Source: an optimization exercise on an open RTL-to-GDS flow (aim: small area). Production flows keep margins and buffers that such runs may drop. Only simulation tests tie the RTL to the original design; equivalence was not proved. The series may have gaps, and a smaller design here may also do less where the tests do not look. Power and IR drop assume default switching activity.

### Drive-strength map, run 1

Drawn at 3 px/um.
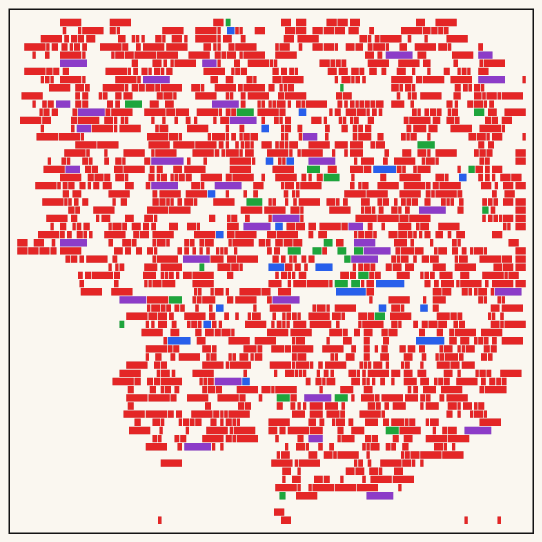
### I/O nets highlighted, run 1

Drawn at 3 px/um.
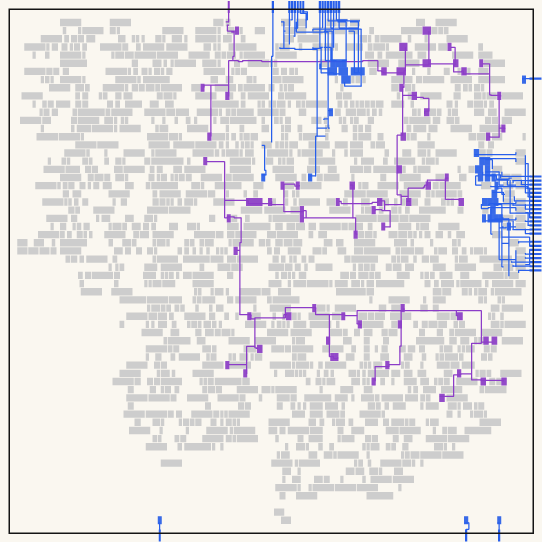
### Wire density map, run 1

Drawn at 2 px/um. 35 x 35 tiles, from white (low) to dark blue (high), scaled to the fullest tile. Values are wire area over tile area, all layers added.
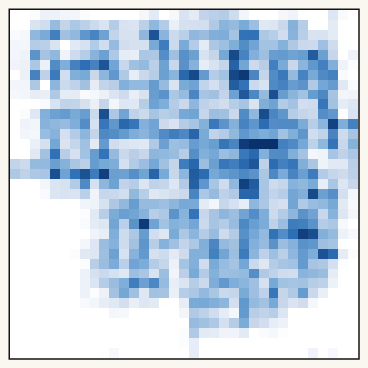
## design/flow/run.sh

```bash
#!/bin/bash
# synth_recipe.tcl (not shown) runs the flow's synth.tcl, then flattens the netlist and writes it again
# the make line also repeats each setting of config.mk as NAME=value (left out here)
make -C /OpenROAD-flow-scripts/flow DESIGN_CONFIG=/design/flow/config.mk WORK_HOME=/design/flow/orfs CLKGATE_MAP_FILE= SYNTH_SCRIPT=/design/flow/synth_recipe.tcl finish
```

## design/flow/config.mk

```make
export PLATFORM = sky130hd
export DESIGN_NAME = Lab2
export DESIGN_NICKNAME = Lab2
export VERILOG_FILES = /design/flow/design.v
export SDC_FILE = /design/flow/constraint.sdc
export NUM_CORES = 4
export LEC_CHECK = 0
export CAP_MARGIN = 20
export CORE_MARGIN = 2
export CORE_UTILIZATION = 40
export SLEW_MARGIN = 20
```

## design/flow/constraint.sdc

```tcl
create_clock -name core_clock -period 5.0 [get_ports {clk}]
set_input_delay 1.0000 -clock core_clock [delete_from_list [all_inputs] [get_ports {clk}]]
set_output_delay 1.0000 -clock core_clock [all_outputs]
set_load 0.01 [all_outputs]
```

## design/flow/design.v

```verilog
module blockDecoder(level, out, shape, pos, char, enable, delVals, sta,boss, lasPos, fire, win, lose);
	input [1:0] level;
	input [1:0] shape;
	input [5:0] pos;
	input [1:0] char;
	input fire;
	input lasPos;
	input sta;
	input boss;
	input win, lose;
	output [41:0] out;
	output [3:0] delVals;
	input enable;
	wire l0, l1, r0, r1, e;
	assign l0 = level[0];
	assign l1 = level[1];
	assign r0 = shape[0];
	assign r1 = shape[1];
	assign e = enable;
	assign out[0] = ~win&~lose&(e | (~pos[0]| ((l1|l0|r0|r1)&(l1|~l0|r1|r0)&(~l1|l0|r0|r1)&(~l1|l0|~r1|r0))));
	assign out[1] = ~win;
	assign out[2] = ~win;
	assign out[3] = ~lose&(e | (~pos[0] | (l1|l0|~r1|~r0)&(l1|~l0|r1|~r0)&(l1|~l0|~r1|r0)&(~l1|l0|~r1|r0)&(~l1|l0|~r1|~r0)));
	assign out[4] = ~win&~lose&~boss&(e | (~pos[0] | (~l1&~l0&~r1&~r0)|(~l1&~l0&~r1&r0)|(~l1&~l0&r1&r0)|(~l1&l0&~r1&~r0)|(~l1&l0&r1&~r0)));
	assign out[5] = ~win&~lose&~boss&(e | (~pos[0] | (~l1&~l0&~r1&~r0)|(~l1&~l0&r1&~r0)|(~l1&~l0&r1&r0)|(~l1&l0&~r1&r0)|(l1&~l0&r1&~r0)));
	assign out[6] = ~lose&~boss;
	assign out[7] = ~lose&~boss&(e|~pos[1] | ((l1|l0|r0|r1)&(l1|~l0|r1|r0)&(~l1|l0|r0|r1)&(~l1|l0|~r1|r0)));
	assign out[8] = ~win&~boss;
	assign out[9] = ~win&~lose&~boss;
	assign out[10] = ~lose&~boss&(e|~pos[1] | (l1|l0|~r1|~r0)&(l1|~l0|r1|~r0)&(l1|~l0|~r1|r0)&(~l1|l0|~r1|r0)&(~l1|l0|~r1|~r0));
	assign out[11] = ~boss&(e|~pos[1] | (~l1&~l0&~r1&~r0)|(~l1&~l0&~r1&r0)|(~l1&~l0&r1&r0)|(~l1&l0&~r1&~r0)|(~l1&l0&r1&~r0));
	assign out[12] = ~lose&~boss&(e|~pos[1] | (~l1&~l0&~r1&~r0)|(~l1&~l0&r1&~r0)|(~l1&~l0&r1&r0)|(~l1&l0&~r1&r0)|(l1&~l0&r1&~r0));
	assign out[13] = ~lose&~boss;
	assign out[14] = ~lose& (~boss|~fire|~lasPos)&(e|~pos[2] | ((l1|l0|r0|r1)&(l1|~l0|r1|r0)&(~l1|l0|r0|r1)&(~l1|l0|~r1|r0)));
	assign out[15] = ~win&~lose;
	assign out[16] = ~win&~lose;
	assign out[17] = ~win&~lose&(~boss|~fire|lasPos)&(e|~pos[2] | (l1|l0|~r1|~r0)&(l1|~l0|r1|~r0)&(l1|~l0|~r1|r0)&(~l1|l0|~r1|r0)&(~l1|l0|~r1|~r0));
	assign out[18] = ~lose&(e|~pos[2] | (~l1&~l0&~r1&~r0)|(~l1&~l0&~r1&r0)|(~l1&~l0&r1&r0)|(~l1&l0&~r1&~r0)|(~l1&l0&r1&~r0));
	assign out[19] = ~lose&(e|~pos[2] | (~l1&~l0&~r1&~r0)|(~l1&~l0&r1&~r0)|(~l1&~l0&r1&r0)|(~l1&l0&~r1&r0)|(l1&~l0&r1&~r0));
	assign out[20] = (~boss|~fire);
	assign out[21] = (~boss|~fire|~lasPos)&(e|~pos[3] | ((l1|l0|r0|r1)&(l1|~l0|r1|r0)&(~l1|l0|r0|r1)&(~l1|l0|~r1|r0)));
	assign out[22] = ~win;
	assign out[23] = ~win;
	assign out[24] = ~win&~lose&(~boss|~fire|lasPos)&(e|~pos[3] | (l1|l0|~r1|~r0)&(l1|~l0|r1|~r0)&(l1|~l0|~r1|r0)&(~l1|l0|~r1|r0)&(~l1|l0|~r1|~r0));
	assign out[25] = ~win&~lose&(e|~pos[3] | (~l1&~l0&~r1&~r0)|(~l1&~l0&~r1&r0)|(~l1&~l0&r1&r0)|(~l1&l0&~r1&~r0)|(~l1&l0&r1&~r0));
	assign out[26] = ~win&~lose&(e|~pos[3] | (~l1&~l0&~r1&~r0)|(~l1&~l0&r1&~r0)|(~l1&~l0&r1&r0)|(~l1&l0&~r1&r0)|(l1&~l0&r1&~r0));
	assign out[27] = (~boss|~fire);
	assign out[28] = (~boss|~fire|~lasPos)&(e|~pos[4] | ((l1|l0|r0|r1)&(l1|~l0|r1|r0)&(~l1|l0|r0|r1)&(~l1|l0|~r1|r0)));
	assign out[29] = 1'b1;
	assign out[30] = 1'b1;
	assign out[31] = (~boss|~fire|lasPos)&(e|~pos[4] | (l1|l0|~r1|~r0)&(l1|~l0|r1|~r0)&(l1|~l0|~r1|r0)&(~l1|l0|~r1|r0)&(~l1|l0|~r1|~r0));
	assign out[32] = e|~pos[4] | (~l1&~l0&~r1&~r0)|(~l1&~l0&~r1&r0)|(~l1&~l0&r1&r0)|(~l1&l0&~r1&~r0)|(~l1&l0&r1&~r0);
	assign out[33] = e|~pos[4] | (~l1&~l0&~r1&~r0)|(~l1&~l0&r1&~r0)|(~l1&~l0&r1&r0)|(~l1&l0&~r1&r0)|(l1&~l0&r1&~r0);
	assign out[34] = (~boss|~fire);
	assign out[35] = (~boss|~fire|~lasPos)&((char[0]|char[1]|sta) & (e|(~pos[5] | ((l1|l0|r0|r1)&(l1|~l0|r1|r0)&(~l1|l0|r0|r1)&(~l1|l0|~r1|r0)))));
	assign out[36] = 1'b1;
	assign out[37] = 1'b1;
	assign out[38] = (~boss|~fire|lasPos)&((~char[0]|~char[1]|sta) & (e|(~pos[5] | (l1|l0|~r1|~r0)&(l1|~l0|r1|~r0)&(l1|~l0|~r1|r0)&(~l1|l0|~r1|r0)&(~l1|l0|~r1|~r0))));
	assign out[39] = (~boss|~fire|lasPos)&((char[0]|~char[1]|sta) & (e|(~pos[5] | (~l1&~l0&~r1&~r0)|(~l1&~l0&~r1&r0)|(~l1&~l0&r1&r0)|(~l1&l0&~r1&~r0)|(~l1&l0&r1&~r0))));
	assign out[40] = (~boss|~fire|~lasPos)&((~char[0]|char[1]|sta) & (e|(~pos[5] | (~l1&~l0&~r1&~r0)|(~l1&~l0&r1&~r0)|(~l1&~l0&r1&r0)|(~l1&l0&~r1&r0)|(l1&~l0&r1&~r0))));
	assign out[41] = (~boss|~fire);
	assign delVals[0] =(~boss|~fire|~lasPos)&((l1|l0|r0|r1)&(l1|~l0|r1|r0)&(~l1|l0|r0|r1)&(~l1|l0|~r1|r0));
	assign delVals[1] =(~boss|~fire|lasPos)&((l1|l0|~r1|~r0)&(l1|~l0|r1|~r0)&(l1|~l0|~r1|r0)&(~l1|l0|~r1|r0)&(~l1|l0|~r1|~r0));
	assign delVals[2] =(~boss|~fire|lasPos)&((~l1&~l0&~r1&~r0)|(~l1&~l0&~r1&r0)|(~l1&~l0&r1&r0)|(~l1&l0&~r1&~r0)|(~l1&l0&r1&~r0));
	assign delVals[3] =(~boss|~fire|~lasPos)&((~l1&~l0&~r1&~r0)|(~l1&~l0&r1&~r0)|(~l1&~l0&r1&r0)|(~l1&l0&~r1&r0)|(l1&~l0&r1&~r0));
endmodule
module collisionDectector(char, blockPos, dmg);
	input [1:0] char;
	input [3:0] blockPos;
	output dmg;
	wire c1, c2, c3, c4;
	assign c1 = (char[0]|char[1]);
	assign c2 = (~char[0]|~char[1]);
	assign c3 = (char[0]|~char[1]);
	assign c4 = (~char[0]|char[1]);
	assign dmg = (~c1 & ~blockPos[0]) | (~c2 & ~blockPos[1]) | (~c3 & ~blockPos[2]) | (~c4 & ~blockPos[3]);
endmodule
module healthDecoder(health, out, bossHealth,boss);
	input[1:0] health;
	input[2:0] bossHealth;
	input boss;
	output[9:0] out;
	wire b2, b1, b0;
	assign b2=bossHealth[2];
	assign b1=bossHealth[1];
	assign b0=bossHealth[0];
	assign out[0] = (health[1] & health[0])|(~health[1] & health[0])|(health[1] & ~health[0]);
	assign out[1] = (health[1] & health[0])|(health[1] & ~health[0]);
	assign out[2] = (health[1] & health[0]);
	assign out[3]= 1'b0;
	assign out[4]= boss&(b2&b1&~b0);
	assign out[5]= boss&((b2&b1&~b0)|(b2&~b1&b0));
	assign out[6]= boss&((b2&b1&~b0)|(b2&~b1&b0)|(b2&~b1&~b0));
	assign out[7]= boss&((b2&b1&~b0)|(b2&~b1&b0)|(b2&~b1&~b0)|(~b2&b1&b0));
	assign out[8]= boss&((b2&b1&~b0)|(b2&~b1&b0)|(b2&~b1&~b0)|(~b2&b1&b0)|(~b2&b1&~b0));
	assign out[9]= boss&((b2&b1&~b0)|(b2&~b1&b0)|(b2&~b1&~b0)|(~b2&b1&b0)|(~b2&b1&~b0)|(~b2&~b1&b0));
endmodule
module loop(cin, rst, button, posVal, charVal, level,power,control,lvlLight,dmg, health, lose, win, player, boss, bossHealth,laserInd,laserPos,fireLaser, shape);
	input cin, rst, power;
	input [1:0] button;
	input dmg;
	output reg player;
	output reg lvlLight;
	output reg control;
	output reg boss;
	output reg[1:0] level;
	output reg[1:0] charVal;
	output reg[1:0] shape;
	output reg[5:0] posVal;
	output reg [1:0] health;
	output reg [2:0] bossHealth;
	output reg [1:0] laserInd;
	output reg laserPos;
	output reg fireLaser;
	output reg lose;
	output reg win;
	reg[31:0] count;
	reg[22:0] delayCount;
	reg[31:0] blinkCount;
	reg[31:0] bossCount;
	reg[31:0] laserCount;
	reg delay;
	reg[3:0] lvlCounter;
	reg[3:0] bossHits;
	reg gen;
	reg[3:0] val1;
	reg[3:0] val2;
	parameter C = 32'd500;
	parameter D = 23'd50;
	parameter E = 32'd100;
	parameter F = 32'd450;
	parameter G = 2'd3;
	reg [3:0] lvl;
	integer j;
	parameter k = 80;
	always @(posedge cin) begin
	if(rst)begin
		player <= 1'b0;
		lvlLight <= 1'b1;
		control = 1'b0;
		boss <= 1'b0;
		level = 2'd0;
		charVal <= 2'd0;
		shape <= 2'd0;
		posVal <= 6'd0;
		health = 2'd3;
		bossHealth <= 3'd6;
		laserInd <= 2'b11;
		laserPos <= 1'b0;
		fireLaser <= 1'b0;
		lose <= 1'b0;
		win <= 1'b0;
		count <= 32'd0;
		delayCount <= 23'b0;
		blinkCount <= 32'd0;
		bossCount <= 32'd0;
		laserCount <= 32'd0;
		delay <= 0;
		lvlCounter <= 4'd0;
		bossHits <= 4'd0;
		gen <= 0;
		val1 <= 4'd0;
		val2 <= 4'd2;
		lvl <= 4'd4;
		j = 240;
	end
	else begin
		if(power == 1 && win == 1'b0 && lose == 1'b0)begin
			if(button[1] == 0 && delay == 0)begin
				if(charVal < 2'd3)begin
					delay <= 1;
					charVal <= charVal + 1;
				end
			end
			if(button[0] == 0 && delay == 0)begin
				if(charVal > 2'd0) begin
					delay <=1 ;
					charVal <= charVal - 1;
				end
			end
			if(delay == 1)
				delayCount <= delayCount + 23'b1;
			if(delayCount >= D-1)begin
				delayCount <= 23'd0;
				delay <= 0;
			end
			blinkCount <= blinkCount + 32'd1;
			if(blinkCount >= E-1)begin
				blinkCount <= 32'd0;
				if(player == 1'b1)
					player <= 1'b0;
				else if(player == 1'b0)
					player <= 1'b1;
			end
			count <= count + 32'd1;
			if (count  >= C-j && control == 1'b0)
			begin
				if(lvlCounter == lvl && level < 3)begin
					level = level + 2'd1;
					if(level >= 3)
						control = 1'b1;
					lvlCounter <= 4'd0;
					j = j+k;
					lvl <= lvl+4'd4;
				end
				count <= 32'd0;
				if(posVal == 6'd0)begin
					posVal <= 6'd1;
					if(lvlCounter == lvl-1)
						lvlLight <= 1'b0;
				end
				else if(posVal == 6'd1)
					posVal <= 6'd2;
				else if(posVal == 6'd2)
					posVal <= 6'd4;
				else if(posVal == 6'd4)
					posVal <= 6'd8;
				else if(posVal == 6'd8)
					posVal <= 6'd16;
				else if(posVal == 6'd16)
					posVal <= 6'd32;
				else if(posVal == 6'd32) begin
					posVal <= 6'd0;
					lvlLight <= 1'b1;
					lvlCounter <= lvlCounter + 4'd1;
					if(dmg == 1 && power == 1)
						health = health - 1;
					shape <= val1 ^ val2;
					if(charVal < 3)
						val1 <= charVal+1;
					else
						val1 <= charVal;
					val2 <= val2 + 1;
				end
			end
			if(control == 1'b1 && level >= 3)begin
				boss <= 1'b1;
				bossCount <= bossCount + 32'd1;
				laserCount <= laserCount +32'd1;
				if(bossCount >= C-1)begin
					bossHits <= bossHits + 1;
					bossCount <= 32'd0;
				end
				if(bossHits >= 4'd4)begin
					if(bossHealth > 3'd0)
						bossHealth <= bossHealth - 3'd1;
					bossHits <= 4'd0;
				end
				if(laserCount >= F-1)begin
					laserCount <= 32'd0;
					if(gen == 1)begin
						fireLaser <= 1'b1;
						laserInd <= 2'b11;
						gen <= 0;
					end
					if(gen == 0)begin
						if(dmg == 1)
							health = health - 1;
						laserPos <= ~laserPos;
						fireLaser <= 1'b0;
						gen <= 1;
						if(laserPos == 1)
							laserInd <= 2'b01;
						if(laserPos == 0)
							laserInd <= 2'b10;
					end
				end	
			end
		end
		if(health <= 2'b0)begin
			lose <= 1'b1;
			boss <= 1'b0;
			laserInd <= 2'b11;
		end
		if(bossHealth <= 3'd0)begin
			win <= 1'b1;
			boss <= 1'b0;
			laserInd <= 2'b11;
		end
	end
	end
endmodule
module Lab2(clk, rst, button, light, dis, switch,levelLight,laserLight);
	input clk, rst, switch;
	input [1:0] button;
	output levelLight;
	output[1:0] laserLight;
	output [41:0] dis;
	output [9:0] light;
	wire p0, p1, p2, p3, p4, p5;
	wire char0, char1;
	wire s1, s0;
	wire l1, l0;
	wire control;
	wire dmg;
	wire del1, del2, del3, del4;
	wire h1, h0;
	wire win, lose;
	wire plstat;
	wire boss;
	wire bh2, bh1, bh0;
	wire lasPos;
	wire fire;
	loop cont(clk, rst, {button[1], button[0]},{p5, p4, p3, p2, p1, p0},
	{char1, char0},{l1, l0},switch,control,levelLight,dmg, {h1, h0},
	lose, win,plstat,boss,{bh2, bh1, bh0},{laserLight[1],laserLight[0]}, lasPos, fire,{s1, s0});
	blockDecoder dec({l1, l0}, {dis[41:0]}, {s1, s0},{p5, p4, p3, p2, p1, p0},
	{char1, char0},control, {del4, del3, del2, del1}, plstat, boss, lasPos, fire, win, lose);
	collisionDectector dect({char1, char0},{del4, del3, del2, del1}, dmg);
	healthDecoder hlthDec({h1, h0},
	{light[9],light[8],light[7],light[6],light[5],light[4],light[3],light[2],light[1],light[0]},{bh2,bh1,bh0},boss);
	endmodule
```

==> notes.md, run 1 <==
Clock network
Clock-pin slew was measured on the worst setup and hold paths at 60 ps. The maximum level of the CTS H-tree is 1. The clock root buffer is sky130_fd_sc_hd__clkbuf_16. The maximum clock path buffer count is 3.

The CTS tree is built. The number of sinks handled by clock tree synthesis is 222. The number of setup buffers added after CTS is 0. The number of buffers inserted by hold repair at cts is 0. The clock network latency to the later pin of the worst-skew pair is 540 ps. TritonCTS created 25 clock buffers.

Pwr
The clock power share is 0.496. The combinational group share of total power is 0.020. The analysis attributes to cell leakage a power of 4.983 nW.

The analysis attributes to net switching a power of 0.0007930 W. Of the total power, the share spent switching nets is 0.2155. The worst-case IR drop observed on VDD is 0.0002827 V.

Of the total power, registers draw 0.484. The power density over the cells is 279.6 mW/mm^2. Cell internal power was estimated by the tool at 0.002887 W.

Finish
Of the cells placed in the final design, the portion with a size suffix greater than 1 is 0.05789. From synthesis to final layout, the design area changed by 13.66%. The most common cell after layout, fill and taps aside is sky130_fd_sc_hd__nor2_1. The library cells used most frequently in the layout, excluding fill and tap cells, are sky130_fd_sc_hd__nor2_1 (242), sky130_fd_sc_hd__dfxtp_1 (222), sky130_fd_sc_hd__nand2_1 (109). The diode insertion count for antenna repair is 0. Summing all non-filler instances in the final layout gives an area of 0.01316 mm^2. The net count of the finished layout is 1493.

Synth
Averaged over all synthesized cells, the footprint is 8.202 um^2. Counting instances in the post-synthesis netlist gives the leading cell types as sky130_fd_sc_hd__nor2_1 (242), sky130_fd_sc_hd__dfxtp_1 (222), sky130_fd_sc_hd__nand2_1 (109), sky130_fd_sc_hd__a21oi_1 (100), sky130_fd_sc_hd__xnor2_1 (55). The number of distinct library cell variants in the gate-level netlist after synthesis is 81. The share of the Yosys chip area taken by registers is 0.3838. After synthesis the netlist holds a flip-flop and latch count of 222. The area of the mapped netlist is 0.01158 mm^2. For this run, asynchronously set or reset flops after synthesis account for 0. The number of synthesized flops with an enable pin is 0. The warning count from the yosys run is 1. Summed over all instances, the cell type with the most area after synthesis is sky130_fd_sc_hd__dfxtp_1. The most common cell in the synthesized netlist is sky130_fd_sc_hd__nor2_1. The synthesized instance count is 1412. For this run, the leading register cell type out of synthesis is sky130_fd_sc_hd__dfxtp_1. Of the post-synthesis cell area, the dominant cell type holds 0.3838.

Hold path
The type of the worst min-delay path is reg -> reg. The startpoint of the worst hold path is cont.blinkCount[31]$_SDFFE_PP0P_.

Worst setup path
The longest individual stage delay on the worst path is 600 ps. The worst setup path is captured at a flop. The setup path with the least slack is of type reg -> reg. The startpoint type of the worst setup path is a flop. The endpoint required time on the critical path is 5470 ps. The largest fanout of any net on the critical path is 15. The signal on the critical path passes through or4_1, or3_1, nor2_1, nand3b_1, xnor2_1, ha_1, nand4_1, nor3_1, nand4_1, o22a_1, a21oi_2, buf_4, nand4_4, or3_1, a21oi_1. The number of buffer and inverter stages on the critical path is 1. The beginning of the critical path is cont.j[15]$_SDFFE_PP0P_. The cell at the slowest stage of the critical path is sky130_fd_sc_hd__or4_1. The top cell family by delay on the critical path is simple AND/OR/NAND/NOR gates.

Route
The number of vias per cell is 5.317. In this run the remaining antenna-violating nets after routing total 0. The number of remaining DRC errors is 0. The number of optimization iterations in the first detailed-route pass is 5.

Global route
The first-pass GRT wire length is 44330 um. The number of global-route vias before repair was 8842. The initial antenna violation count is 0.

Global routing finished with a remaining overflow of 0. Across every metal layer, demand over resource in global routing totals 0.1724. Entering global routing, the biggest net connects 62 pins.

STA
The relative slew slack is 0.2576. In the finished design, the share of the clock period the worst path needs comes to 0.8910. The transition time at the pin with the least slew margin is 1114 ps. The clock tree skew after final layout is 17.22 ps. For this run, the top clock speed supported by timing is 224.5 MHz. Counting I/O delays and the setup requirement, the final critical path takes 4455 ps.

The number of endpoints with negative hold slack in the final report is 0. The setup-violating endpoint count in the final report is 0. Setup repair after global routing left no endpoint under its margin. After routing, the total negative slack on setup checks comes to 0 ps.

The number of pins with negative max-slew slack in the final report is 0.

Run status
The run finished with no timing, DRC or antenna violations.

Placed design
The wire-length estimate of the detail-placed layout is 19130 um. The routability congestion estimate from global placement is 0.8065. The instance area after placement is 0.01234 mm^2.

Die
The die covers 0.03033 mm^2. The number of cell rows is 62. In this run the horizontal extent of the chip is 174.2 um.

The region available for standard cell placement spans 0.02863 mm^2. The die is 174.2 um tall. The initial utilization of the core area, before any placement, comes to 0.4046.

Run
Across the run, the number of max-cap violations was 0.
## Picture notes: 'Drive-strength map'
legend:
  _2 cells:
    colour: green
    cells: 28
    share: 1.9%
    most_used: or2_2
  _0 and _1 cells:
    colour: red
    cells: 1367
    share: 94%
    most_used: nor2_1
  _3 and _4 cells:
    colour: blue
    cells: 21
    share: 1.4%
    most_used: buf_4
  _6 and larger:
    colour: purple
    cells: 35
    share: 2.4%
    most_used: clkbuf_16
setup slack after layout: 545.1 ps
Plain + repair buffers: 68

## Picture notes: 'I/O nets highlighted'
legend:
  `rst`:
    colour: purple
    bits: 1
    direction: input
    end_cells: 62
    wire: 743 um
  `dis`:
    colour: blue
    bits: 42
    direction: output
    end_cells: 34
    wire: 850 um
count of port buffers added during placement: 54
num ports: 60

## Picture notes: 'Wire density map'
mean over tiles: 0.14
tiles over half the peak: 21%
nearly empty tiles: 24%
fullest tile: 0.48
emptiest ninth of the die: bottom left
drt total wl: 26690 um
overall via count from detail_route: 9757
WL/cell: 14.54 um

==> run 1: power by group through the flow <==
stage,Clock (W),Sequential [W],Combinational (W)
6_report,0.00183,0.00178,0.0000732
5_1_grt,0.00194,0.00178,0.0000818
4_1_cts,0.00188,0.00178,0.0000738
3_5_place_dp,0,0.00182,0.0000737
3_3_place_gp,0,0.00182,0.0000734
2_1_floorplan,0,0.00182,0.0000552
==> run 1: cells by family after synthesis <==
family                   count (synthesis)  synth area share
AO/OA/AOI/OAI                          251            0.1434
multiplexers                             4          0.003889
adder cells (fa/ha/maj)                 54           0.05834
buffers and inverters                  121           0.04678
other                                    2         0.0006485
AND/OR/NAND/NOR                        651            0.2817
flip-flops                             222            0.3838
XOR/XNOR                               107           0.08157
==> run 1: routing by layer <==
layer,global-route usage,part of all wire,vias to the layer above
met3,0.02472,0.036,34
met4,0.03676,0.016,0
li1,-,-,5021
met5,0,0,-
met2,0.2892,0.47,147
met1,0.2358,0.48,4555
==> run 1: worst paths after layout <==
check	endpoint	slack [ps]	cells past startpoint
min reg2reg	cont.blinkCount[31]$_SDFFE_PP0P_	470	2
max reg2reg	cont.bossCount[12]$_SDFFE_PP0P_	550	15
min	cont.blinkCount[31]$_SDFFE_PP0P_	470	2
max	cont.bossCount[12]$_SDFFE_PP0P_	550	15
==> run 1: flip-flops by register name, indices dropped and copies added (netlist names), 3 cells and up, named ones only <==
signal / count
cont.count: 32
cont.bossHealth: 3
cont.j: 28
cont.posVal: 6
cont.laserCount: 32
cont.blinkCount: 32
cont.delayCount: 23
cont.bossCount: 32
cont.lvlCounter: 4
cont.bossHits: 4
==> run 1: area by class of cell <==
type / count / area (um^2)
fill: 2848 / 15460
multi-input combinational: 1072 / 6606
sequential: 222 / 4444
clock buffer: 40 / 762.0
timing repair buffer: 68 / 640.6
tap: 384 / 480.5
inverter: 45 / 168.9
clock inverter: 4 / 60.06
==> run 1: metrics by stage <==
step | utilization | instances | setup slack (ps) | hold WS, ps | total power, W
finish | 0.4598 | 1835 | 545.1 | 468.5 | 0.003680
detailed placement | 0.4311 | 1791 | 581.3 | 453.3 | 0.001893
CTS | 0.4598 | 1835 | 552.9 | 466.0 | 0.003737
global route | 0.4598 | 1835 | 205.7 | 495.0 | 0.003800
floorplan | - | 1415 | 1038 | 428.5 | 0.001871
global placement | 0.4311 | 1791 | 633.9 | 438.1 | 0.001893
## Run 2: files that changed since run 1, shown whole
==> design/flow/design.v <==
module Lab2(clk, rst, button, light, dis, switch, levelLight, laserLight);
	input clk, rst, switch;
	input [1:0] button;
	output levelLight;
	output [1:0] laserLight;
	output [41:0] dis;
	output [9:0] light;
	reg [1:0] cv;      
	reg [5:0] dc;      
	reg [6:0] bc;      
	reg pl;            
	reg [1:0] lv;      
	reg [1:0] hp;      
	reg [2:0] bh;      
	reg gen, fire, lpos;
	reg [8:0] cnt;     
	reg [5:0] pos;     
	reg [3:0] lc;      
	reg [1:0] shape, v1, v2;
	reg [2:0] hits;
	reg [8:0] bcnt;
	reg [8:0] lcnt;
	wire win = (bh == 3'd7);
	wire lose = (hp == 2'd0);
	wire ctrl = (lv == 2'd3);
	wire boss = ctrl & ~win & ~lose;
	wire run = switch & ~win & ~lose;
	wire l1 = lv[1], l0 = lv[0], r1 = shape[1], r0 = shape[0];
	wire b0 = (l1|l0|r0|r1)&(l1|~l0|r1|r0)&(~l1|l0|r0|r1)&(~l1|l0|~r1|r0);
	wire b1 = (l1|l0|~r1|~r0)&(l1|~l0|r1|~r0)&(l1|~l0|~r1|r0)&(~l1|l0|~r1|r0)&(~l1|l0|~r1|~r0);
	wire b2 = (~l1&~l0&~r1&~r0)|(~l1&~l0&~r1&r0)|(~l1&~l0&r1&r0)|(~l1&l0&~r1&~r0)|(~l1&l0&r1&~r0);
	wire b3 = (~l1&~l0&~r1&~r0)|(~l1&~l0&r1&~r0)|(~l1&~l0&r1&r0)|(~l1&l0&~r1&r0)|(l1&~l0&r1&~r0);
	wire bf = boss & fire;
	wire m0 = ~(bf & lpos);
	wire m1 = ~(bf & ~lpos);
	wire [3:0] del = {m0 & b3, m1 & b2, m1 & b1, m0 & b0};
	wire dmg = (cv == 2'd0 & ~del[0]) | (cv == 2'd3 & ~del[1]) | (cv == 2'd2 & ~del[2]) | (cv == 2'd1 & ~del[3]);
	wire [8:0] thr = (lv == 2'd0) ? 9'd260 : (lv == 2'd1) ? 9'd180 : 9'd100;
	wire step = run & ~ctrl & (cnt == thr);
	wire lup = step & (lc == {lv + 2'd1, 2'b00});
	wire [1:0] lvn = lup ? lv + 2'd1 : lv;
	wire bact = run & (lvn == 2'd3);
	wire las = bact & (lcnt == 9'd448 + 9'd1) & ctrl;
	wire [1:0] hpn = hp - {1'b0, ((step & pos[5]) | (las & ~gen)) & dmg};
	always @(posedge clk) begin
		if (rst) begin
			cv <= 0; dc <= 0; bc <= 0; pl <= 0; lv <= 0; hp <= 3; bh <= 6;
			gen <= 0; fire <= 0; lpos <= 0; cnt <= 0; pos <= 0; lc <= 0;
			shape <= 0; v1 <= 0; v2 <= 2; hits <= 0; bcnt <= 0; lcnt <= 0;
		end else begin
			if (run) begin
				if (~button[1] && dc == 0 && cv < 3) begin dc <= 1; cv <= cv + 1; end
				if (~button[0] && dc == 0 && cv > 0) begin dc <= 1; cv <= cv - 1; end
				if (dc != 0) dc <= (dc == 6'd50) ? 6'd0 : dc + 6'd1;
				bc <= (bc == 7'd99) ? 7'd0 : bc + 7'd1;
				if (bc == 7'd99) pl <= ~pl;
				if (~ctrl) cnt <= cnt + 9'd1;
			end
			if (step) begin
				cnt <= 0;
				if (lup) begin lv <= lvn; lc <= 0; end
				if (pos == 0) pos <= 6'd1;
				else pos <= {pos[4:0], 1'b0};
				if (pos[5]) begin
					lc <= lc + 4'd1;
					shape <= v1 ^ v2;
					v1 <= (cv < 3) ? cv + 2'd1 : cv;
					v2 <= v2 + 2'd1;
				end
			end
			if (bact) begin
				bcnt <= (bcnt == 9'd499) ? 9'd0 : bcnt + 9'd1;
				if (bcnt == 9'd499) hits <= hits + 3'd1;
				if (hits == 3'd4) begin
					hits <= 0;
					if (bh != 0) bh <= bh - 3'd1;
				end
				lcnt <= (lcnt == 9'd449) ? 9'd0 : lcnt + 9'd1;
				if (lcnt == 9'd449) begin
					if (gen) begin fire <= 1; gen <= 0; end
					else begin lpos <= ~lpos; fire <= 0; gen <= 1; end
				end
			end
			hp <= hpn;
			if (bh == 0) bh <= 3'd7;
		end
	end
	wire e = ctrl;
	wire [5:0] p = pos;
	wire wl = ~win & ~lose;
	wire ba = ~bf | ~lpos;
	wire bb = ~bf | lpos;
	wire sta = pl;
	assign dis[0] = wl & (e | ~p[0] | b0);
	assign dis[1] = ~win;
	assign dis[2] = ~win;
	assign dis[3] = ~lose & (e | ~p[0] | b1);
	assign dis[4] = wl & ~boss & (e | ~p[0] | b2);
	assign dis[5] = wl & ~boss & (e | ~p[0] | b3);
	assign dis[6] = ~lose & ~boss;
	assign dis[7] = ~lose & ~boss & (e | ~p[1] | b0);
	assign dis[8] = ~win & ~boss;
	assign dis[9] = wl & ~boss;
	assign dis[10] = ~lose & ~boss & (e | ~p[1] | b1);
	assign dis[11] = ~boss & (e | ~p[1] | b2);
	assign dis[12] = ~lose & ~boss & (e | ~p[1] | b3);
	assign dis[13] = ~lose & ~boss;
	assign dis[14] = ~lose & ba & (e | ~p[2] | b0);
	assign dis[15] = wl;
	assign dis[16] = wl;
	assign dis[17] = wl & bb & (e | ~p[2] | b1);
	assign dis[18] = ~lose & (e | ~p[2] | b2);
	assign dis[19] = ~lose & (e | ~p[2] | b3);
	assign dis[20] = ~bf;
	assign dis[21] = ba & (e | ~p[3] | b0);
	assign dis[22] = ~win;
	assign dis[23] = ~win;
	assign dis[24] = wl & bb & (e | ~p[3] | b1);
	assign dis[25] = wl & (e | ~p[3] | b2);
	assign dis[26] = wl & (e | ~p[3] | b3);
	assign dis[27] = ~bf;
	assign dis[28] = ba & (e | ~p[4] | b0);
	assign dis[29] = 1'b1;
	assign dis[30] = 1'b1;
	assign dis[31] = bb & (e | ~p[4] | b1);
	assign dis[32] = e | ~p[4] | b2;
	assign dis[33] = e | ~p[4] | b3;
	assign dis[34] = ~bf;
	assign dis[35] = ba & (cv[0] | cv[1] | sta) & (e | ~p[5] | b0);
	assign dis[36] = 1'b1;
	assign dis[37] = 1'b1;
	assign dis[38] = bb & (~cv[0] | ~cv[1] | sta) & (e | ~p[5] | b1);
	assign dis[39] = bb & (cv[0] | ~cv[1] | sta) & (e | ~p[5] | b2);
	assign dis[40] = ba & (~cv[0] | cv[1] | sta) & (e | ~p[5] | b3);
	assign dis[41] = ~bf;
	assign light[0] = hp != 0;
	assign light[1] = hp[1];
	assign light[2] = hp[1] & hp[0];
	assign light[3] = 1'b0;
	assign light[4] = boss & (bh == 3'd6);
	assign light[5] = boss & (bh == 3'd6 | bh == 3'd5);
	assign light[6] = boss & (bh == 3'd6 | bh == 3'd5 | bh == 3'd4);
	assign light[7] = boss & (bh == 3'd6 | bh == 3'd5 | bh == 3'd4 | bh == 3'd3);
	assign light[8] = boss & (bh == 3'd6 | bh == 3'd5 | bh == 3'd4 | bh == 3'd3 | bh == 3'd2);
	assign light[9] = boss & (bh == 3'd6 | bh == 3'd5 | bh == 3'd4 | bh == 3'd3 | bh == 3'd2 | bh == 3'd1);
	assign levelLight = ~((pos != 0) & (lc == {lv, 2'b11}));
	assign laserLight = (gen & ~win & ~lose) ? (lpos ? 2'b10 : 2'b01) : 2'b11;
endmodule
==> run 2 against run 1 <==
  * Still clean on timing, DRC and antenna
  * Clock power fell by 77%
  * Worst setup slack improved by 340 ps
  * Register-to-register slack improved by 1200 ps
  * First-iteration DRC count fell by 69%
  * Sequential share of layout area fell by 5.6 points
  * Count of clock-buffer cells in the layout fell by 28
  * Via count fell by 61%
  * Design area fell by 61%
  * Worst hold slack improved by 14 ps
  * Die area fell by 61%
  * Largest power group is now registers
==> notes.md, run 2 <==
Synth
The simple-gate share of the synthesized area is 0.2562. Of the synthesized area, sequential elements account for 0.3298. The warning count from the yosys run is 1. The largest family of logic cells by synthesized area is simple AND/OR/NAND/NOR gates. Measured against the total synthesized area, the mux share comes to 0.03693. Of all flip-flops after synthesis, the portion carrying an async set or reset was 0. The share of synthesized area in the top cell type comes to 0.3298. The primary flip-flop cell chosen by synthesis mapping is sky130_fd_sc_hd__dfxtp_1. After synthesis, the cell types taking the most area are sky130_fd_sc_hd__dfxtp_1 (33%), sky130_fd_sc_hd__ha_1 (8.9%), sky130_fd_sc_hd__nor2_1 (5.9%), sky130_fd_sc_hd__a21oi_1 (4.8%), sky130_fd_sc_hd__xnor2_1 (4.0%). By count the netlist is led by sky130_fd_sc_hd__dfxtp_1 (72), sky130_fd_sc_hd__nor2_1 (69), sky130_fd_sc_hd__a21oi_1 (42), sky130_fd_sc_hd__nand2_1 (38), sky130_fd_sc_hd__inv_1 (32). The synthesized-area fraction occupied by ao, oa, aoi and oai cells was 0.1451.

The average instance in the mapped netlist occupies 8.064 um^2. Of all cell types, the one taking the most synthesized area is sky130_fd_sc_hd__dfxtp_1. The post-synthesis sequential element count is 72. The synthesized instance count is 542. The number of distinct library cell variants in the gate-level netlist after synthesis is 51. Of the total synthesized cell area, the portion taken by full adders, half adders and majority gates is 0.08875. In this run, synthesis inferred 0 flip-flops with an integrated enable. The most common cell in the synthesized netlist is sky130_fd_sc_hd__dfxtp_1. Of the total synthesized cell area, the portion taken by XOR and XNOR cells is 0.07214. The synthesized netlist occupies a cell area of 0.004370 mm^2.

Hold path
The type of the worst min-delay path is reg -> reg.

Worst setup path
The critical path capture point type is an output port. On the critical path the largest part of the delay comes from buffers and inverters. The critical path goes through ha_1, o2bb2ai_2, inv_1, and2_0, and3_1, a221oi_1, clkdlybuf4s50_1. The number of buffer and inverter stages on the critical path is 2. For the worst setup path, the data required time is 4000 ps.

The largest single stage delay on the critical path is 600 ps. The slowest stage of the critical path belongs to the cell sky130_fd_sc_hd__clkdlybuf4s50_1. The startpoint type of the worst setup path is a flop.

In this run the worst path has a maximum fanout of 14. The arrival time of data at the critical path endpoint is 3120 ps. The critical path is of the reg -> out type.

Route
The antenna violation net count after detailed routing is 0. The number of remaining DRC errors is 0. The number of optimization iterations in the first detailed-route pass is 4.

The detailed router placed 3817 vias in this run. After detailed routing, the average wire length per cell comes to 14.35 um. The total wire length after detailed routing is 10450 um. After detailed routing, the number of vias per cell comes to 5.243. The number of violations reported at the end of detailed-routing iteration 0 is 213.

Run
The tool flagged a number of max-cap violations equal to 0.

Global route
The first global-routing pass estimated 16980 um of wire. The initial antenna violation count is 0. The global-route congestion overflow total is 0. The total global routing track utilization is 0.1803. Entering global routing, the biggest net connects 40 pins. The number of global-route vias before repair is 3552.

STA
Headroom to the max-slew limit came out at 0.3581. Hold is met by 482.7 ps. The worst path needs 4118 ps of the cycle, external delays included. The sum of negative setup slack is 0 ps. Of the available clock period, the critical path in the final layout requires 0.8235. The number of pins with negative max-slew slack in the final report is 0. For this run, the top clock speed supported by timing is 242.9 MHz. The number of endpoints with negative hold slack in the final report is 0. Setup violations remaining at the end of the flow were counted as 0.

For the pin with the worst max-slew slack, the measured transition is 950.4 ps. For the final database, setup skew stands at 8.389 ps. Setup slack closes at 882.3 ps.

Setup repair after global routing left no endpoint under its margin.

Placed design
At the end of routability-driven placement, the weighted congestion stood at 0.8414. The instance area after placement is 0.004952 mm^2. The number of port buffers is 54. The half-perimeter wire length after placement is 7832 um. The number of cells in the design after placement is 713. The post-placement setup slack is 1154 ps.

Finish
The count of cells in the finished layout, fillers not included, comes to 728. After the last flow step, the layout net total stands at 620. The diode insertion count for antenna repair is 0.

The top cell types in the final layout, fill and taps aside, are sky130_fd_sc_hd__dfxtp_1 (72), sky130_fd_sc_hd__nor2_1 (69), sky130_fd_sc_hd__clkdlybuf4s50_1 (54). In the final layout, the multi-input gates occupy 0.002638 mm^2. Leaving out fill and tap cells, the most frequent cell in the layout is sky130_fd_sc_hd__dfxtp_1.

The proportion of layout cells with a drive suffix above 1 is 0.04932. The largest registers in the layout are bcnt: 9 flops, cnt: 9 flops, lcnt: 9 flops. Fill cells in the final layout number 1069.

Clock network
Post-CTS timing repair inserted 0 buffers for setup. In this run the number of H-tree levels came out at 3. The tree is rooted in a sky130_fd_sc_hd__clkbuf_8. Clock latency on the worst-skew pair, taken at its later pin, is 350 ps. The count of cells resized by post-cts repair is 0. The CTS tree is built. After clock tree synthesis, the clock-pin slew on the worst setup and hold paths is 70 ps. The maximum clock path buffer count is 2. Buffers inserted to repair hold after CTS numbered 0.

Pwr
The static leakage is 1.858 nW. The peak supply drop is 0.0001431 V. Total power for the finished layout comes to 0.001100 W. In this run the power density over the cells is 214.7 mW/mm^2.

Die
In this run the horizontal extent of the chip is 108.5 um. The number of cell rows is 38. For this configuration, the core starts out at a cell density of 0.4067. The die extent in y is 108.5 um. The total area inside the core boundary comes to 0.01075 mm^2. The overall die area is 0.01178 mm^2. The top-level port count is 60.

Run status
The flow ran to the end and the layout has no timing, DRC or antenna violations.
## run 2: changes by cell type in the layout (fill, tap and decap cells not counted), sizes merged, moves of 32 or more
cell	before	now
a21oi	103	42
dfxtp	222	72
nand2	109	38
nand3	46	13
nor2	242	69
nor4	35	3
xnor2	55	20
xor2	52	16
## run 2: power by group
group / switching, W / leakage, nW / internal (W) / total [W]
logic: 0.0000552 / 1.19 / 0.0000395 / 0.0000947
registers: 0.00000935 / 0.581 / 0.000581 / 0.000590
clock network: 0.000212 / 0.0882 / 0.000203 / 0.000415
total: 0.000277 / 1.86 / 0.000823 / 0.00110
## run 2: logic make-up after synthesis
kind of cell,Yosys count
multiplexers,16
AO/OA/AOI/OAI,105
flip-flops,72
adder cells (fa/ha/maj),31
buffers and inverters,63
other,2
AND/OR/NAND/NOR,217
XOR/XNOR,36
## run 2: layout make-up
cell class / count / share of cell area
multi-input cells: 410 / 0.5146
flip-flops and latches: 72 / 0.2812
repair buffers: 59 / 0.1128
well taps: 140 / 0.03418
clock buffers: 12 / 0.03027
inverters: 32 / 0.02344
clock inverters: 3 / 0.003418
## run 2: final timing paths
kind	start	depth (start not counted)	slack, ps	end
setup reg to reg	lv[0]$_SDFFE_PP0P_	13	1770	hp[1]$_SDFF_PP1_
setup / recovery	bh[0]$_SDFFE_PP0P_	7	880	dis[35]
hold reg to reg	bcnt[1]$_SDFFE_PP0N_	2	480	bcnt[1]$_SDFFE_PP0N_
hold / removal	bcnt[1]$_SDFFE_PP0N_	2	480	bcnt[1]$_SDFFE_PP0N_
## run 2: per-layer routing
| layer | up-vias | track usage | wire length, um |
|---|---|---|---|
| li1 | 1950 | - | - |
| met1 | 1798 | 0.2279 | 4868 |
| met2 | 56 | 0.3067 | 5111 |
| met3 | 13 | 0.04039 | 331 |
| met4 | 0 | 0.05220 | 133 |
| met5 | - | 0 | 0 |
## run 2: worst register-to-register path: cells and delay by family, from the launching register on
family,cells,cell delay (ps)
AOI/OAI and AO/OA,2,410
buffers and inverters,3,610
and+or+nand+nor,3,740
muxes,1,100
adders and majority gates,2,430
DFF,1,500
xor gates and xnor gates,2,330
### Where the registers sit, run 2

Drawn at 4 px/um. Other sequential cells in the stronger grey, the rest of the logic in the fainter grey.
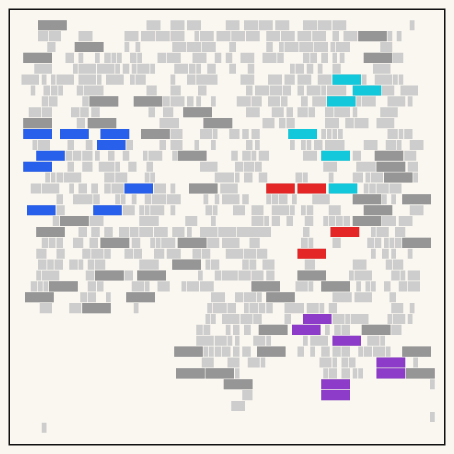
legend:
  `pos`:
    colour: cyan
    sequential_cells: 6
    where: top right
  `lc`:
    colour: red
    sequential_cells: 4
  `bc`:
    colour: purple
    sequential_cells: 7
    where: bottom right
  `lcnt`:
    colour: blue
    sequential_cells: 9
not coloured: 46
utilization after layout: 0.4769
Register Area: 0.001441 mm^2
Seq/total area: 0.2812
Seq power: 0.000590 W

### Drive-strength map, run 2

Drawn at 6 px/um.
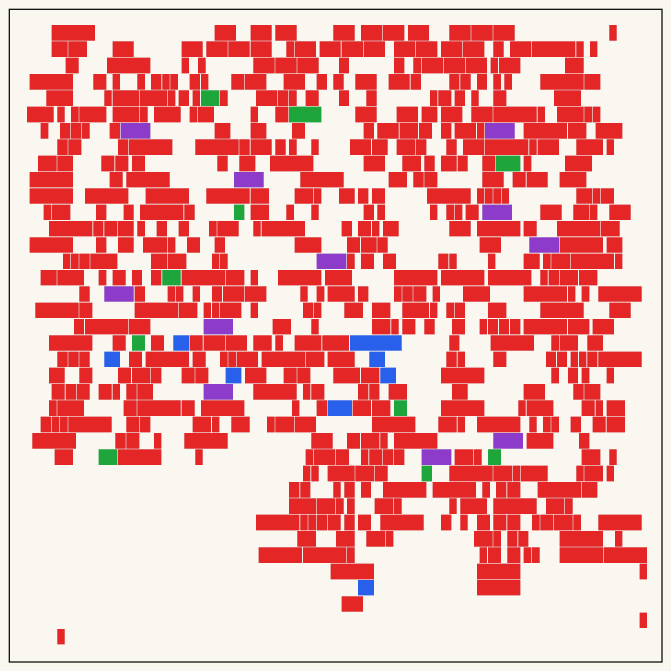
legend:
  _2 cells:
    colour: green
    cells: 10
    share: 1.7%
    most_used: or2_2
  _3 and _4 cells:
    colour: blue
    cells: 8
    share: 1.4%
    most_used: buf_4
  _6 and larger:
    colour: purple
    cells: 11
    share: 1.9%
    most_used: clkbuf_8
  _0 and _1 cells:
    colour: red
    cells: 559
    share: 95%
    most_used: dfxtp_1
P&R area growth vs syn: 17.26%
final design instance area without fill: 0.005125 mm^2

### The clock tree on the layout, run 2

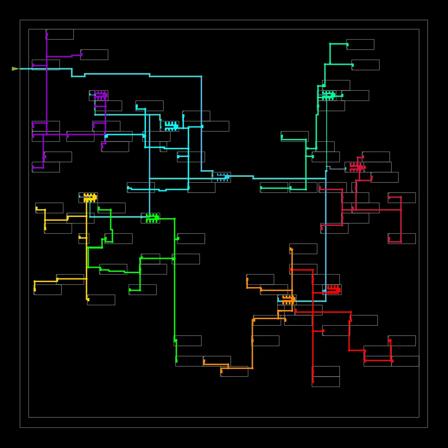
CTS sink count: 72
sequential cell count: 72
TritonCTS Buffers: 9

### I/O nets highlighted, run 2

Drawn at 6 px/um.
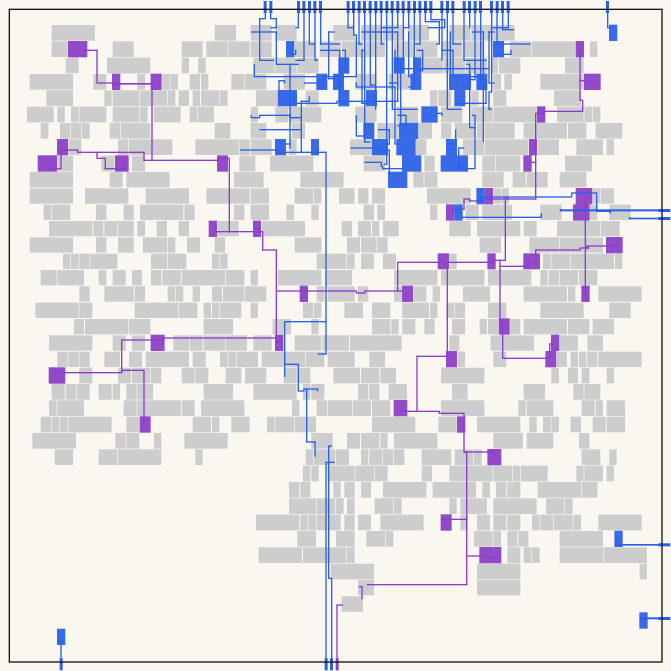

==> run 3: changes to the inputs <==
--- a/design/flow/design.v
+++ b/design/flow/design.v
@@ -14,11 +14,9 @@
 	reg [2:0] bh;      
 	reg gen, fire, lpos;
-	reg [8:0] cnt;     
-	reg [5:0] pos;     
+	reg [5:0] lo;
+	reg [2:0] hi;
+	reg [2:0] pos;     
 	reg [3:0] lc;      
-	reg [1:0] shape, v1, v2;
-	reg [2:0] hits;
-	reg [8:0] bcnt;
-	reg [8:0] lcnt;
+	reg [1:0] shape, v1;
 	wire win = (bh == 3'd7);
 	wire lose = (hp == 2'd0);
@@ -36,16 +34,19 @@
 	wire [3:0] del = {m0 & b3, m1 & b2, m1 & b1, m0 & b0};
 	wire dmg = (cv == 2'd0 & ~del[0]) | (cv == 2'd3 & ~del[1]) | (cv == 2'd2 & ~del[2]) | (cv == 2'd1 & ~del[3]);
-	wire [8:0] thr = (lv == 2'd0) ? 9'd260 : (lv == 2'd1) ? 9'd180 : 9'd100;
-	wire step = run & ~ctrl & (cnt == thr);
+	wire thit = (lv == 2'd0) ? (hi == 3'd5 && lo == 6'd10) :
+	            (lv == 2'd1) ? (hi == 3'd3 && lo == 6'd30) : (hi == 3'd2 && lo == 6'd0);
+	wire step = run & ~ctrl & thit;
 	wire lup = step & (lc == {lv + 2'd1, 2'b00});
-	wire [1:0] lvn = lup ? lv + 2'd1 : lv;
-	wire bact = run & (lvn == 2'd3);
-	wire las = bact & (lcnt == 9'd448 + 9'd1) & ctrl;
-	wire [1:0] hpn = hp - {1'b0, ((step & pos[5]) | (las & ~gen)) & dmg};
+	wire exitb = step & (pos == 3'd6);
+	wire lw = (lo == 6'd49);
+	wire brun = run & ctrl;
+	wire bev = brun & lw & (hi == 3'd7) & (pos == 3'd5);
+	wire las = brun & (lo == 6'd48) & (lc == 4'd8);
+	wire [1:0] hpn = hp - {1'b0, (exitb | (las & ~gen)) & dmg};
 	always @(posedge clk) begin
 		if (rst) begin
 			cv <= 0; dc <= 0; bc <= 0; pl <= 0; lv <= 0; hp <= 3; bh <= 6;
-			gen <= 0; fire <= 0; lpos <= 0; cnt <= 0; pos <= 0; lc <= 0;
-			shape <= 0; v1 <= 0; v2 <= 2; hits <= 0; bcnt <= 0; lcnt <= 0;
+			gen <= 0; fire <= 0; lpos <= 0; lo <= 0; hi <= 0; pos <= 0; lc <= 0;
+			shape <= 0; v1 <= 0;
 		end else begin
 			if (run) begin
@@ -55,37 +56,32 @@
 				bc <= (bc == 7'd99) ? 7'd0 : bc + 7'd1;
 				if (bc == 7'd99) pl <= ~pl;
-				if (~ctrl) cnt <= cnt + 9'd1;
+				lo <= lw ? 6'd0 : lo + 6'd1;
+				hi <= hi + {2'b0, lw};
 			end
 			if (step) begin
-				cnt <= 0;
-				if (lup) begin lv <= lvn; lc <= 0; end
-				if (pos == 0) pos <= 6'd1;
-				else pos <= {pos[4:0], 1'b0};
-				if (pos[5]) begin
+				lo <= 0;
+				hi <= 0;
+				if (lup) begin lv <= lv + 2'd1; lc <= 0; end
+				pos <= (pos == 3'd6) ? 3'd0 : pos + 3'd1;
+				if (exitb) begin
 					lc <= lc + 4'd1;
-					shape <= v1 ^ v2;
-					v1 <= (cv < 3) ? cv + 2'd1 : cv;
-					v2 <= v2 + 2'd1;
+					shape <= v1 ^ (lc[1:0] + 2'd2);
+					v1 <= (cv == 2'd3) ? cv : cv + 2'd1;
 				end
 			end
-			if (bact) begin
-				bcnt <= (bcnt == 9'd499) ? 9'd0 : bcnt + 9'd1;
-				if (bcnt == 9'd499) hits <= hits + 3'd1;
-				if (hits == 3'd4) begin
-					hits <= 0;
-					if (bh != 0) bh <= bh - 3'd1;
-				end
-				lcnt <= (lcnt == 9'd449) ? 9'd0 : lcnt + 9'd1;
-				if (lcnt == 9'd449) begin
-					if (gen) begin fire <= 1; gen <= 0; end
-					else begin lpos <= ~lpos; fire <= 0; gen <= 1; end
-				end
+			if (brun & lw) begin
+				lc <= (lc == 4'd8) ? 4'd0 : lc + 4'd1;
+				if (hi == 3'd7) pos <= (pos == 3'd5) ? 3'd1 : pos + 3'd1;
+			end
+			if (las) begin
+				if (gen) begin fire <= 1; gen <= 0; end
+				else begin lpos <= ~lpos; fire <= 0; gen <= 1; end
 			end
 			hp <= hpn;
-			if (bh == 0) bh <= 3'd7;
+			bh <= bh - {2'b0, bev | (bh == 3'd0)};
 		end
 	end
 	wire e = ctrl;
-	wire [5:0] p = pos;
+	wire [5:0] p = {pos == 3'd6, pos == 3'd5, pos == 3'd4, pos == 3'd3, pos == 3'd2, pos == 3'd1};
 	wire wl = ~win & ~lose;
 	wire ba = ~bf | ~lpos;
==> design/flow/flow/run.sh (new file) <==
#!/bin/bash
export BUFFER_PORTS_ARGS="-buffer_cell sky130_fd_sc_hd__buf_1"
bash standard.sh > standard_run.log 2>&1
==> design/flow/standard.sh (new file) <==
#!/bin/bash
# synth_recipe.tcl (not shown) runs the flow's synth.tcl, then flattens the netlist and writes it again
# the make line also repeats each setting of config.mk as NAME=value (left out here)
make -C /OpenROAD-flow-scripts/flow DESIGN_CONFIG=/design/flow/config.mk WORK_HOME=/design/flow/orfs CLKGATE_MAP_FILE= SYNTH_SCRIPT=/design/flow/synth_recipe.tcl "${@:-finish}"
removed: design/flow/run.sh
### I/O nets highlighted, run 3

Drawn at 6 px/um.
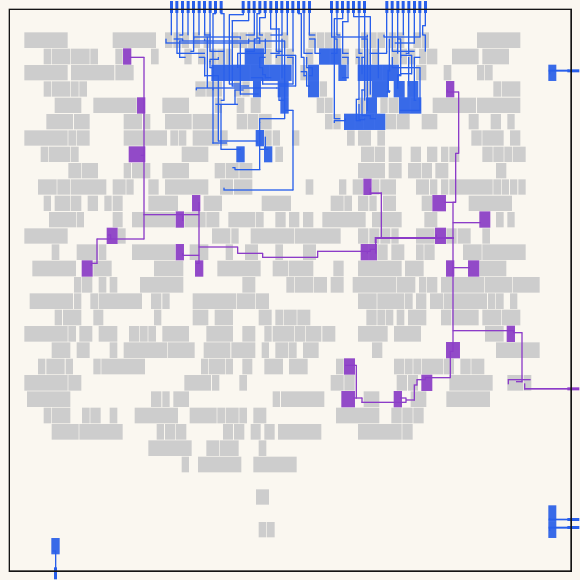
legend:
  `dis`:
    colour: blue
    bits: 42
    direction: output
    end_cells: 34
    wire: 728 um
  `rst`:
    colour: purple
    bits: 1
    direction: input
    end_cells: 24
    wire: 253 um

### Where the registers sit, run 3

Drawn at 4 px/um. Other sequential cells in the stronger grey, the rest of the logic in the fainter grey.
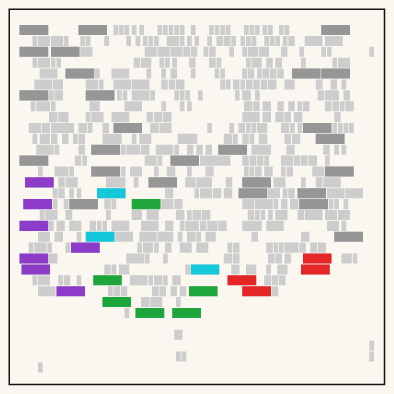
legend:
  `bc`:
    colour: purple
    sequential_cells: 7
  `hi`:
    colour: cyan
    sequential_cells: 3
  `lc`:
    colour: red
    sequential_cells: 4
  `lo`:
    colour: green
    sequential_cells: 6
not coloured: 26
Register Area: 920.9 um^2
utilization after layout: 0.4472
Seq power: 0.000384 W

==> run 3 against run 2 <==
  * Still clean
  * Count of clock-buffer cells in the layout shrank 7
  * Worst hold slack better by 8.2 ps
  * Combinational power down 8.4%
  * Non-clock buffer count fell by 4
  * Critical path type unchanged
==> notes.md, run 3 <==
Run status
The flow ran to the end and the layout has no timing, DRC or antenna violations.

STA
Clock skew on the completed layout was measured at 8.783 ps. Final hold analysis gives a worst-case slack of 490.9 ps. In the finished design, the share of the clock period the worst path needs comes to 0.7449.

Setup violations remaining at the end of the flow were counted as 0. The number of pins with negative max-slew slack in the final report came to 0. The number of endpoints with negative hold slack in the final report is 0. In this run the tightest slew margin relative to its limit is 0.4794. At the pin with the least slew margin, the transition time is 773.8 ps.

Adding up every negative setup slack in the final design gives 0 ps. The routed design could run at a clock period as short as 3725 ps. Setup repair after global routing left no endpoint under its margin.

Based on the critical path, the design can be clocked at up to 268.5 MHz.

Pwr
For this design the static power due to leakage is 1.280 nW. The overall power of the completed layout is 0.0007017 W. Across the VDD grid, the largest voltage drop is 0.0001237 V.

For this design the ratio of total power to cell area is 203.1 mW/mm^2.

Worst setup path
Data on the critical path arrives at its endpoint at 2720 ps. Of all nets on the critical path, the largest fanout is 13. The critical path capture point type is an output port. STA puts the critical path data required time at 4000 ps.

The startpoint identified for the worst register-to-register timing path is lv[0]$_SDFFE_PP0P_. The beginning of the critical path is lv[0]$_SDFFE_PP0P_. The startpoint type of the worst setup path is a flop. The kind of critical path is reg -> out.

Finish
In the layout the commonest cells are sky130_fd_sc_hd__buf_1 (54), sky130_fd_sc_hd__nor2_1 (53), sky130_fd_sc_hd__dfxtp_1 (46). Of the cells placed in the final design, the portion with a size suffix greater than 1 is 0.04338. The most common cell after layout, fill and taps aside is sky130_fd_sc_hd__buf_1. The largest registers in the layout are bc: 7 flops, dc: 6 flops, lo: 6 flops. The post-route cell area is 0.003456 mm^2. After filler insertion, the fill cell instance count of the layout stands at 795.

The register with the highest flop count is bc. The diode insertion count for antenna repair is 0. The multi-input combinational cells in the finished layout cover a total of 0.002009 mm^2. In the final design database the tool counted 491 nets. After the flow finishes, the layout carries non-filler instances totaling 563.

The register with the most flip-flops in the layout has 7 of them.

Placed design
The instance area after placement is 0.003366 mm^2. The number of cells in the design after placement is 555. The post-placement setup slack is 1661 ps. The half-perimeter wire length after placement is 6210 um. The number of port buffers is 54. Routability-driven placement finished with a final weighted congestion of 0.9487.

Synth
The most common cell in the synthesized netlist is sky130_fd_sc_hd__nor2_1. The area of the mapped netlist is 0.003198 mm^2. After synthesis, the cell types taking the most area are sky130_fd_sc_hd__dfxtp_1 (29%), sky130_fd_sc_hd__ha_1 (10%), sky130_fd_sc_hd__a21oi_1 (6.9%), sky130_fd_sc_hd__nor2_1 (6.2%), sky130_fd_sc_hd__nand2_1 (4.9%). The area share of the largest cell type after synthesis is 0.2879. The synthesized instance count is 424. The commonest cells after synthesis are sky130_fd_sc_hd__nor2_1 (53), sky130_fd_sc_hd__dfxtp_1 (46), sky130_fd_sc_hd__a21oi_1 (44), sky130_fd_sc_hd__nand2_1 (42), sky130_fd_sc_hd__ha_1 (26).

The library cell with the largest summed area after synthesis is sky130_fd_sc_hd__dfxtp_1. The post-synthesis sequential element count is 46. The number of distinct library cell variants in the gate-level netlist after synthesis is 52. The sequential-to-total area share from yosys stat is 0.2879. A synthesized cell averages 7.543 um^2. The primary flip-flop cell chosen by synthesis mapping is sky130_fd_sc_hd__dfxtp_1.

The fraction of registers with async set or reset after synthesis is 0. For this run, the number of Yosys warnings is 1. The number of synthesized flops with an enable pin is 0.

Clock network
TritonCTS built the clock tree. The maximum clock path buffer count is 2. The maximum level of the CTS H-tree is 2.

The number of buffers inserted by hold repair at cts is 0. The CTS buffer count is 5. The cell sitting at the root of the clock tree is a sky130_fd_sc_hd__clkbuf_8. The count of cells resized by post-cts repair is 0. The number of sinks handled by clock tree synthesis is 46.

The clock network latency to the later pin of the worst-skew pair is 300 ps. The register clock-pin slew on the reported worst setup and hold paths is 90 ps. The number of setup buffers added after CTS is 0.

Global route
The met1 routing resource usage after global routing is 0.2404. The maximum number of pins on one net before global-route repair is 25. The first global-routing pass estimated 13430 um of wire.

The number of global-route vias before repair is 2875. The layer flagged by global routing as most heavily used is met2. Summed over all layers, the global routing overflow is 0. For this run, global-route usage on met3 was measured as 0.04271. The initial antenna violation count was 0.

For met2 alone, demand over resource in global routing was 0.3219. The total global routing track utilization is 0.1900.

Die
The horizontal extent of the die is 93.42 um. The floorplan step defined a core boundary enclosing 0.007727 mm^2. The overall die area is 0.008726 mm^2. 60 I/O pins were placed.

In this run the vertical extent of the chip is 93.42 um. The number of cell rows is 32. The initial utilization of the core area, before any placement, comes to 0.4139.

Route
The number of violations reported at the end of detailed-routing iteration 0 is 184. The number of remaining DRC errors is 0. The antenna violation net count after detailed routing is 0.

The number of vias per cell is 5.389. The routed length per placed instance is 14.39 um. The via count is 3034. The total wire length after detailed routing is 8099 um. The number of optimization iterations in the first detailed-route pass is 5.

Hold path
In this run the most critical hold path is launched from bc[1]$_SDFFE_PP0P_. In this run the worst hold path is classified as reg -> reg.

Run
Max-cap violations in this run came to 0.
### Drive-strength map, run 3

Drawn at 6 px/um.
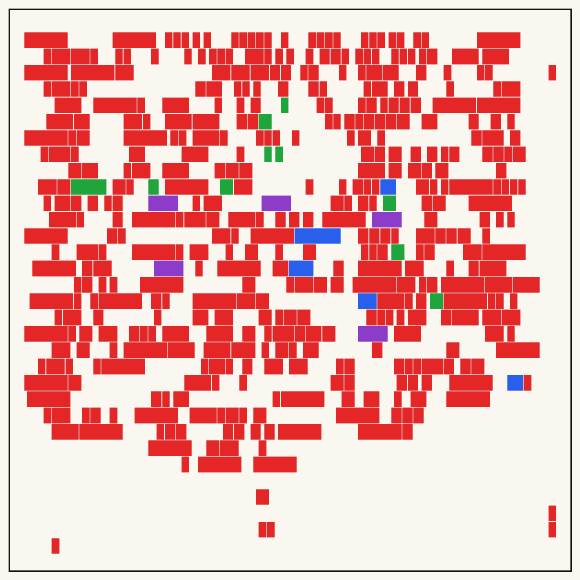
legend:
  _3 and _4 cells:
    colour: blue
    cells: 5
    share: 1.1%
  _2 cells:
    colour: green
    cells: 10
    share: 2.2%
    most_used: inv_2
  _6 and larger:
    colour: purple
    cells: 5
    share: 1.1%
    most_used: clkbuf_8
  _0 and _1 cells:
    colour: red
    cells: 441
    share: 96%
    most_used: buf_1
setup slack after layout: 1275 ps
P&R area growth vs syn: 8.059%

==> run 3: cell count changes in the layout (fill, tap and decap cells not counted), sizes merged, moves of 7 or more <==
cell / change
inv: -7
or3: -8
mux2i: -10
dfxtp: -26
buf: +50
nor2: -14
clkdlybuf4s50: -54
nand4: -10
clkbuf: -7
o21ai: -8
xnor2: -7
==> run 3: final timing paths <==
kind,to,slack [ps],depth (start not counted)
max,dis[39],1280,7
min,bc[1]$_SDFFE_PP0P_,490,2
min reg2reg,bc[1]$_SDFFE_PP0P_,490,2
max reg2reg,hp[1]$_SDFF_PP1_,1980,10
==> run 3: layout make-up <==
cell class | count | area share
inverter | 26 | 0.02824
tap | 102 | 0.03693
clock inverter | 3 | 0.006155
multi-input combinational | 326 | 0.5815
clock buffer | 5 | 0.01991
timing repair buffer | 55 | 0.06083
sequential | 46 | 0.2665
==> run 3: power by group <==
group	leakage, nW	switching [W]	total [W]	internal (W)
combinational	0.863	0.0000537	0.0000867	0.0000331
clock	0.0441	0.000132	0.000231	0.0000984
sequential	0.372	0.0000104	0.000384	0.000374
total	1.28	0.000196	0.000702	0.000505
==> run 3: kinds of logic (layout without fill, tap and decap cells) <==
group | count (synthesis) | after routing | synth area share
buffers and inverters | 55 | 89 | 0.08724
xor gates and xnor gates | 25 | 25 | 0.06847
other | 2 | 5 | 0.002348
muxes | 5 | 5 | 0.01565
DFF | 46 | 46 | 0.2879
AOI/OAI and AO/OA | 88 | 88 | 0.1612
and+or+nand+nor | 177 | 177 | 0.2754
adders and majority gates | 26 | 26 | 0.1017
==> run 3: routing by layer <==
layer | vias to the layer above | share of wire | routed length, um
met3 | 12 | 0.052 | 425
met2 | 83 | 0.50 | 4027
met1 | 1421 | 0.44 | 3562
met4 | 0 | 0.010 | 83
met5 | - | 0 | 0
li1 | 1518 | - | -
==> run 3: worst max-delay path, stage by stage, from the launching register on <==
cell and delay (ps):
sky130_fd_sc_hd__dfxtp_1 430, sky130_fd_sc_hd__ha_1 470, sky130_fd_sc_hd__o21ai_0 310, sky130_fd_sc_hd__nor2_1 350, sky130_fd_sc_hd__nand2_1 180, sky130_fd_sc_hd__nor2_1 390
sky130_fd_sc_hd__a221oi_1 120, sky130_fd_sc_hd__buf_1 180
==> run 4: changes to the inputs <==
==> design/flow/run.sh (new file) <==
#!/bin/bash
# synth_recipe.tcl (not shown) runs the flow's synth.tcl, then flattens the netlist and writes it again
# the make line also repeats each setting of config.mk as NAME=value (left out here)
make -C /OpenROAD-flow-scripts/flow DESIGN_CONFIG=/design/flow/config.mk WORK_HOME=/design/flow/orfs CLKGATE_MAP_FILE= SYNTH_SCRIPT=/design/flow/synth_recipe.tcl finish
removed: design/flow/flow/run.sh
removed: design/flow/standard.sh
==> run 4 against run 3 <==
  * Global-route usage increased by 1.4 points
  * Clock skew increased by 3.2 ps
  * Still clean on timing, DRC and antenna
  * Sequential power about the same
  * Worst setup slack got worse by 340 ps
  * Largest power group unchanged
  * Die area unchanged
  * Critical path depth unchanged
  * Count of clock-buffer cells in the layout unchanged
  * Power increased by 2.5%
==> notes.md, run 4 <==
Run status
The run finished with no timing, DRC or antenna violations.

Pwr
The cell internal power dissipation is 0.0005166 W. For this design the static power due to leakage is 1.447 nW. For this design the ratio of total power to cell area is 189.1 mW/mm^2. The clock power share is 0.330.

The net switching power is 0.0002028 W. The flip-flop and latch power is 0.000385 W. The power in the clock group is 0.000237 W. Of the total power, the share spent switching nets is 0.2819. The relative contribution of sequential cells to total power is 0.535. The share of total power dissipated in combinational logic is 0.135. The power of the combinational group is 0.0000973 W.

Across the VDD grid, the largest voltage drop is 0.0001400 V. The group drawing the most power is registers.

Clock network
Hold repair after CTS inserted 0 buffers. The clock network latency to the later pin of the worst-skew pair is 300 ps. After clock tree synthesis, the repair step resized 0 gates. The register clock-pin slew on the reported worst setup and hold paths is 100 ps. TritonCTS built the clock tree. The maximum level of the CTS H-tree is 2.

The clock passes through at most 2 buffers. Buffers added to address setup during post-CTS repair amount to 0.

STA
Setup repair after global routing left no endpoint under its margin. The clock tree skew after final layout is 11.96 ps. The highest clock rate is 245.8 MHz. The number of endpoints with negative hold slack in the final report was 0. At the pin with the least slew margin, the transition time is 776.2 ps. The clock period could shrink to 4069 ps. The relative slew slack is 0.4778. Setup violations remaining at the end of the flow were counted as 0. Dividing the final minimum period by the clock period gives 0.8138. The sum of negative setup slack is 0 ps. The number of pins with negative max-slew slack in the final report was 0.

Hold path
The min-delay analysis places its worst path in the category reg -> reg.

Global route
The number of global-route vias before repair is 2894. The total overflow left after global routing is 0. The first-pass GRT wire length is 14100 um. Entering global routing, the biggest net connects 25 pins. The initial antenna violation count is 0.

Route
After detailed routing, the average wire length per cell comes to 15.28 um. The first detailed-routing pass ran for 5 iterations. The number of remaining DRC errors is 0.

The detailed router finished its first iteration with 158 violations. The number of vias per cell is 5.326. The routed layout has 3004 vias.

Once detail routing completed, the nets flagged for antenna violations numbered 0.

Run
The number of maximum-capacitance violations is 0.

Worst setup path
The critical path in this run is classified as reg -> out. For the worst setup path, the data required time is 4000 ps. The arrival time of data at the critical path endpoint is 3070 ps. The largest fanout of any net on the critical path is 13. The worst setup path is launched from a flop. The worst setup path is captured at an output port.

Synth
The synthesized design contains 0 enable-type register cells. The per-instance average area after synthesis is 7.543 um^2. The library cell with the largest summed area after synthesis is sky130_fd_sc_hd__dfxtp_1.

By instance count, the leading cell after synthesis is sky130_fd_sc_hd__nor2_1. The commonest cells after synthesis are sky130_fd_sc_hd__nor2_1 (53), sky130_fd_sc_hd__dfxtp_1 (46), sky130_fd_sc_hd__a21oi_1 (44), sky130_fd_sc_hd__nand2_1 (42), sky130_fd_sc_hd__ha_1 (26). The number of distinct library cell variants in the gate-level netlist after synthesis is 52. Of the synthesized area, sequential elements account for 0.2879.

The primary flip-flop cell chosen by synthesis mapping is sky130_fd_sc_hd__dfxtp_1. The post-synthesis sequential element count is 46. By area the synthesized netlist is led by sky130_fd_sc_hd__dfxtp_1 (29%), sky130_fd_sc_hd__ha_1 (10%), sky130_fd_sc_hd__a21oi_1 (6.9%), sky130_fd_sc_hd__nor2_1 (6.2%), sky130_fd_sc_hd__nand2_1 (4.9%). For this run, the number of Yosys warnings is 1. The area of the mapped netlist is 0.003198 mm^2.

The area share of the largest cell type after synthesis is 0.2879. Counting flops with an async set or reset pin after synthesis yields a share of 0. The synthesized instance count is 424.

Finish
Of the cells placed in the final design, the portion with a size suffix greater than 1 is 0.04545. The net count of the finished layout is 492. The post-route cell area is 0.003804 mm^2.

Ranked by flip-flop count, first place goes to bc. The filler cells instantiated in the layout total 769. In the final layout, the registers with the most flip-flops are bc: 7 flops, dc: 6 flops, lo: 6 flops. The flip-flop count of the largest register after layout is 7. At the end of the flow the core is filled with cells to 0.4922. Leaving out filler cells and counting taps, the final layout contains 564. Relative to the synthesized area, the layout overhead comes to 18.94%. The top cell types in the final layout, fill and taps aside, are sky130_fd_sc_hd__clkdlybuf4s50_1 (54), sky130_fd_sc_hd__nor2_1 (53), sky130_fd_sc_hd__dfxtp_1 (46). 0 antenna diodes ended up in the layout. The library cell used most frequently in the layout, excluding fill and tap cells, is sky130_fd_sc_hd__clkdlybuf4s50_1.

Placed design
The half-perimeter wire length after placement is 6706 um. The routability congestion estimate from global placement is 0.8750. The placed instances occupy a cell area of 0.003711 mm^2. Port buffering added 54 buffers. The number of cells in the design after placement is 556.

Die
The floorplan has 32 rows. The area inside the core boundary is 0.007727 mm^2. From left edge to right edge, the die measures 93.42 um. The top-level port count is 60. The initial utilization of the core area, before any placement, comes to 0.4139. The overall die area is 0.008726 mm^2. The die extent in y is 93.42 um.
[run 4: path summary, 6_finish.rpt]
kind	from	to	slack, ps	depth (start not counted)
setup / recovery	lv[0]$_SDFFE_PP0P_	dis[39]	930	7
hold / removal	bc[1]$_SDFFE_PP0P_	bc[1]$_SDFFE_PP0P_	490	2
setup reg to reg	lv[0]$_SDFFE_PP0P_	hp[1]$_SDFF_PP1_	1930	10
hold reg to reg	bc[1]$_SDFFE_PP0P_	bc[1]$_SDFFE_PP0P_	490	2
[run 4: area by class of cell]
cell class / instances / area, um^2 / area share
clock inverters: 3 / 23.77 / 0.006250
multi-input cells: 326 / 2009 / 0.5283
inverters: 26 / 97.59 / 0.02566
repair buffers: 56 / 555.5 / 0.1461
flip-flops and latches: 46 / 920.9 / 0.2421
well taps: 102 / 127.6 / 0.03355
clock buffers: 5 / 68.82 / 0.01809
[run 4: logic make-up (layout without fill, tap and decap cells)]
group | count (synthesis) | in the layout | share of synthesized area
DFF | 46 | 46 | 0.2879
buffers and inverters | 55 | 90 | 0.08724
muxes | 5 | 5 | 0.01565
and+or+nand+nor | 177 | 177 | 0.2754
other | 2 | 5 | 0.002348
AOI/OAI and AO/OA | 88 | 88 | 0.1612
adders and majority gates | 26 | 26 | 0.1017
xor gates and xnor gates | 25 | 25 | 0.06847
[run 4: worst max-delay path, cell delays in order, from the launching register on]
cell                              delay (ps)
sky130_fd_sc_hd__dfxtp_1                 440
sky130_fd_sc_hd__ha_1                    480
sky130_fd_sc_hd__o21ai_0                 310
sky130_fd_sc_hd__nor2_1                  340
sky130_fd_sc_hd__nand2_1                 190
sky130_fd_sc_hd__nor2_1                  390
sky130_fd_sc_hd__a221oi_1                110
sky130_fd_sc_hd__clkdlybuf4s50_1         520
[run 4: metal layers]
metal  routed length [um]  track usage  up-vias
met4                   86      0.05515        0
met5                    0            0        -
met3                  284      0.03062        6
met2                 4343       0.3513       63
met1                 3906       0.2643     1419
li1                     -            -     1516
[run 4: metrics by stage]
stage | power [W] | setup slack (ps) | hold WS, ps
after CTS | 0.0007267 | 942.7 | 495.9
after floorplan | 0.0004572 | 2391 | 453.7
after global routing | 0.0007614 | 640.5 | 524.9
final | 0.0007194 | 930.9 | 493.2
after detailed placement | 0.0004897 | 1296 | 480.1
after global placement | 0.0004890 | 1385 | 461.7
### Wire density map, run 4

Drawn at 4 px/um. 19 x 19 tiles, from white (low) to dark blue (high), scaled to the fullest tile. Values are wire area over tile area, all layers added.
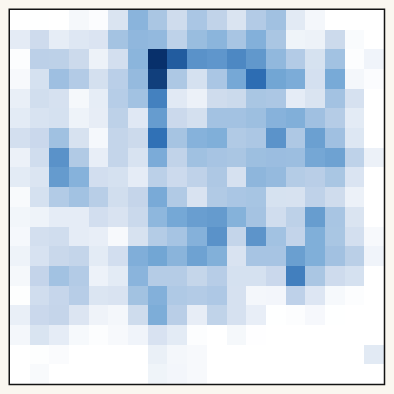
mean over tiles: 0.15
densest ninth of the die: top middle
nearly empty tiles: 18%
tiles over half the peak: 8.3%
fullest tile: 0.67
emptiest ninth of the die: bottom right
Global Route Usage Sum: 0.2037
drt total wl: 8620 um

### The clock tree on the layout, run 4

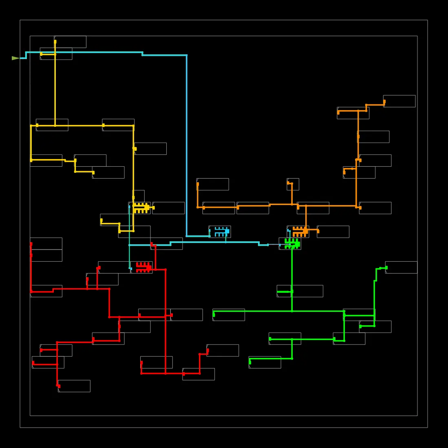
CTS Root Cell: sky130_fd_sc_hd__clkbuf_8
sequential cell count: 46
CTS sink count: 46
TritonCTS Buffers: 5

### I/O nets highlighted, run 4

Drawn at 6 px/um.
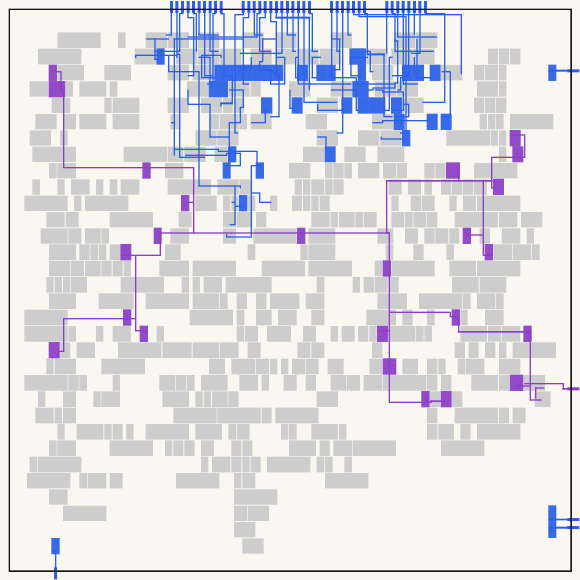
legend:
  `dis`:
    colour: blue
    bits: 42
    direction: output
    end_cells: 34
    wire: 898 um
  `rst`:
    colour: purple
    bits: 1
    direction: input
    end_cells: 24
    wire: 290 um

==> run 5: changes to the inputs <==
==> design/flow/flow/run.sh (new file) <==
#!/bin/bash
export BUFFER_PORTS_ARGS="-buffer_cell sky130_fd_sc_hd__buf_1"
export CTS_ARGS="-sink_clustering_enable -repair_clock_nets -dont_use_dummy_load -sink_clustering_size 50 -sink_clustering_max_diameter 500 -buf_list sky130_fd_sc_hd__clkbuf_8 -root_buf sky130_fd_sc_hd__clkbuf_8"
bash standard.sh > standard_run.log 2>&1
==> design/flow/standard.sh (new file) <==
#!/bin/bash
# synth_recipe.tcl (not shown) runs the flow's synth.tcl, then flattens the netlist and writes it again
# the make line also repeats each setting of config.mk as NAME=value (left out here)
make -C /OpenROAD-flow-scripts/flow DESIGN_CONFIG=/design/flow/config.mk WORK_HOME=/design/flow/orfs CLKGATE_MAP_FILE= SYNTH_SCRIPT=/design/flow/synth_recipe.tcl "${@:-finish}"
removed: design/flow/run.sh
==> run 5 against run 4 <==
  * Still clean
  * Sequential power about the same
  * Register-to-register slack improved by 40 ps
  * Core utilization decreased by 4.8 points
  * Worst hold slack got worse by 2.2 ps
  * Final cell count decreased by 0.71%
  * Maximum frequency increased by 10%
  * Synthesized cell count unchanged
  * Worst setup slack improved by 380 ps
  * Combinational power decreased by 12%
  * Critical endpoint unchanged
  * Largest power group unchanged
==> notes.md, run 5 <==
Worst setup path
The worst setup path is launched from a flop. The longest individual stage delay on the worst path is 470 ps. At the worst endpoint, the required time is 4000 ps.

The arrival time of data at the critical path endpoint is 2690 ps. The cell type with the highest occurrence count on the critical path is sky130_fd_sc_hd__nor2_1. The largest fanout of any net on the critical path is 13. The beginning of the critical path is lv[0]$_SDFFE_PP0P_. On the critical path the largest part of the delay comes from simple AND/OR/NAND/NOR gates. The worst register-to-register path has a depth of 10.

The kind of critical path is reg -> out. Counting both buffers and inverters, the worst setup path holds a total of 1. The startpoint of the lowest-slack register-to-register path is lv[0]$_SDFFE_PP0P_. The critical path capture point type is an output port. The largest individual stage delay along the critical path comes from the cell sky130_fd_sc_hd__ha_1. The critical path goes through ha_1, o21ai_0, nor2_1, nand2_1, nor2_1, a221oi_1, buf_1.

STA
The number of endpoints with negative hold slack in the final report was 0. The final period utilization is 0.7382. On the final layout, the worst clock skew is 22.13 ps. Setup violations remaining at the end of the flow were counted as 0. The sum of negative setup slack is 0 ps. The number of pins with negative max-slew slack in the final report is 0.

Die
The die covers 0.008726 mm^2. The initial core utilization is 0.4139. The number of cell rows is 32. The top-level port count is 60. The die extent in y is 93.42 um. The floorplan step defined a core boundary enclosing 0.007727 mm^2.

Placed design
The instance area after placement is 0.003366 mm^2. The number of cells in the design after placement is 555. The routability congestion estimate from global placement is 0.9487. During placement, the flow inserted port buffers numbering 54.

Global route
The most heavily used metal layer in global routing is met2. The maximum number of pins on one net before global-route repair is 25. The first-pass GRT wire length is 13410 um. The global-route track usage on met2 is 0.3207. For this run, global-route usage on met3 was measured as 0.03707.

The initial antenna violation count is 0.

Finish
In the layout the commonest cells are sky130_fd_sc_hd__buf_1 (54), sky130_fd_sc_hd__nor2_1 (53), sky130_fd_sc_hd__dfxtp_1 (46). The area growth from synthesis to layout is 7.394%. Once layout is complete, the cells apart from fillers number 560.

Leaving out fill and tap cells, the most frequent cell in the layout is sky130_fd_sc_hd__buf_1. The register with the most flip-flops in the layout has 7 of them. In the final layout, the share of cells above drive strength 1 is 0.03712. With fillers left out, the area of the finished cells amounts to 0.003435 mm^2.

The largest registers in the layout are bc: 7 flops, dc: 6 flops, lo: 6 flops.

Clock network
The maximum clock path buffer count is 2. The number of buffers inserted by hold repair at cts is 0. The later pin in the worst-skew pair is clocked with a latency of 300 ps. The root buffer cell chosen for the clock tree is sky130_fd_sc_hd__clkbuf_8. Buffers added to address setup during post-CTS repair amount to 0. In this run, CTS created clock tree buffers numbering 5. The CTS tree is built. The number of sinks handled by clock tree synthesis is 46.

Synth
The warning count from the yosys run is 1. The fraction of registers with async set or reset after synthesis is 0. The most common cell in the synthesized netlist is sky130_fd_sc_hd__nor2_1. The sequential-to-total area share from yosys stat is 0.2879. The post-synthesis sequential element count is 46. After synthesis the cells add up to 0.003198 mm^2. In this run, synthesis inferred 0 flip-flops with an integrated enable. Yosys attributes the largest share of cell area to sky130_fd_sc_hd__dfxtp_1 (29%), sky130_fd_sc_hd__ha_1 (10%), sky130_fd_sc_hd__a21oi_1 (6.9%), sky130_fd_sc_hd__nor2_1 (6.2%), sky130_fd_sc_hd__nand2_1 (4.9%).

Run status
The flow ran to the end and the layout has no timing, DRC or antenna violations.

Hold path
The startpoint of the worst hold path is bc[1]$_SDFFE_PP0P_. The type of the worst min-delay path is reg -> reg. The number of stages on the worst hold path is 2.

Route
The number of violations reported at the end of detailed-routing iteration 0 is 216. For this run, design rule violations remaining after detail routing come to 0. After detailed routing, the number of vias per cell comes to 5.393.

The antenna violation net count after detailed routing is 0. The number of optimization iterations in the first detailed-route pass is 4.

Pwr
Total power for the finished layout comes to 0.0006746 W. The static leakage is 1.272 nW. The worst-case IR drop observed on VDD is 0.0001242 V.
==> run 5: worst paths after layout <==
check                        to  slack [ps]
min          bc[1]$_SDFFE_PP0P_         490
min reg2reg  bc[1]$_SDFFE_PP0P_         490
max reg2reg    hp[1]$_SDFF_PP1_        1970
max                     dis[39]        1310
==> run 5: layer usage <==
layer / vias up / wire length (um)
li1: 1513 / -
met1: 1412 / 3651
met2: 85 / 4028
met3: 10 / 374
met4: 0 / 42
met5: - / 0
==> run 5: tightest hold or removal path, stage by stage, from the launching register on <==
cell and delay (ps):
sky130_fd_sc_hd__dfxtp_1 340, sky130_fd_sc_hd__nand2_1 60, sky130_fd_sc_hd__a21oi_1 50
==> run 5: per-stage QoR <==
step	setup slack [ps]	hold slack (ps)
3_3_place_gp	1810	470.0
4_1_cts	1332	498.3
5_1_grt	966.9	506.5
6_report	1309	491.0
3_5_place_dp	1661	483.7
2_1_floorplan	2391	453.7
==> run 5: logic make-up (layout without fill, tap and decap cells) <==
kind of cell	count (synthesis)	in the layout	share of synthesized area
and+or+nand+nor	177	177	0.2754
AOI/OAI and AO/OA	88	88	0.1612
buffers and inverters	55	86	0.08724
DFF	46	46	0.2879
adders and majority gates	26	26	0.1017
xor gates and xnor gates	25	25	0.06847
muxes	5	5	0.01565
other	2	5	0.002348
==> run 5: layout make-up <==
cell class | count | area (um^2) | area share
clock buffers | 5 | 68.82 | 0.02004
multi-input cells | 326 | 2009 | 0.5851
inverters | 26 | 97.59 | 0.02842
flip-flops and latches | 46 | 920.9 | 0.2681
repair buffers | 55 | 210.2 | 0.06120
well taps | 102 | 127.6 | 0.03716
==> run 5: power by group <==
part	internal (W)	switching [W]	total, W
Sequential	0.000374	0.0000104	0.000384
Clock	0.0000903	0.000114	0.000204
Combinational	0.0000329	0.0000531	0.0000860
Total	0.000497	0.000177	0.000675
### The clock tree on the layout, run 5

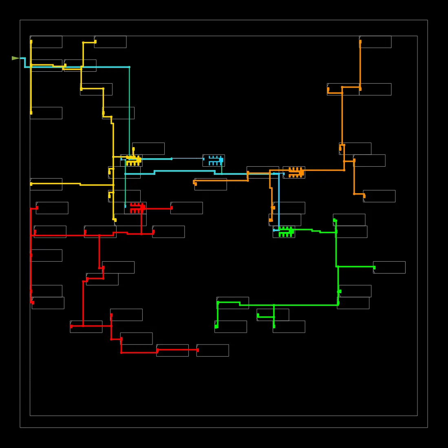
number of levels in the clock H-tree: 2

### Where the registers sit, run 5

Drawn at 4 px/um. Other sequential cells in the stronger grey, the rest of the logic in the fainter grey.
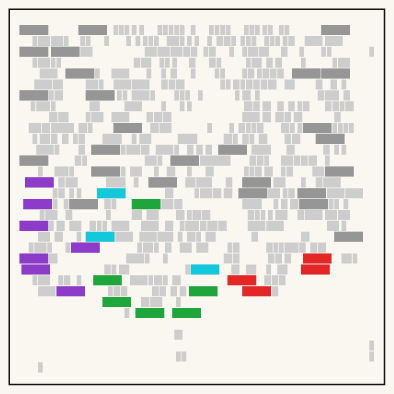
legend:
  `hi`:
    colour: cyan
    sequential_cells: 3
  `bc`:
    colour: purple
    sequential_cells: 7
  `lo`:
    colour: green
    sequential_cells: 6
  `lc`:
    colour: red
    sequential_cells: 4
not coloured: 26
utilization after layout: 0.4445
Seq/total area: 0.2681

### Wire density map, run 5

Drawn at 4 px/um. 19 x 19 tiles, from white (low) to dark blue (high), scaled to the fullest tile. Values are wire area over tile area, all layers added.
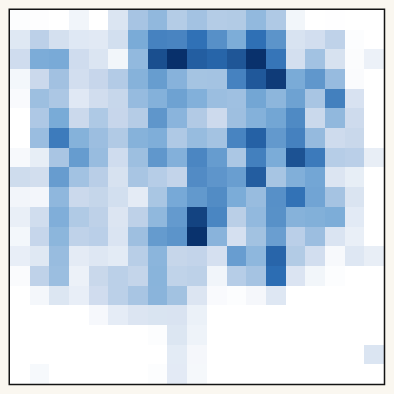
nearly empty tiles: 26%
fullest tile: 0.54
mean over tiles: 0.15
densest ninth of the die: top middle
tiles over half the peak: 17%
WL/cell: 14.46 um
drt total wl: 8095 um
overall via count from detail_route: 3020
Global Route Usage Sum: 0.1895

## Run 6: files that changed since run 5, shown whole
==> design/flow/design.v <==
module Lab2(clk, rst, button, light, dis, switch, levelLight, laserLight);
	input clk, rst, switch;
	input [1:0] button;
	output levelLight;
	output [1:0] laserLight;
	output [41:0] dis;
	output [9:0] light;
	reg [1:0] cv;      
	reg [5:0] dc;      
	reg [6:0] bc;      
	reg pl;            
	reg [1:0] lv;      
	reg [1:0] hp;      
	reg [2:0] bh;      
	reg gen, fire, lpos;
	reg [5:0] lo;
	reg [2:0] hi;
	reg [2:0] pos;     
	reg [3:0] lc;      
	reg [1:0] shape, v1;
	wire win = bh[2] & bh[1] & bh[0];
	wire lose = ~hp[1] & ~hp[0];
	wire ctrl = lv[1] & lv[0];
	wire boss = ctrl & ~win & ~lose;
	wire run = switch & ~win & ~lose;
	wire l1 = lv[1], l0 = lv[0], r1 = shape[1], r0 = shape[0];
	wire b0 = (l1|l0|r0|r1)&(l1|~l0|r1|r0)&(~l1|l0|r0|r1)&(~l1|l0|~r1|r0);
	wire b1 = (l1|l0|~r1|~r0)&(l1|~l0|r1|~r0)&(l1|~l0|~r1|r0)&(~l1|l0|~r1|r0)&(~l1|l0|~r1|~r0);
	wire b2 = (~l1&~l0&~r1&~r0)|(~l1&~l0&~r1&r0)|(~l1&~l0&r1&r0)|(~l1&l0&~r1&~r0)|(~l1&l0&r1&~r0);
	wire b3 = (~l1&~l0&~r1&~r0)|(~l1&~l0&r1&~r0)|(~l1&~l0&r1&r0)|(~l1&l0&~r1&r0)|(l1&~l0&r1&~r0);
	wire bf = boss & fire;
	wire m0 = ~(bf & lpos);
	wire m1 = ~(bf & ~lpos);
	wire [3:0] del = {m0 & b3, m1 & b2, m1 & b1, m0 & b0};
	wire dmg = (~cv[1] & ~cv[0] & ~del[0]) | (cv[1] & cv[0] & ~del[1]) | (cv[1] & ~cv[0] & ~del[2]) | (~cv[1] & cv[0] & ~del[3]);
	wire thit = (~lv[1] & ~lv[0] & hi[2] & hi[0] & lo[3] & lo[1]) |
	            (~lv[1] & lv[0] & hi[1] & hi[0] & lo[4] & lo[3] & lo[2] & lo[1]) |
	            (lv[1] & hi[1]);
	wire step = run & ~ctrl & thit;
	wire lcm = ~lv[1] & ~lv[0] ? lc[2] : ~lv[1] ? lc[3] : lc[3] & lc[2];
	wire lup = step & lcm;
	wire exitb = step & pos[2] & pos[1];
	wire lwr = run & lo[5] & lo[4] & lo[0];
	wire blw = ctrl & lwr;
	wire bhw = blw & hi[2];
	wire bev = bhw & (pos == 3'd0);
	wire las = run & ctrl & lo[5] & lo[4] & ~lo[0] & lc[3];
	wire dmgev = (exitb | (las & ~gen)) & dmg;
	wire idle = ~dc[5] & ~dc[4] & ~dc[3];
	wire up = ~button[1] & ~(cv[1] & cv[0]);
	wire dn = ~button[0] & (cv[1] | cv[0]);
	wire mv = run & idle & (up | dn);
	wire [7:0] bcs = {1'b0, bc} + {7'd0, run};
	always @(posedge clk) begin
		if (rst) begin
			cv <= 0; dc <= 0; bc <= 7'd28; pl <= 0; lv <= 0; hp <= 3; bh <= 6;
			gen <= 0; fire <= 0; lpos <= 0; lo <= 0; hi <= 0; pos <= 0; lc <= 0;
			shape <= 0; v1 <= 0;
		end else begin
			if (mv) cv <= dn ? cv - 2'd1 : cv + 2'd1;
			dc <= (dc + {5'd0, run & ~idle}) | {2'b0, mv, mv, mv, 1'b0};
			bc <= bcs[7] ? 7'd28 : bcs[6:0];
			pl <= pl ^ bcs[7];
			lo <= (step | lwr) ? 6'd0 : lo + {5'd0, run};
			hi <= (step | bhw) ? 3'd0 : hi + {2'd0, lwr};
			if (exitb) pos <= 0;
			else if (step | bhw) pos <= pos + 3'd1;
			if (lup | (blw & lc[3])) lc <= 0;
			else if (exitb | blw) lc <= lc + 4'd1;
			lv <= lv + {1'b0, lup};
			if (exitb) begin
				shape <= {v1[1] ^ ~lc[1], v1[0] ^ lc[0]};
				v1 <= (cv[1] & cv[0]) ? cv : cv + 2'd1;
			end
			if (las) begin
				gen <= ~gen; fire <= gen; lpos <= lpos ^ ~gen;
			end
			hp <= hp - {1'b0, dmgev};
			bh <= bh - {2'b0, bev | (bh == 3'd0)};
		end
	end
	wire e = ctrl;
	wire [5:0] p = {pos == 3'd6, pos == 3'd5, pos == 3'd4, pos == 3'd3, pos == 3'd2, pos == 3'd1};
	wire wl = ~win & ~lose;
	wire ba = ~bf | ~lpos;
	wire bb = ~bf | lpos;
	wire sta = pl;
	assign dis[0] = wl & (e | ~p[0] | b0);
	assign dis[1] = ~win;
	assign dis[2] = ~win;
	assign dis[3] = ~lose & (e | ~p[0] | b1);
	assign dis[4] = wl & ~boss & (e | ~p[0] | b2);
	assign dis[5] = wl & ~boss & (e | ~p[0] | b3);
	assign dis[6] = ~lose & ~boss;
	assign dis[7] = ~lose & ~boss & (e | ~p[1] | b0);
	assign dis[8] = ~win & ~boss;
	assign dis[9] = wl & ~boss;
	assign dis[10] = ~lose & ~boss & (e | ~p[1] | b1);
	assign dis[11] = ~boss & (e | ~p[1] | b2);
	assign dis[12] = ~lose & ~boss & (e | ~p[1] | b3);
	assign dis[13] = ~lose & ~boss;
	assign dis[14] = ~lose & ba & (e | ~p[2] | b0);
	assign dis[15] = wl;
	assign dis[16] = wl;
	assign dis[17] = wl & bb & (e | ~p[2] | b1);
	assign dis[18] = ~lose & (e | ~p[2] | b2);
	assign dis[19] = ~lose & (e | ~p[2] | b3);
	assign dis[20] = ~bf;
	assign dis[21] = ba & (e | ~p[3] | b0);
	assign dis[22] = ~win;
	assign dis[23] = ~win;
	assign dis[24] = wl & bb & (e | ~p[3] | b1);
	assign dis[25] = wl & (e | ~p[3] | b2);
	assign dis[26] = wl & (e | ~p[3] | b3);
	assign dis[27] = ~bf;
	assign dis[28] = ba & (e | ~p[4] | b0);
	assign dis[29] = 1'b1;
	assign dis[30] = 1'b1;
	assign dis[31] = bb & (e | ~p[4] | b1);
	assign dis[32] = e | ~p[4] | b2;
	assign dis[33] = e | ~p[4] | b3;
	assign dis[34] = ~bf;
	assign dis[35] = ba & (cv[0] | cv[1] | sta) & (e | ~p[5] | b0);
	assign dis[36] = 1'b1;
	assign dis[37] = 1'b1;
	assign dis[38] = bb & (~cv[0] | ~cv[1] | sta) & (e | ~p[5] | b1);
	assign dis[39] = bb & (cv[0] | ~cv[1] | sta) & (e | ~p[5] | b2);
	assign dis[40] = ba & (~cv[0] | cv[1] | sta) & (e | ~p[5] | b3);
	assign dis[41] = ~bf;
	assign light[0] = hp != 0;
	assign light[1] = hp[1];
	assign light[2] = hp[1] & hp[0];
	assign light[3] = 1'b0;
	assign light[4] = boss & (bh == 3'd6);
	assign light[5] = boss & (bh == 3'd6 | bh == 3'd5);
	assign light[6] = boss & (bh == 3'd6 | bh == 3'd5 | bh == 3'd4);
	assign light[7] = boss & (bh == 3'd6 | bh == 3'd5 | bh == 3'd4 | bh == 3'd3);
	assign light[8] = boss & (bh == 3'd6 | bh == 3'd5 | bh == 3'd4 | bh == 3'd3 | bh == 3'd2);
	assign light[9] = boss & (bh == 3'd6 | bh == 3'd5 | bh == 3'd4 | bh == 3'd3 | bh == 3'd2 | bh == 3'd1);
	assign levelLight = ~(~ctrl & (pos != 0) & ((~lv[1] & ~lv[0]) ? lc[1] & lc[0] : ~lv[1] ? lc[2] & lc[1] & lc[0] : lc[3] & lc[1] & lc[0]));
	assign laserLight = (gen & ~win & ~lose) ? (lpos ? 2'b10 : 2'b01) : 2'b11;
endmodule
==> design/flow/flow/run.sh <==
#!/bin/bash
export BUFFER_PORTS_ARGS="-buffer_cell sky130_fd_sc_hd__buf_1"
export CTS_ARGS="-sink_clustering_enable -repair_clock_nets -dont_use_dummy_load -sink_clustering_size 50 -sink_clustering_max_diameter 500 -buf_list sky130_fd_sc_hd__clkbuf_16 -root_buf sky130_fd_sc_hd__clkbuf_16"
bash standard.sh > standard_run.log 2>&1
==> run 6 against run 5 <==
  * Clock power is 48% higher
  * Sequential power hardly changed
  * Register-to-register slack better by 270 ps
  * Non-clock buffer count stayed put
  * Global-route usage is 2.9 points lower
  * Largest power group unchanged
  * Wire length is 22% lower
  * Flip-flop and latch count stayed put
==> notes.md, run 6 <==
Run status
The flow ran to the end and the layout has no timing, DRC or antenna violations.

Route
The total met2 wirelength after detailed routing is 2793 um. The uppermost layer routed is met4. Summed over all nets, wire length on met3 after detailed routing comes to 279 um. In the routed layout, each cell is associated on average with a via count of 5.086. The routed length per placed instance is 13.22 um. After detailed routing, the number of remaining DRC violations is 0. The detailed router finished its first iteration with 136 violations. The number of optimization iterations in the first detailed-route pass is 4. The routed length on met1 is 3160 um. The via count is 2426.

Worst setup path
The top cell family by delay on the critical path is simple AND/OR/NAND/NOR gates. The startpoint type of the worst setup path is a flop. The longest individual stage delay on the worst path is 630 ps. The critical path in this run is classified as reg -> out. The worst reg2reg path endpoint is hp[1]$_SDFF_PP1_. At the worst endpoint, the arrival time is 2480 ps. The number of buffers and inverters on the critical path is 1.

STA classifies the critical path endpoint as an output port. The slowest stage of the critical path belongs to the cell sky130_fd_sc_hd__dfxtp_1. The signal on the critical path passes through nand2_1, nor3_4, and3b_1, a221oi_1, buf_1. The flop-to-flop setup slack is 2240 ps. Counting cells, the worst reg-to-reg path comes to 8. Of all nets on the critical path, the largest fanout is 17.

For the worst setup path, the data required time is 4000 ps.

Finish
The register with the most flip-flops in the layout has 7 of them. Excluding fillers, the count of instances in the completed layout stands at 477. The register with the highest flop count is bc. Leaving out fill and tap cells, the most frequent cells in the layout are sky130_fd_sc_hd__buf_1 (54), sky130_fd_sc_hd__dfxtp_1 (46), sky130_fd_sc_hd__a21oi_1 (30).

The library cell used most frequently in the layout, excluding fill and tap cells, is sky130_fd_sc_hd__buf_1. The proportion of layout cells with a drive suffix above 1 is 0.04762. The net total in the final layout is 409.

STA
For the pin with the worst max-slew slack, the measured transition is 880.8 ps. Headroom to the max-slew limit came out at 0.4078. The number of pins with negative max-slew slack in the final report is 0. Based on the critical path, the design can be clocked at up to 287.7 MHz. Of the available clock period, the critical path in the final layout requires 0.6951. Setup repair after global routing left no endpoint under its margin. After routing, the total negative slack on setup checks comes to 0 ps.

The setup-violating endpoint count in the final report is 0. The clock period minus worst slack is 3476 ps.

Pwr
The peak supply drop is 0.0001144 V. The design draws 0.0007438 W. The static leakage is 1.187 nW.

The power density over the cells is 233.6 mW/mm^2.

Clock network
The H-tree was split into 2 levels. Once the clock tree was built, the setup fixing pass inserted 0 buffers. The maximum clock path buffer count is 2. The number of sinks handled by clock tree synthesis is 46. The CTS buffer count is 5.

At the later pin of the worst-skew pair, clock insertion delay measures 290 ps.

Global route
In the global route stage, met2 resource usage came out at 0.2490. For met1 alone, demand over resource in global routing was 0.2274. The initial antenna violation count is 0.

The met3 capacity usage during global routing is 0.03047. The first global-routing pass estimated 9763 um of wire. In this run the most used layer during global routing was met2. Entering global routing, the biggest net connects 33 pins.

Synth
The per-instance average area after synthesis is 8.458 um^2. The sequential-to-total area share from yosys stat is 0.3183. Synthesis instantiated 55 different standard cells from the library. The warning count from the yosys run is 1. In the synthesized netlist, the number of instances is 342. Sorting the synthesized cells by how often they occur yields sky130_fd_sc_hd__dfxtp_1 (46), sky130_fd_sc_hd__a21oi_1 (30), sky130_fd_sc_hd__nor2_1 (25), sky130_fd_sc_hd__ha_1 (24). By area the synthesized netlist is led by sky130_fd_sc_hd__dfxtp_1 (32%), sky130_fd_sc_hd__ha_1 (10%), sky130_fd_sc_hd__xnor2_1 (5.4%), sky130_fd_sc_hd__a21oi_1 (5.2%), sky130_fd_sc_hd__buf_4 (3.9%). In the synthesized netlist the dominant register cell turns out to be sky130_fd_sc_hd__dfxtp_1.

The number of synthesized flops with an enable pin is 0. The area share of the largest cell type after synthesis is 0.3183. The area of the mapped netlist is 0.002893 mm^2.

The post-synthesis sequential element count is 46. The most common cell in the synthesized netlist is sky130_fd_sc_hd__dfxtp_1. After synthesis, the share of flip-flops with an asynchronous set or reset is 0.

Run
Max-cap violations in this run came to 0.

Hold path
The worst hold path terminates at v1[1]$_SDFFE_PP0P_. The number of stages on the worst hold path is 2.

Placed design
Once placement completed, the tool counted placed cells totaling 472. Port buffering added 54 buffers. The half-perimeter wire length after placement is 4745 um. Summing all placed instances gives a cell area of 0.003059 mm^2. Routability-driven placement finished with a final weighted congestion of 0.8483.

Die
During I/O placement, the number of pins put on the boundary was 60. The initial core utilization is 0.4053. The horizontal extent of the die is 89.04 um. The area inside the core boundary is 0.007137 mm^2.

The die extent in y is 89.04 um. The floorplan step defined a die boundary enclosing 0.007928 mm^2.
-- run 6: cell count changes after synthesis, moves of 4 or more --
cell / change
sky130_fd_sc_hd__clkbuf_1: -4
sky130_fd_sc_hd__nand4_1: -8
sky130_fd_sc_hd__xor2_1: -6
sky130_fd_sc_hd__and3_1: +6
sky130_fd_sc_hd__nand2_1: -19
sky130_fd_sc_hd__a21oi_1: -14
sky130_fd_sc_hd__buf_2: +4
sky130_fd_sc_hd__nor3_1: -6
sky130_fd_sc_hd__nor2_1: -28
sky130_fd_sc_hd__xnor2_1: +5
sky130_fd_sc_hd__o21ai_1: -4
-- run 6: layout make-up --
class | count | area [um^2]
tap | 99 | 123.9
timing repair buffer | 55 | 210.2
fill | 724 | 3953
sequential | 46 | 920.9
clock buffer | 5 | 125.1
multi-input combinational | 249 | 1718
inverter | 23 | 86.33
-- run 6: cell families after synthesis --
family	synth area share
muxes	0.006921
and+or+nand+nor	0.2301
xor gates and xnor gates	0.07266
adders and majority gates	0.1073
other	0.002596
DFF	0.3183
AOI/OAI and AO/OA	0.1704
buffers and inverters	0.09169
-- run 6: worst register-to-register path, delay by kind of cell (launching register included) --
family | cells | cell delay [ps]
adder cells (fa/ha/maj) | 1 | 190
AND/OR/NAND/NOR | 4 | 1360
XOR/XNOR | 1 | 110
AO/OA/AOI/OAI | 2 | 360
flip-flops | 1 | 630
-- run 6: worst max-delay path by stage --
stage / startpoint / to / slack [ps] / cells past startpoint
2_1_floorplan: bh[2]$_SDFF_PP1_ / dis[14] / 2480 / 7
3_3_place_gp: lv[0]$_SDFF_PP0_ / dis[39] / 1870 / 5
3_5_place_dp: lv[0]$_SDFF_PP0_ / dis[35] / 1820 / 5
4_1_cts: lv[0]$_SDFF_PP0_ / dis[39] / 1530 / 5
5_1_grt: lv[0]$_SDFF_PP0_ / dis[40] / 1300 / 5
6_report: lv[0]$_SDFF_PP0_ / dis[39] / 1520 / 5
-- run 6: through the flow --
stage / hold WS, ps / utilization / setup WS, ps
after floorplan: 469.1 / - / 2484
after global placement: 492.1 / 0.4286 / 1869
after detailed placement: 501.5 / 0.4286 / 1822
after CTS: 516.1 / 0.4462 / 1532
after global routing: 543.4 / 0.4462 / 1303
final: 514.3 / 0.4462 / 1524
-- run 6: power breakdown --
part           internal, W  switching, W
Clock             0.000177      0.000126
Combinational    0.0000245     0.0000344
Sequential        0.000376    0.00000696
Total             0.000577      0.000167
### Drive-strength map, run 6

Drawn at 6 px/um.
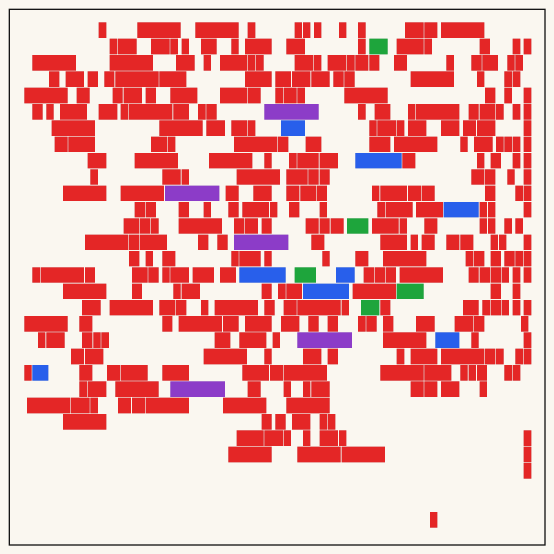
legend:
  _2 cells:
    colour: green
    cells: 5
    share: 1.3%
  _3 and _4 cells:
    colour: blue
    cells: 8
    share: 2.1%
    most_used: nor4_4
  _6 and larger:
    colour: purple
    cells: 5
    share: 1.3%
    most_used: clkbuf_16
  _0 and _1 cells:
    colour: red
    cells: 360
    share: 95%
    most_used: buf_1
final design instance area without fill: 0.003184 mm^2
setup slack after layout: 1524 ps
P&R area growth vs syn: 10.08%
Plain + repair buffers: 55

### Where the registers sit, run 6

Drawn at 6 px/um. Other sequential cells in the stronger grey, the rest of the logic in the fainter grey.
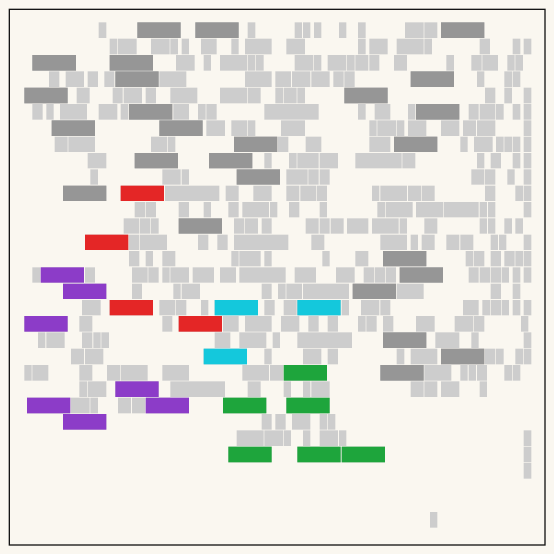
legend:
  `bc`:
    colour: purple
    sequential_cells: 7
  `lc`:
    colour: red
    sequential_cells: 4
    where: left middle
  `lo`:
    colour: green
    sequential_cells: 6
    where: bottom middle
  `hi`:
    colour: cyan
    sequential_cells: 3
not coloured: 26
utilization after layout: 0.4462
Seq/total area: 0.2892
Seq power: 0.000383 W

### The clock tree on the layout, run 6

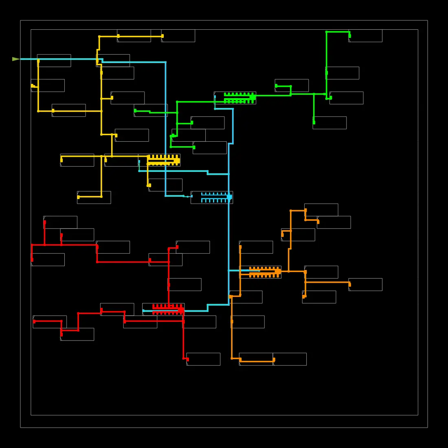
CTS Root Cell: sky130_fd_sc_hd__clkbuf_16

==> run 7: changes to the inputs <==
==> design/flow/flow/run.sh (replaced) <==
#!/bin/bash
export BUFFER_PORTS_ARGS="-buffer_cell sky130_fd_sc_hd__buf_1"
export CTS_ARGS="-sink_clustering_enable -repair_clock_nets -dont_use_dummy_load -sink_clustering_size 50 -sink_clustering_max_diameter 500 -buf_list sky130_fd_sc_hd__clkbuf_8 -root_buf sky130_fd_sc_hd__clkbuf_8"
bash standard.sh > standard_run.log 2>&1
### Where the registers sit, run 7

Drawn at 6 px/um. Other sequential cells in the stronger grey, the rest of the logic in the fainter grey.
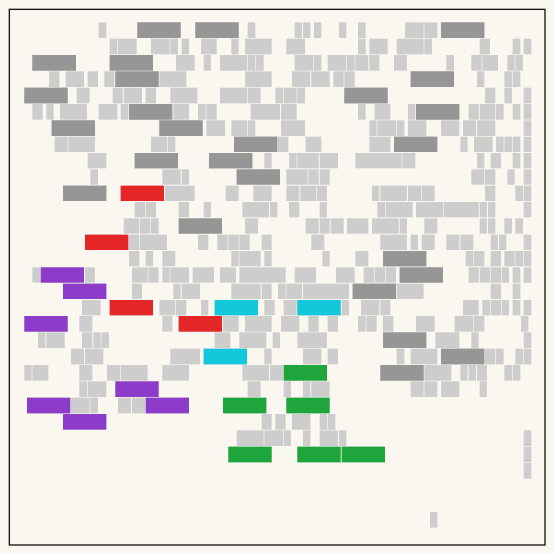
legend:
  `hi`:
    colour: cyan
    sequential_cells: 3
  `bc`:
    colour: purple
    sequential_cells: 7
  `lo`:
    colour: green
    sequential_cells: 6
    where: bottom middle
  `lc`:
    colour: red
    sequential_cells: 4
    where: left middle
not coloured: 26
Seq power: 0.000382 W
Seq/total area: 0.2944
utilization after layout: 0.4383

### Wire density map, run 7

Drawn at 4 px/um. 18 x 18 tiles, from white (low) to dark blue (high), scaled to the fullest tile. Values are wire area over tile area, all layers added.
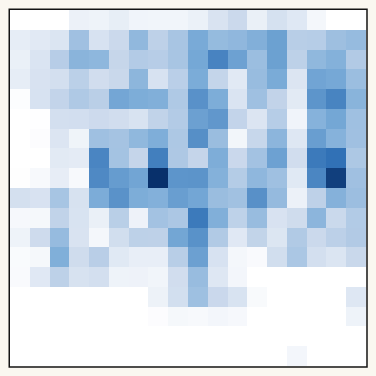
tiles over half the peak: 11%
fullest tile: 0.54
mean over tiles: 0.13
nearly empty tiles: 24%
drt total wl: 6263 um
Global Route Usage Sum: 0.1582
WL/cell: 13.13 um
overall via count from detail_route: 2426

### Drive-strength map, run 7

Drawn at 6 px/um.
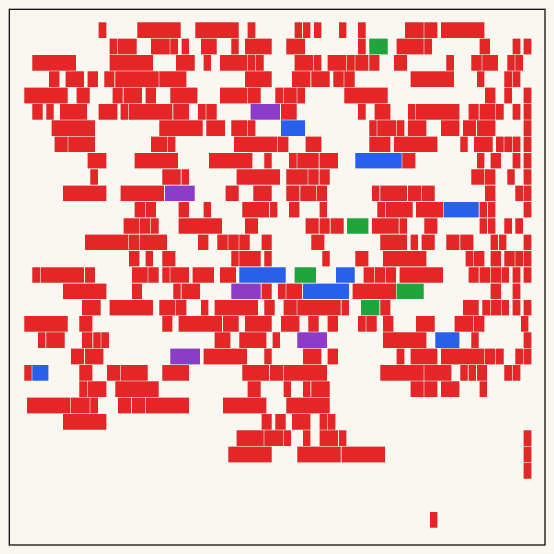
legend:
  _2 cells:
    colour: green
    cells: 5
    share: 1.3%
  _0 and _1 cells:
    colour: red
    cells: 360
    share: 95%
    most_used: buf_1
  _3 and _4 cells:
    colour: blue
    cells: 8
    share: 2.1%
    most_used: nor4_4
  _6 and larger:
    colour: purple
    cells: 5
    share: 1.3%
    most_used: clkbuf_8
P&R area growth vs syn: 8.132%
setup slack after layout: 1505 ps

==> run 7 against run 6 <==
  * Still clean
  * Worst setup slack lost 19 ps
  * Maximum frequency fell by 0.55%
  * Non-clock buffer count unchanged
  * Count of clock-buffer cells in the layout did not move
  * Critical endpoint is now dis[35]
  * Highest routed layer unchanged
==> notes.md, run 7 <==
Run status
The run finished with no timing, DRC or antenna violations.

Hold path
The min-delay analysis places its worst path in the category reg -> reg.

Finish
In the final layout, the registers with the most flip-flops are bc: 7 flops, dc: 6 flops, lo: 6 flops. 0 antenna diodes ended up in the layout. bc holds more flip-flops than any other register.

The number of fillers in the final layout is 733. The area occupied by registers is 920.9 um^2.

Synth
Yosys attributes the largest share of cell area to sky130_fd_sc_hd__dfxtp_1 (32%), sky130_fd_sc_hd__ha_1 (10%), sky130_fd_sc_hd__xnor2_1 (5.4%), sky130_fd_sc_hd__a21oi_1 (5.2%), sky130_fd_sc_hd__buf_4 (3.9%). The most common cell in the synthesized netlist is sky130_fd_sc_hd__dfxtp_1. The fraction of registers with async set or reset after synthesis is 0. The per-instance average area after synthesis is 8.458 um^2. The primary flip-flop cell chosen by synthesis mapping is sky130_fd_sc_hd__dfxtp_1. The sequential-to-total area share from yosys stat is 0.3183. The number of synthesized flops with an enable pin is 0. The number of distinct library cell variants in the gate-level netlist after synthesis is 55.

Pwr
Summed over all cells, the static leakage comes to 1.161 nW. Summing internal, switching and leakage power gives 0.0006451 W. Across the VDD grid, the largest voltage drop is 0.0001044 V.

Worst setup path
STA classifies the critical path endpoint as an output port. The startpoint type of the worst setup path is a flop. The largest fanout of any net on the critical path is 17. The number of buffer and inverter stages on the critical path is 1. Data on the critical path is required at its endpoint by 4000 ps.

Die
For this configuration, the core starts out at a cell density of 0.4053. The floorplan step defined a die boundary enclosing 0.007928 mm^2. The die extent in y is 89.04 um. The number of cell rows is 31. The area inside the core boundary is 0.007137 mm^2. The horizontal extent of the die is 89.04 um.

Route
In this run the remaining antenna-violating nets after routing total 0. After the first detailed-routing iteration, the DRC count stood at 131.

STA
The number of endpoints with negative hold slack in the final report is 0. In this run the tightest slew margin relative to its limit is 0.4007. Clock skew on the completed layout was measured at 11.32 ps.

The sum of negative setup slack is 0 ps. The setup-violating endpoint count in the final report is 0. For the pin with the worst max-slew slack, the measured transition is 891.3 ps. The highest clock rate is 286.1 MHz.

Clock network
TritonCTS built the clock tree. In this run, post-CTS repair resized a total of 0 instances. The clock network latency to the later pin of the worst-skew pair is 290 ps. After clock tree synthesis, the flow added hold-fix buffers numbering 0.

The CTS buffer count is 5. CTS built an H-tree with a depth of 2. Clock tree synthesis found a total of 46 sinks. The clock passes through at most 2 buffers.

Global route
The met1 routing resource usage after global routing is 0.2229. The first-pass GRT wire length is 9708 um. The global-route congestion overflow total is 0. The maximum number of pins on one net before global-route repair is 33.

For this run, global-route usage on met2 was measured as 0.2463.

Placed design
The number of port buffers is 54. The routability congestion estimate from global placement is 0.8483. The wire-length estimate of the detail-placed layout is 4745 um.

Run
The tool flagged a number of max-cap violations equal to 0.
## run 7: through the flow
step,hold WS (ps),cells,utilization,instance area (um^2),setup slack (ps)
2_1_floorplan,469.1,345,-,2904,2484
3_3_place_gp,492.1,472,0.4286,3059,1869
3_5_place_dp,501.5,472,0.4286,3059,1822
4_1_cts,519.4,477,0.4383,3128,1518
5_1_grt,547.5,477,0.4383,3128,1280
6_report,517.7,477,0.4383,3128,1505
## run 7: cell type report
class / count / area share
clock buffer: 5 / 0.02200
multi-input combinational: 249 / 0.5492
inverter: 23 / 0.02760
tap: 99 / 0.03960
sequential: 46 / 0.2944
timing repair buffer: 55 / 0.06720
## run 7: kinds of logic (layout without fill, tap and decap cells)
group,after synthesis,count (layout),share of synthesized area
simple gates,117,117,0.2301
compound gates,76,76,0.1704
buf+inv,50,83,0.09169
flops,46,46,0.3183
fa+ha+maj,25,25,0.1073
xor+xnor,24,24,0.07266
other cells,2,5,0.002596
mux,2,2,0.006921
## run 7: final timing paths
kind,start,endpoint,slack (ps),cells past startpoint
min,v1[1]$_SDFFE_PP0P_,v1[1]$_SDFFE_PP0P_,520,2
min reg2reg,v1[1]$_SDFFE_PP0P_,v1[1]$_SDFFE_PP0P_,520,2
max,lv[0]$_SDFF_PP0_,dis[35],1510,5
max reg2reg,lv[0]$_SDFF_PP0_,hp[1]$_SDFF_PP1_,2240,8
## run 7: per-layer routing
metal,wire length (um),vias to the layer above
met5,0,-
met4,73,0
met3,344,6
met2,2778,72
met1,3068,1100
li1,-,1248
## run 7: worst reg2reg max path, delay by kind of cell, from the launching register on
family,cells,cell delay (ps)
and+or+nand+nor,4,1370
AOI/OAI and AO/OA,2,350
DFF,1,630
xor gates and xnor gates,1,110
adders and majority gates,1,180
## run 7: power by group
| group | switching [W] | internal (W) |
|---|---|---|
| registers | 0.00000692 | 0.000375 |
| clock network | 0.000114 | 0.0000903 |
| logic | 0.0000343 | 0.0000245 |
| total | 0.000155 | 0.000490 |
==> run 8: changes to the inputs <==
==> design/flow/flow/run.sh (replaced) <==
#!/bin/bash
set -euo pipefail
export BUFFER_PORTS_ARGS="-buffer_cell sky130_fd_sc_hd__buf_1"
export CTS_ARGS="-sink_clustering_enable -repair_clock_nets -dont_use_dummy_load -sink_clustering_size 50 -sink_clustering_max_diameter 500 -buf_list sky130_fd_sc_hd__clkbuf_8 -root_buf sky130_fd_sc_hd__clkbuf_8"
R=orfs/results/${FLOW_PLATFORM:-sky130hd}/Lab2/base
bash standard.sh synth > std_synth.log 2>&1
cp $R/1_2_yosys.v std_1_2_yosys.v
LIB=$FLOW_HOME/platforms/sky130hd/lib/sky130_fd_sc_hd__tt_025C_1v80.lib
YOSYS=$(command -v yosys || echo /OpenROAD-flow-scripts/tools/install/yosys/bin/yosys)
sed "s#@LIB@#$LIB#g; s#@IN@#std_1_2_yosys.v#; s#@SCR@#flow/area.scr#; s#@OUT@#resynth.v#; s#@STAT@#resynth_stat.log#" flow/resynth.ys > resynth_run.ys
$YOSYS -s resynth_run.ys > resynth.log 2>&1
test "$(grep -c dfxtp std_1_2_yosys.v)" = "$(grep -c dfxtp resynth.v)"
cp resynth.v $R/1_2_yosys.v
rm -f $R/1_synth.odb $R/1_synth.sdc
bash standard.sh finish > std_finish.log 2>&1
==> design/flow/flow/area.scr (new file) <==
strash
dch -f
amap
strash
dch -f
amap
strash
dch -f
amap
topo
==> design/flow/flow/resynth.ys (new file) <==
# Re-map the combinational logic of the standard synthesis for area.
# The flip-flops are kept as they are (same cells, same instance names).
read_liberty -ignore_miss_func @LIB@
read_verilog -defer @IN@
hierarchy -top Lab2
setattr -mod -set keep_hierarchy 1 sky130_fd_sc_hd__dfxtp_1
flatten
opt_clean -purge
techmap
opt -purge
abc -liberty @LIB@ -dont_use sky130_fd_sc_hd__probe_p_8 -dont_use sky130_fd_sc_hd__probec_p_8 -dont_use sky130_fd_sc_hd__lpflow_bleeder_1 -dont_use sky130_fd_sc_hd__lpflow_clkbufkapwr_1 -dont_use sky130_fd_sc_hd__lpflow_clkbufkapwr_16 -dont_use sky130_fd_sc_hd__lpflow_clkbufkapwr_2 -dont_use sky130_fd_sc_hd__lpflow_clkbufkapwr_4 -dont_use sky130_fd_sc_hd__lpflow_clkbufkapwr_8 -dont_use sky130_fd_sc_hd__lpflow_clkinvkapwr_1 -dont_use sky130_fd_sc_hd__lpflow_clkinvkapwr_16 -dont_use sky130_fd_sc_hd__lpflow_clkinvkapwr_2 -dont_use sky130_fd_sc_hd__lpflow_clkinvkapwr_4 -dont_use sky130_fd_sc_hd__lpflow_clkinvkapwr_8 -dont_use sky130_fd_sc_hd__lpflow_decapkapwr_12 -dont_use sky130_fd_sc_hd__lpflow_decapkapwr_3 -dont_use sky130_fd_sc_hd__lpflow_decapkapwr_4 -dont_use sky130_fd_sc_hd__lpflow_decapkapwr_6 -dont_use sky130_fd_sc_hd__lpflow_decapkapwr_8 -dont_use sky130_fd_sc_hd__lpflow_inputiso0n_1 -dont_use sky130_fd_sc_hd__lpflow_inputiso0p_1 -dont_use sky130_fd_sc_hd__lpflow_inputiso1n_1 -dont_use sky130_fd_sc_hd__lpflow_inputiso1p_1 -dont_use sky130_fd_sc_hd__lpflow_inputisolatch_1 -dont_use sky130_fd_sc_hd__lpflow_isobufsrc_1 -dont_use sky130_fd_sc_hd__lpflow_isobufsrc_16 -dont_use sky130_fd_sc_hd__lpflow_isobufsrc_2 -dont_use sky130_fd_sc_hd__lpflow_isobufsrc_4 -dont_use sky130_fd_sc_hd__lpflow_isobufsrc_8 -dont_use sky130_fd_sc_hd__lpflow_isobufsrckapwr_16 -dont_use sky130_fd_sc_hd__lpflow_lsbuf_lh_hl_isowell_tap_1 -dont_use sky130_fd_sc_hd__lpflow_lsbuf_lh_hl_isowell_tap_2 -dont_use sky130_fd_sc_hd__lpflow_lsbuf_lh_hl_isowell_tap_4 -dont_use sky130_fd_sc_hd__lpflow_lsbuf_lh_isowell_4 -dont_use sky130_fd_sc_hd__lpflow_lsbuf_lh_isowell_tap_1 -dont_use sky130_fd_sc_hd__lpflow_lsbuf_lh_isowell_tap_2 -dont_use sky130_fd_sc_hd__lpflow_lsbuf_lh_isowell_tap_4  -script @SCR@
opt_clean -purge
splitnets
opt_clean -purge
hilomap -singleton -hicell sky130_fd_sc_hd__conb_1 HI -locell sky130_fd_sc_hd__conb_1 LO
insbuf -buf sky130_fd_sc_hd__buf_4 A X
opt_clean -purge
select Lab2
tee -o @STAT@ stat -liberty @LIB@
write_verilog -noattr -nohex -nodec -selected @OUT@
==> run 8 against run 7 <==
  * Still clean
  * Die area fell by 17%
  * First-iteration DRC count decreased by 18%
  * Register-to-register slack worse by 640 ps
  * Combinational power fell by 34%
  * Worst setup slack lost 480 ps
  * Clock skew rose by 6.2 ps
  * Critical path depth grew 3
  * Sequential share of layout area rose by 5.0 points
  * Wire length fell by 4.4%
  * Largest cell class unchanged
==> notes.md, run 8 <==
Run status
The run finished with no timing, DRC or antenna violations.

Hold path
The type of the worst min-delay path is reg -> reg. The startpoint identified for the worst hold timing path is dc[5]$_SDFF_PP0_. Counting instances, the worst hold path has a depth of 1. The endpoint with the worst hold slack is dc[5]$_SDFF_PP0_.

Clock network
The register clock-pin slew on the reported worst setup and hold paths is 90 ps. The maximum level of the CTS H-tree is 2. In this run, post-CTS repair resized a total of 0 instances. The maximum clock path buffer count is 2. For this design, the CTS-stage hold fixing added 0 buffers. TritonCTS built the clock tree. The CTS buffer count is 5.

For the worst-skew pair, the clock arrives at the later sink with an insertion delay of 300 ps. Clock tree synthesis found a total of 46 sinks. In this run the post-CTS setup repair buffer count came out at 0.

Finish
The repair_antennas step left the layout with diodes totalling 0. The register with the most flip-flops in the layout has 7 of them. The library cell used most frequently in the layout, excluding fill and tap cells, is sky130_fd_sc_hd__nor2_1.

The net total in the final layout is 407. Fill cells in the final layout number 645. The largest registers in the layout are bc: 7 flops, dc: 6 flops, lo: 6 flops. The top cell types in the final layout, fill and taps aside, are sky130_fd_sc_hd__nor2_1 (111), sky130_fd_sc_hd__buf_1 (54), sky130_fd_sc_hd__dfxtp_1 (46).

The register with the highest flop count is bc. Of the cells placed in the final design, the portion with a size suffix greater than 1 is 0.01500.

Placed design
The half-perimeter wire length after placement is 4612 um. The instance area after placement is 0.002601 mm^2. The number of port buffers is 54.

The routability congestion estimate from global placement is 0.8750.

Die
The top-level port count is 60. In this run the vertical extent of the chip is 81.32 um. The initial core utilization is 0.4087.

From left edge to right edge, the die measures 81.32 um. The die covers 0.006612 mm^2. The core region is 0.005851 mm^2. Row generation in the floorplan step produced 28 rows.

Global route
The number of global-route vias before repair is 2081. Entering global routing, the biggest net connects 16 pins. The initial antenna violation count is 0. The first-pass GRT wire length is 9384 um.

The global-route congestion overflow total is 0. The total global routing track utilization is 0.1833.

Pwr
The power density over the cells is 232.4 mW/mm^2. The peak supply drop is 0.0001111 V. The static leakage is 0.8687 nW.

Worst setup path
The flop-to-flop setup slack is 1600 ps. The number of cells on the worst reg-to-reg path is 13. The startpoint identified for the worst register-to-register timing path is bh[1]$_SDFF_PP1_.

The largest fanout of any net on the critical path is 9. The worst setup path is launched from a flop. The worst setup path is captured at an output port. The beginning of the critical path is lv[0]$_SDFF_PP0_. The endpoint identified for the worst register-to-register timing path is lc[3]$_SDFFE_PP0P_. The arrival time of data at the critical path endpoint is 2970 ps. The kind of critical path is reg -> out. The endpoint required time on the critical path is 4000 ps.

STA
For the final database, setup skew stands at 17.55 ps. The number of endpoints with negative hold slack in the final report came to 0. The worst pin sits at a relative slew slack of 0.3337. Summed over all failing endpoints, the final setup total negative slack is 0 ps. Dividing the final minimum period by the clock period gives 0.7948. The transition time at the pin with the least slew margin is 990.3 ps.

Subtracting the final worst setup slack from the clock period gives 3974 ps. Setup repair after global routing left no endpoint under its margin. The highest clock rate is 251.6 MHz. The number of pins with negative max-slew slack in the final report is 0.

Setup violations remaining at the end of the flow were counted as 0.

Route
The routed length per placed instance is 12.61 um. The number of optimization iterations in the first detailed-route pass is 6. The total wire length after detailed routing is 5988 um. For this block, the initial DRC count from the detailed router was 108.

The antenna violation net count after detailed routing is 0. The via count is 2441. After detailed routing, the number of vias per cell comes to 5.139. For this run, design rule violations remaining after detail routing come to 0.

Synth
The area of the mapped netlist is 0.002391 mm^2. The warning count from the yosys run is 1. A synthesized cell averages 6.812 um^2. Counting every instance in the synthesized netlist gives 351.

Run
The number of maximum-capacitance violations is 0.
run 8: cell count changes in the layout (fill, tap and decap cells not counted), sizes merged, moves of 9 or more:
cell	change
nor3	+9
xnor2	-18
inv	-23
a21oi	-21
ha	-24
nand3	-9
nor2	+85
clkinv	+41
run 8: worst max path at each step:
stage	to	slack, ps	cells after the start
floorplan	dis[17]	1830	11
global placement	dis[14]	1620	8
detailed placement	dis[40]	1430	8
CTS	dis[40]	1080	8
global route	dis[35]	730	8
finish	dis[35]	1030	8
run 8: final cells by class:
cell class	instances	area (um^2)	area share
Clock buffer	5	68.82	0.02577
Inverter	41	153.9	0.05764
Multi-Input combinational cell	253	1222	0.4578
Sequential cell	46	920.9	0.3449
Tap cell	75	93.84	0.03515
Timing Repair Buffer	55	210.2	0.07873
run 8: metal layers:
metal	GRT usage	part of all wire	vias to the layer above	wire length (um)
met1	0.2249	0.47	1082	2799
met2	0.3148	0.46	83	2726
met5	0	0	-	0
met3	0.03667	0.061	9	365
li1	-	-	1267	-
met4	0.06949	0.016	0	97
run 8: worst max-delay path, cell delays in order, from the launching register on:
cell,delay [ps]
sky130_fd_sc_hd__dfxtp_1,360
sky130_fd_sc_hd__clkinv_1,230
sky130_fd_sc_hd__nor2_1,560
sky130_fd_sc_hd__clkinv_1,380
sky130_fd_sc_hd__nor2_1,320
sky130_fd_sc_hd__nand2_1,180
sky130_fd_sc_hd__nor2_1,400
sky130_fd_sc_hd__nor2_1,120
sky130_fd_sc_hd__buf_1,150
run 8: stage by stage:
| stage | setup slack [ps] | total power [W] | hold slack, ps | instances |
|---|---|---|---|---|
| detailed placement | 1427 | 0.0004246 | 458.7 | 470 |
| finish | 1026 | 0.0006205 | 475.4 | 475 |
| CTS | 1081 | 0.0006322 | 477.5 | 475 |
| global route | 732.5 | 0.0006478 | 510.3 | 475 |
| global placement | 1624 | 0.0004245 | 450.9 | 470 |
| floorplan | 1830 | 0.0004137 | 433.1 | 354 |
run 8: power by group:
part / internal, W / total [W] / leakage [nW] / switching (W)
logic: 0.0000123 / 0.0000386 / 0.460 / 0.0000263
clock network: 0.0000903 / 0.000204 / 0.0359 / 0.000114
registers: 0.000373 / 0.000378 / 0.373 / 0.00000454
total: 0.000476 / 0.000620 / 0.869 / 0.000145
### The clock tree on the layout, run 8

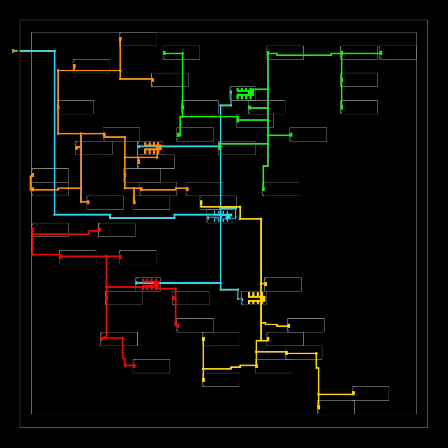
CTS Root Cell: sky130_fd_sc_hd__clkbuf_8

### Drive-strength map, run 8

Drawn at 8 px/um.
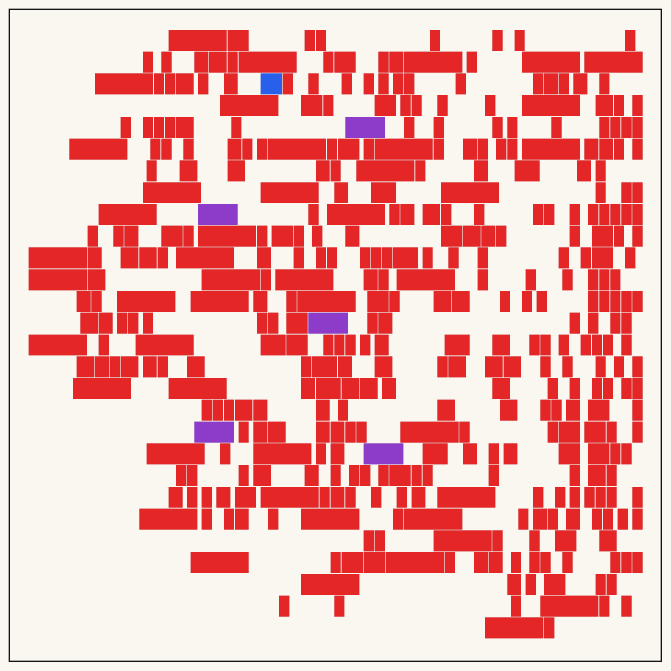
legend:
  _0 and _1 cells:
    colour: red
    cells: 394
    share: 99%
    most_used: nor2_1
  _6 and larger:
    colour: purple
    cells: 5
    share: 1.3%
    most_used: clkbuf_8
  _3 and _4 cells:
    colour: blue
    cells: 1
    share: 0.25%
    most_used: buf_4
setup slack after layout: 1026 ps
P&R area growth vs syn: 11.67%
final design instance area without fill: 0.002670 mm^2

### Where the registers sit, run 8

Drawn at 6 px/um. Other sequential cells in the stronger grey, the rest of the logic in the fainter grey.
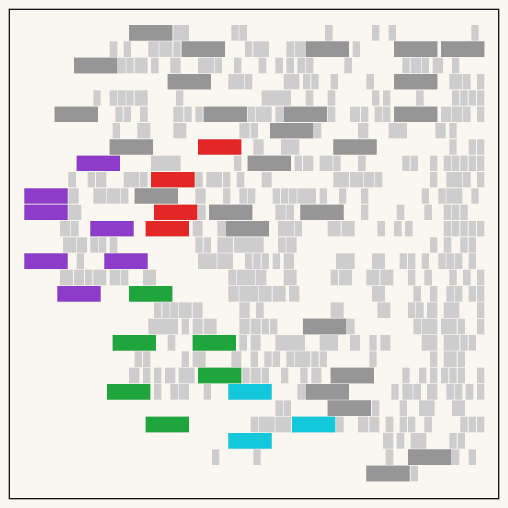
legend:
  `hi`:
    colour: cyan
    sequential_cells: 3
  `lo`:
    colour: green
    sequential_cells: 6
  `lc`:
    colour: red
    sequential_cells: 4
  `bc`:
    colour: purple
    sequential_cells: 7
    where: left middle
Seq power: 0.000378 W
Seq/total area: 0.3449
utilization after layout: 0.4564


## Gallery

Wire density map.
Plate I
Drawn at 4 px/um. 16 x 16 tiles, from white (low) to dark blue (high), scaled to the fullest tile. Values are wire area over tile area, all layers added.
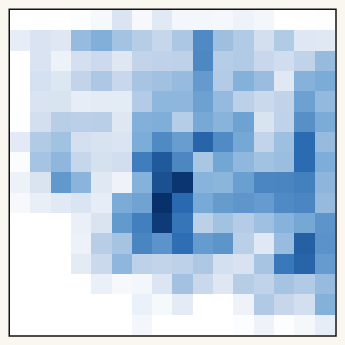
Plate II
Drawn at 4 px/um. 18 x 18 tiles, from white (low) to dark blue (high), scaled to the fullest tile. Values are wire area over tile area, all layers added.
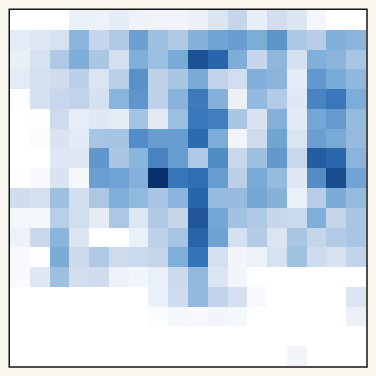
Plate III
Drawn at 4 px/um. 19 x 19 tiles, from white (low) to dark blue (high), scaled to the fullest tile. Values are wire area over tile area, all layers added.
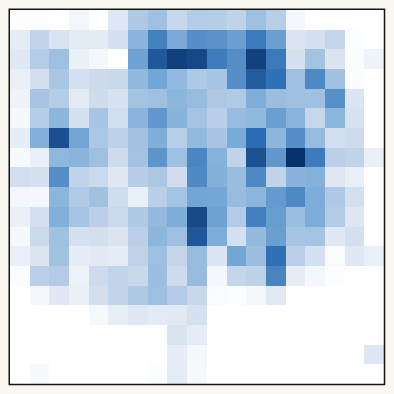
Plate IV
Drawn at 3 px/um. 22 x 22 tiles, from white (low) to dark blue (high), scaled to the fullest tile. Values are wire area over tile area, all layers added.
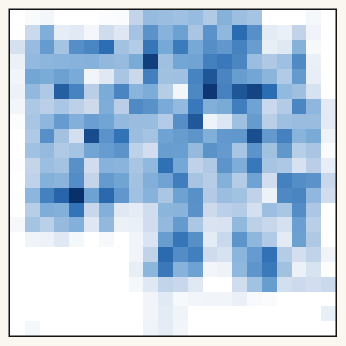
- smallest die: Plate I
- largest die: Plate IV
- run 6 = Plate II
- run 3 = Plate III
- run 8 = Plate I
- run 2 = Plate IV


## Gallery

I/O nets highlighted.
(a)
Drawn at 6 px/um.
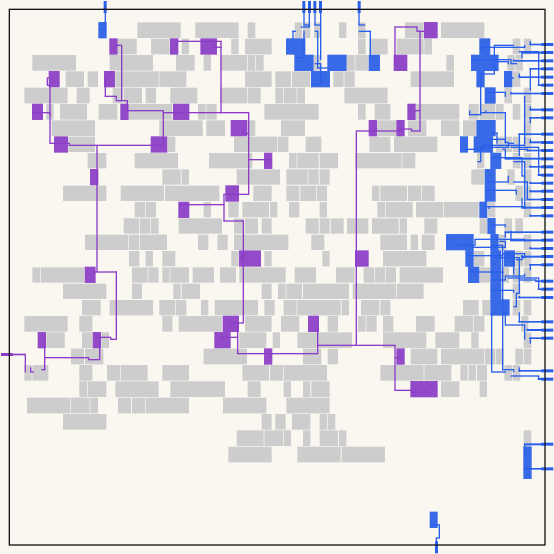
(b)
Drawn at 6 px/um.
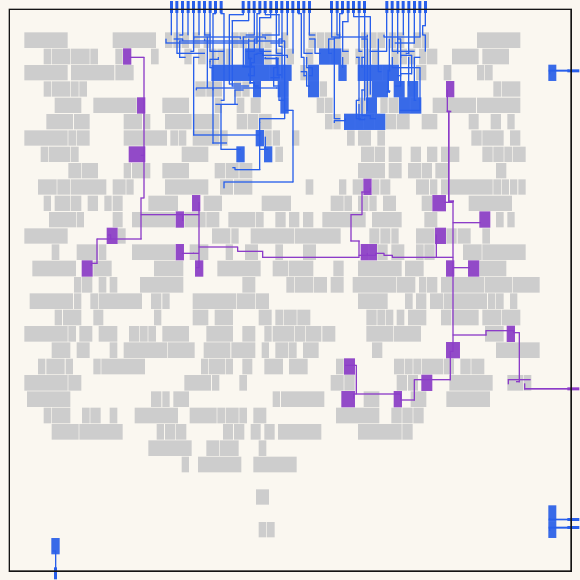
(c)
Drawn at 8 px/um.
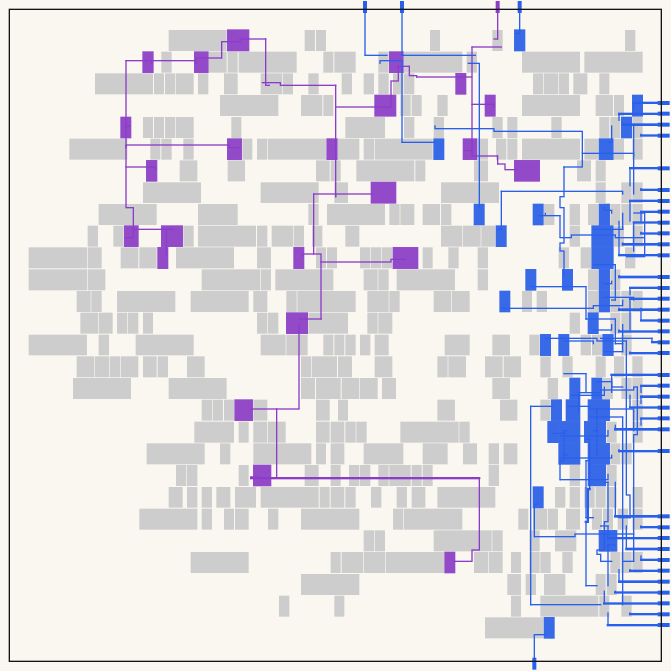
(c) -> run 8
(a) -> run 6
(b) -> run 5
- most cells: (b)
- smallest die: (c)

==> re-timing with driven ports <==
The flow's constraints put no driver on any port. The routed layouts listed below were extracted and timed again, unchanged, in two steps. Step 1 assumes that a clkbuf_16 drives the clock port and a buf_2 every other input. Step 2, shift: input delay + t, output delay - t, t = (earliest + latest rising clock arrival at the registers) / 2. This alone moves slack from input paths to output paths. Three values: no drivers, after step 1, after step 2; two values: the first two.
| run | t, ns | slack for setup (ns) | worst setup path at the end | worst slew at a driven data input, ns | pins driven straight from the clock port |
|---|---|---|---|---|---|
| run 1 | 0.584 | 0.545 / 0.545 / 0.545 | register to register | 0.04 | 1 |
| run 2 | 0.381 | 0.882 / 0.850 / 1.121 | input to register | 0.04 | 1 |
| run 3 | 0.324 | 1.275 / 1.249 / 1.573 | register to output | 0.04 | 1 |
| run 4 | 0.328 | 0.931 / 0.898 / 1.226 | register to output | 0.04 | 1 |
| run 5 | 0.314 | 1.309 / 1.283 / 1.597 | register to output | 0.04 | 1 |
| run 6 | 0.316 | 1.524 / 1.491 / 1.807 | register to output | 0.03 | 1 |
| run 7 | 0.319 | 1.505 / 1.476 / 1.794 | register to output | 0.03 | 1 |
| run 8 | 0.320 | 1.026 / 0.996 / 1.316 | register to output | 0.03 | 1 |
After both steps setup and hold are still met in every run listed.
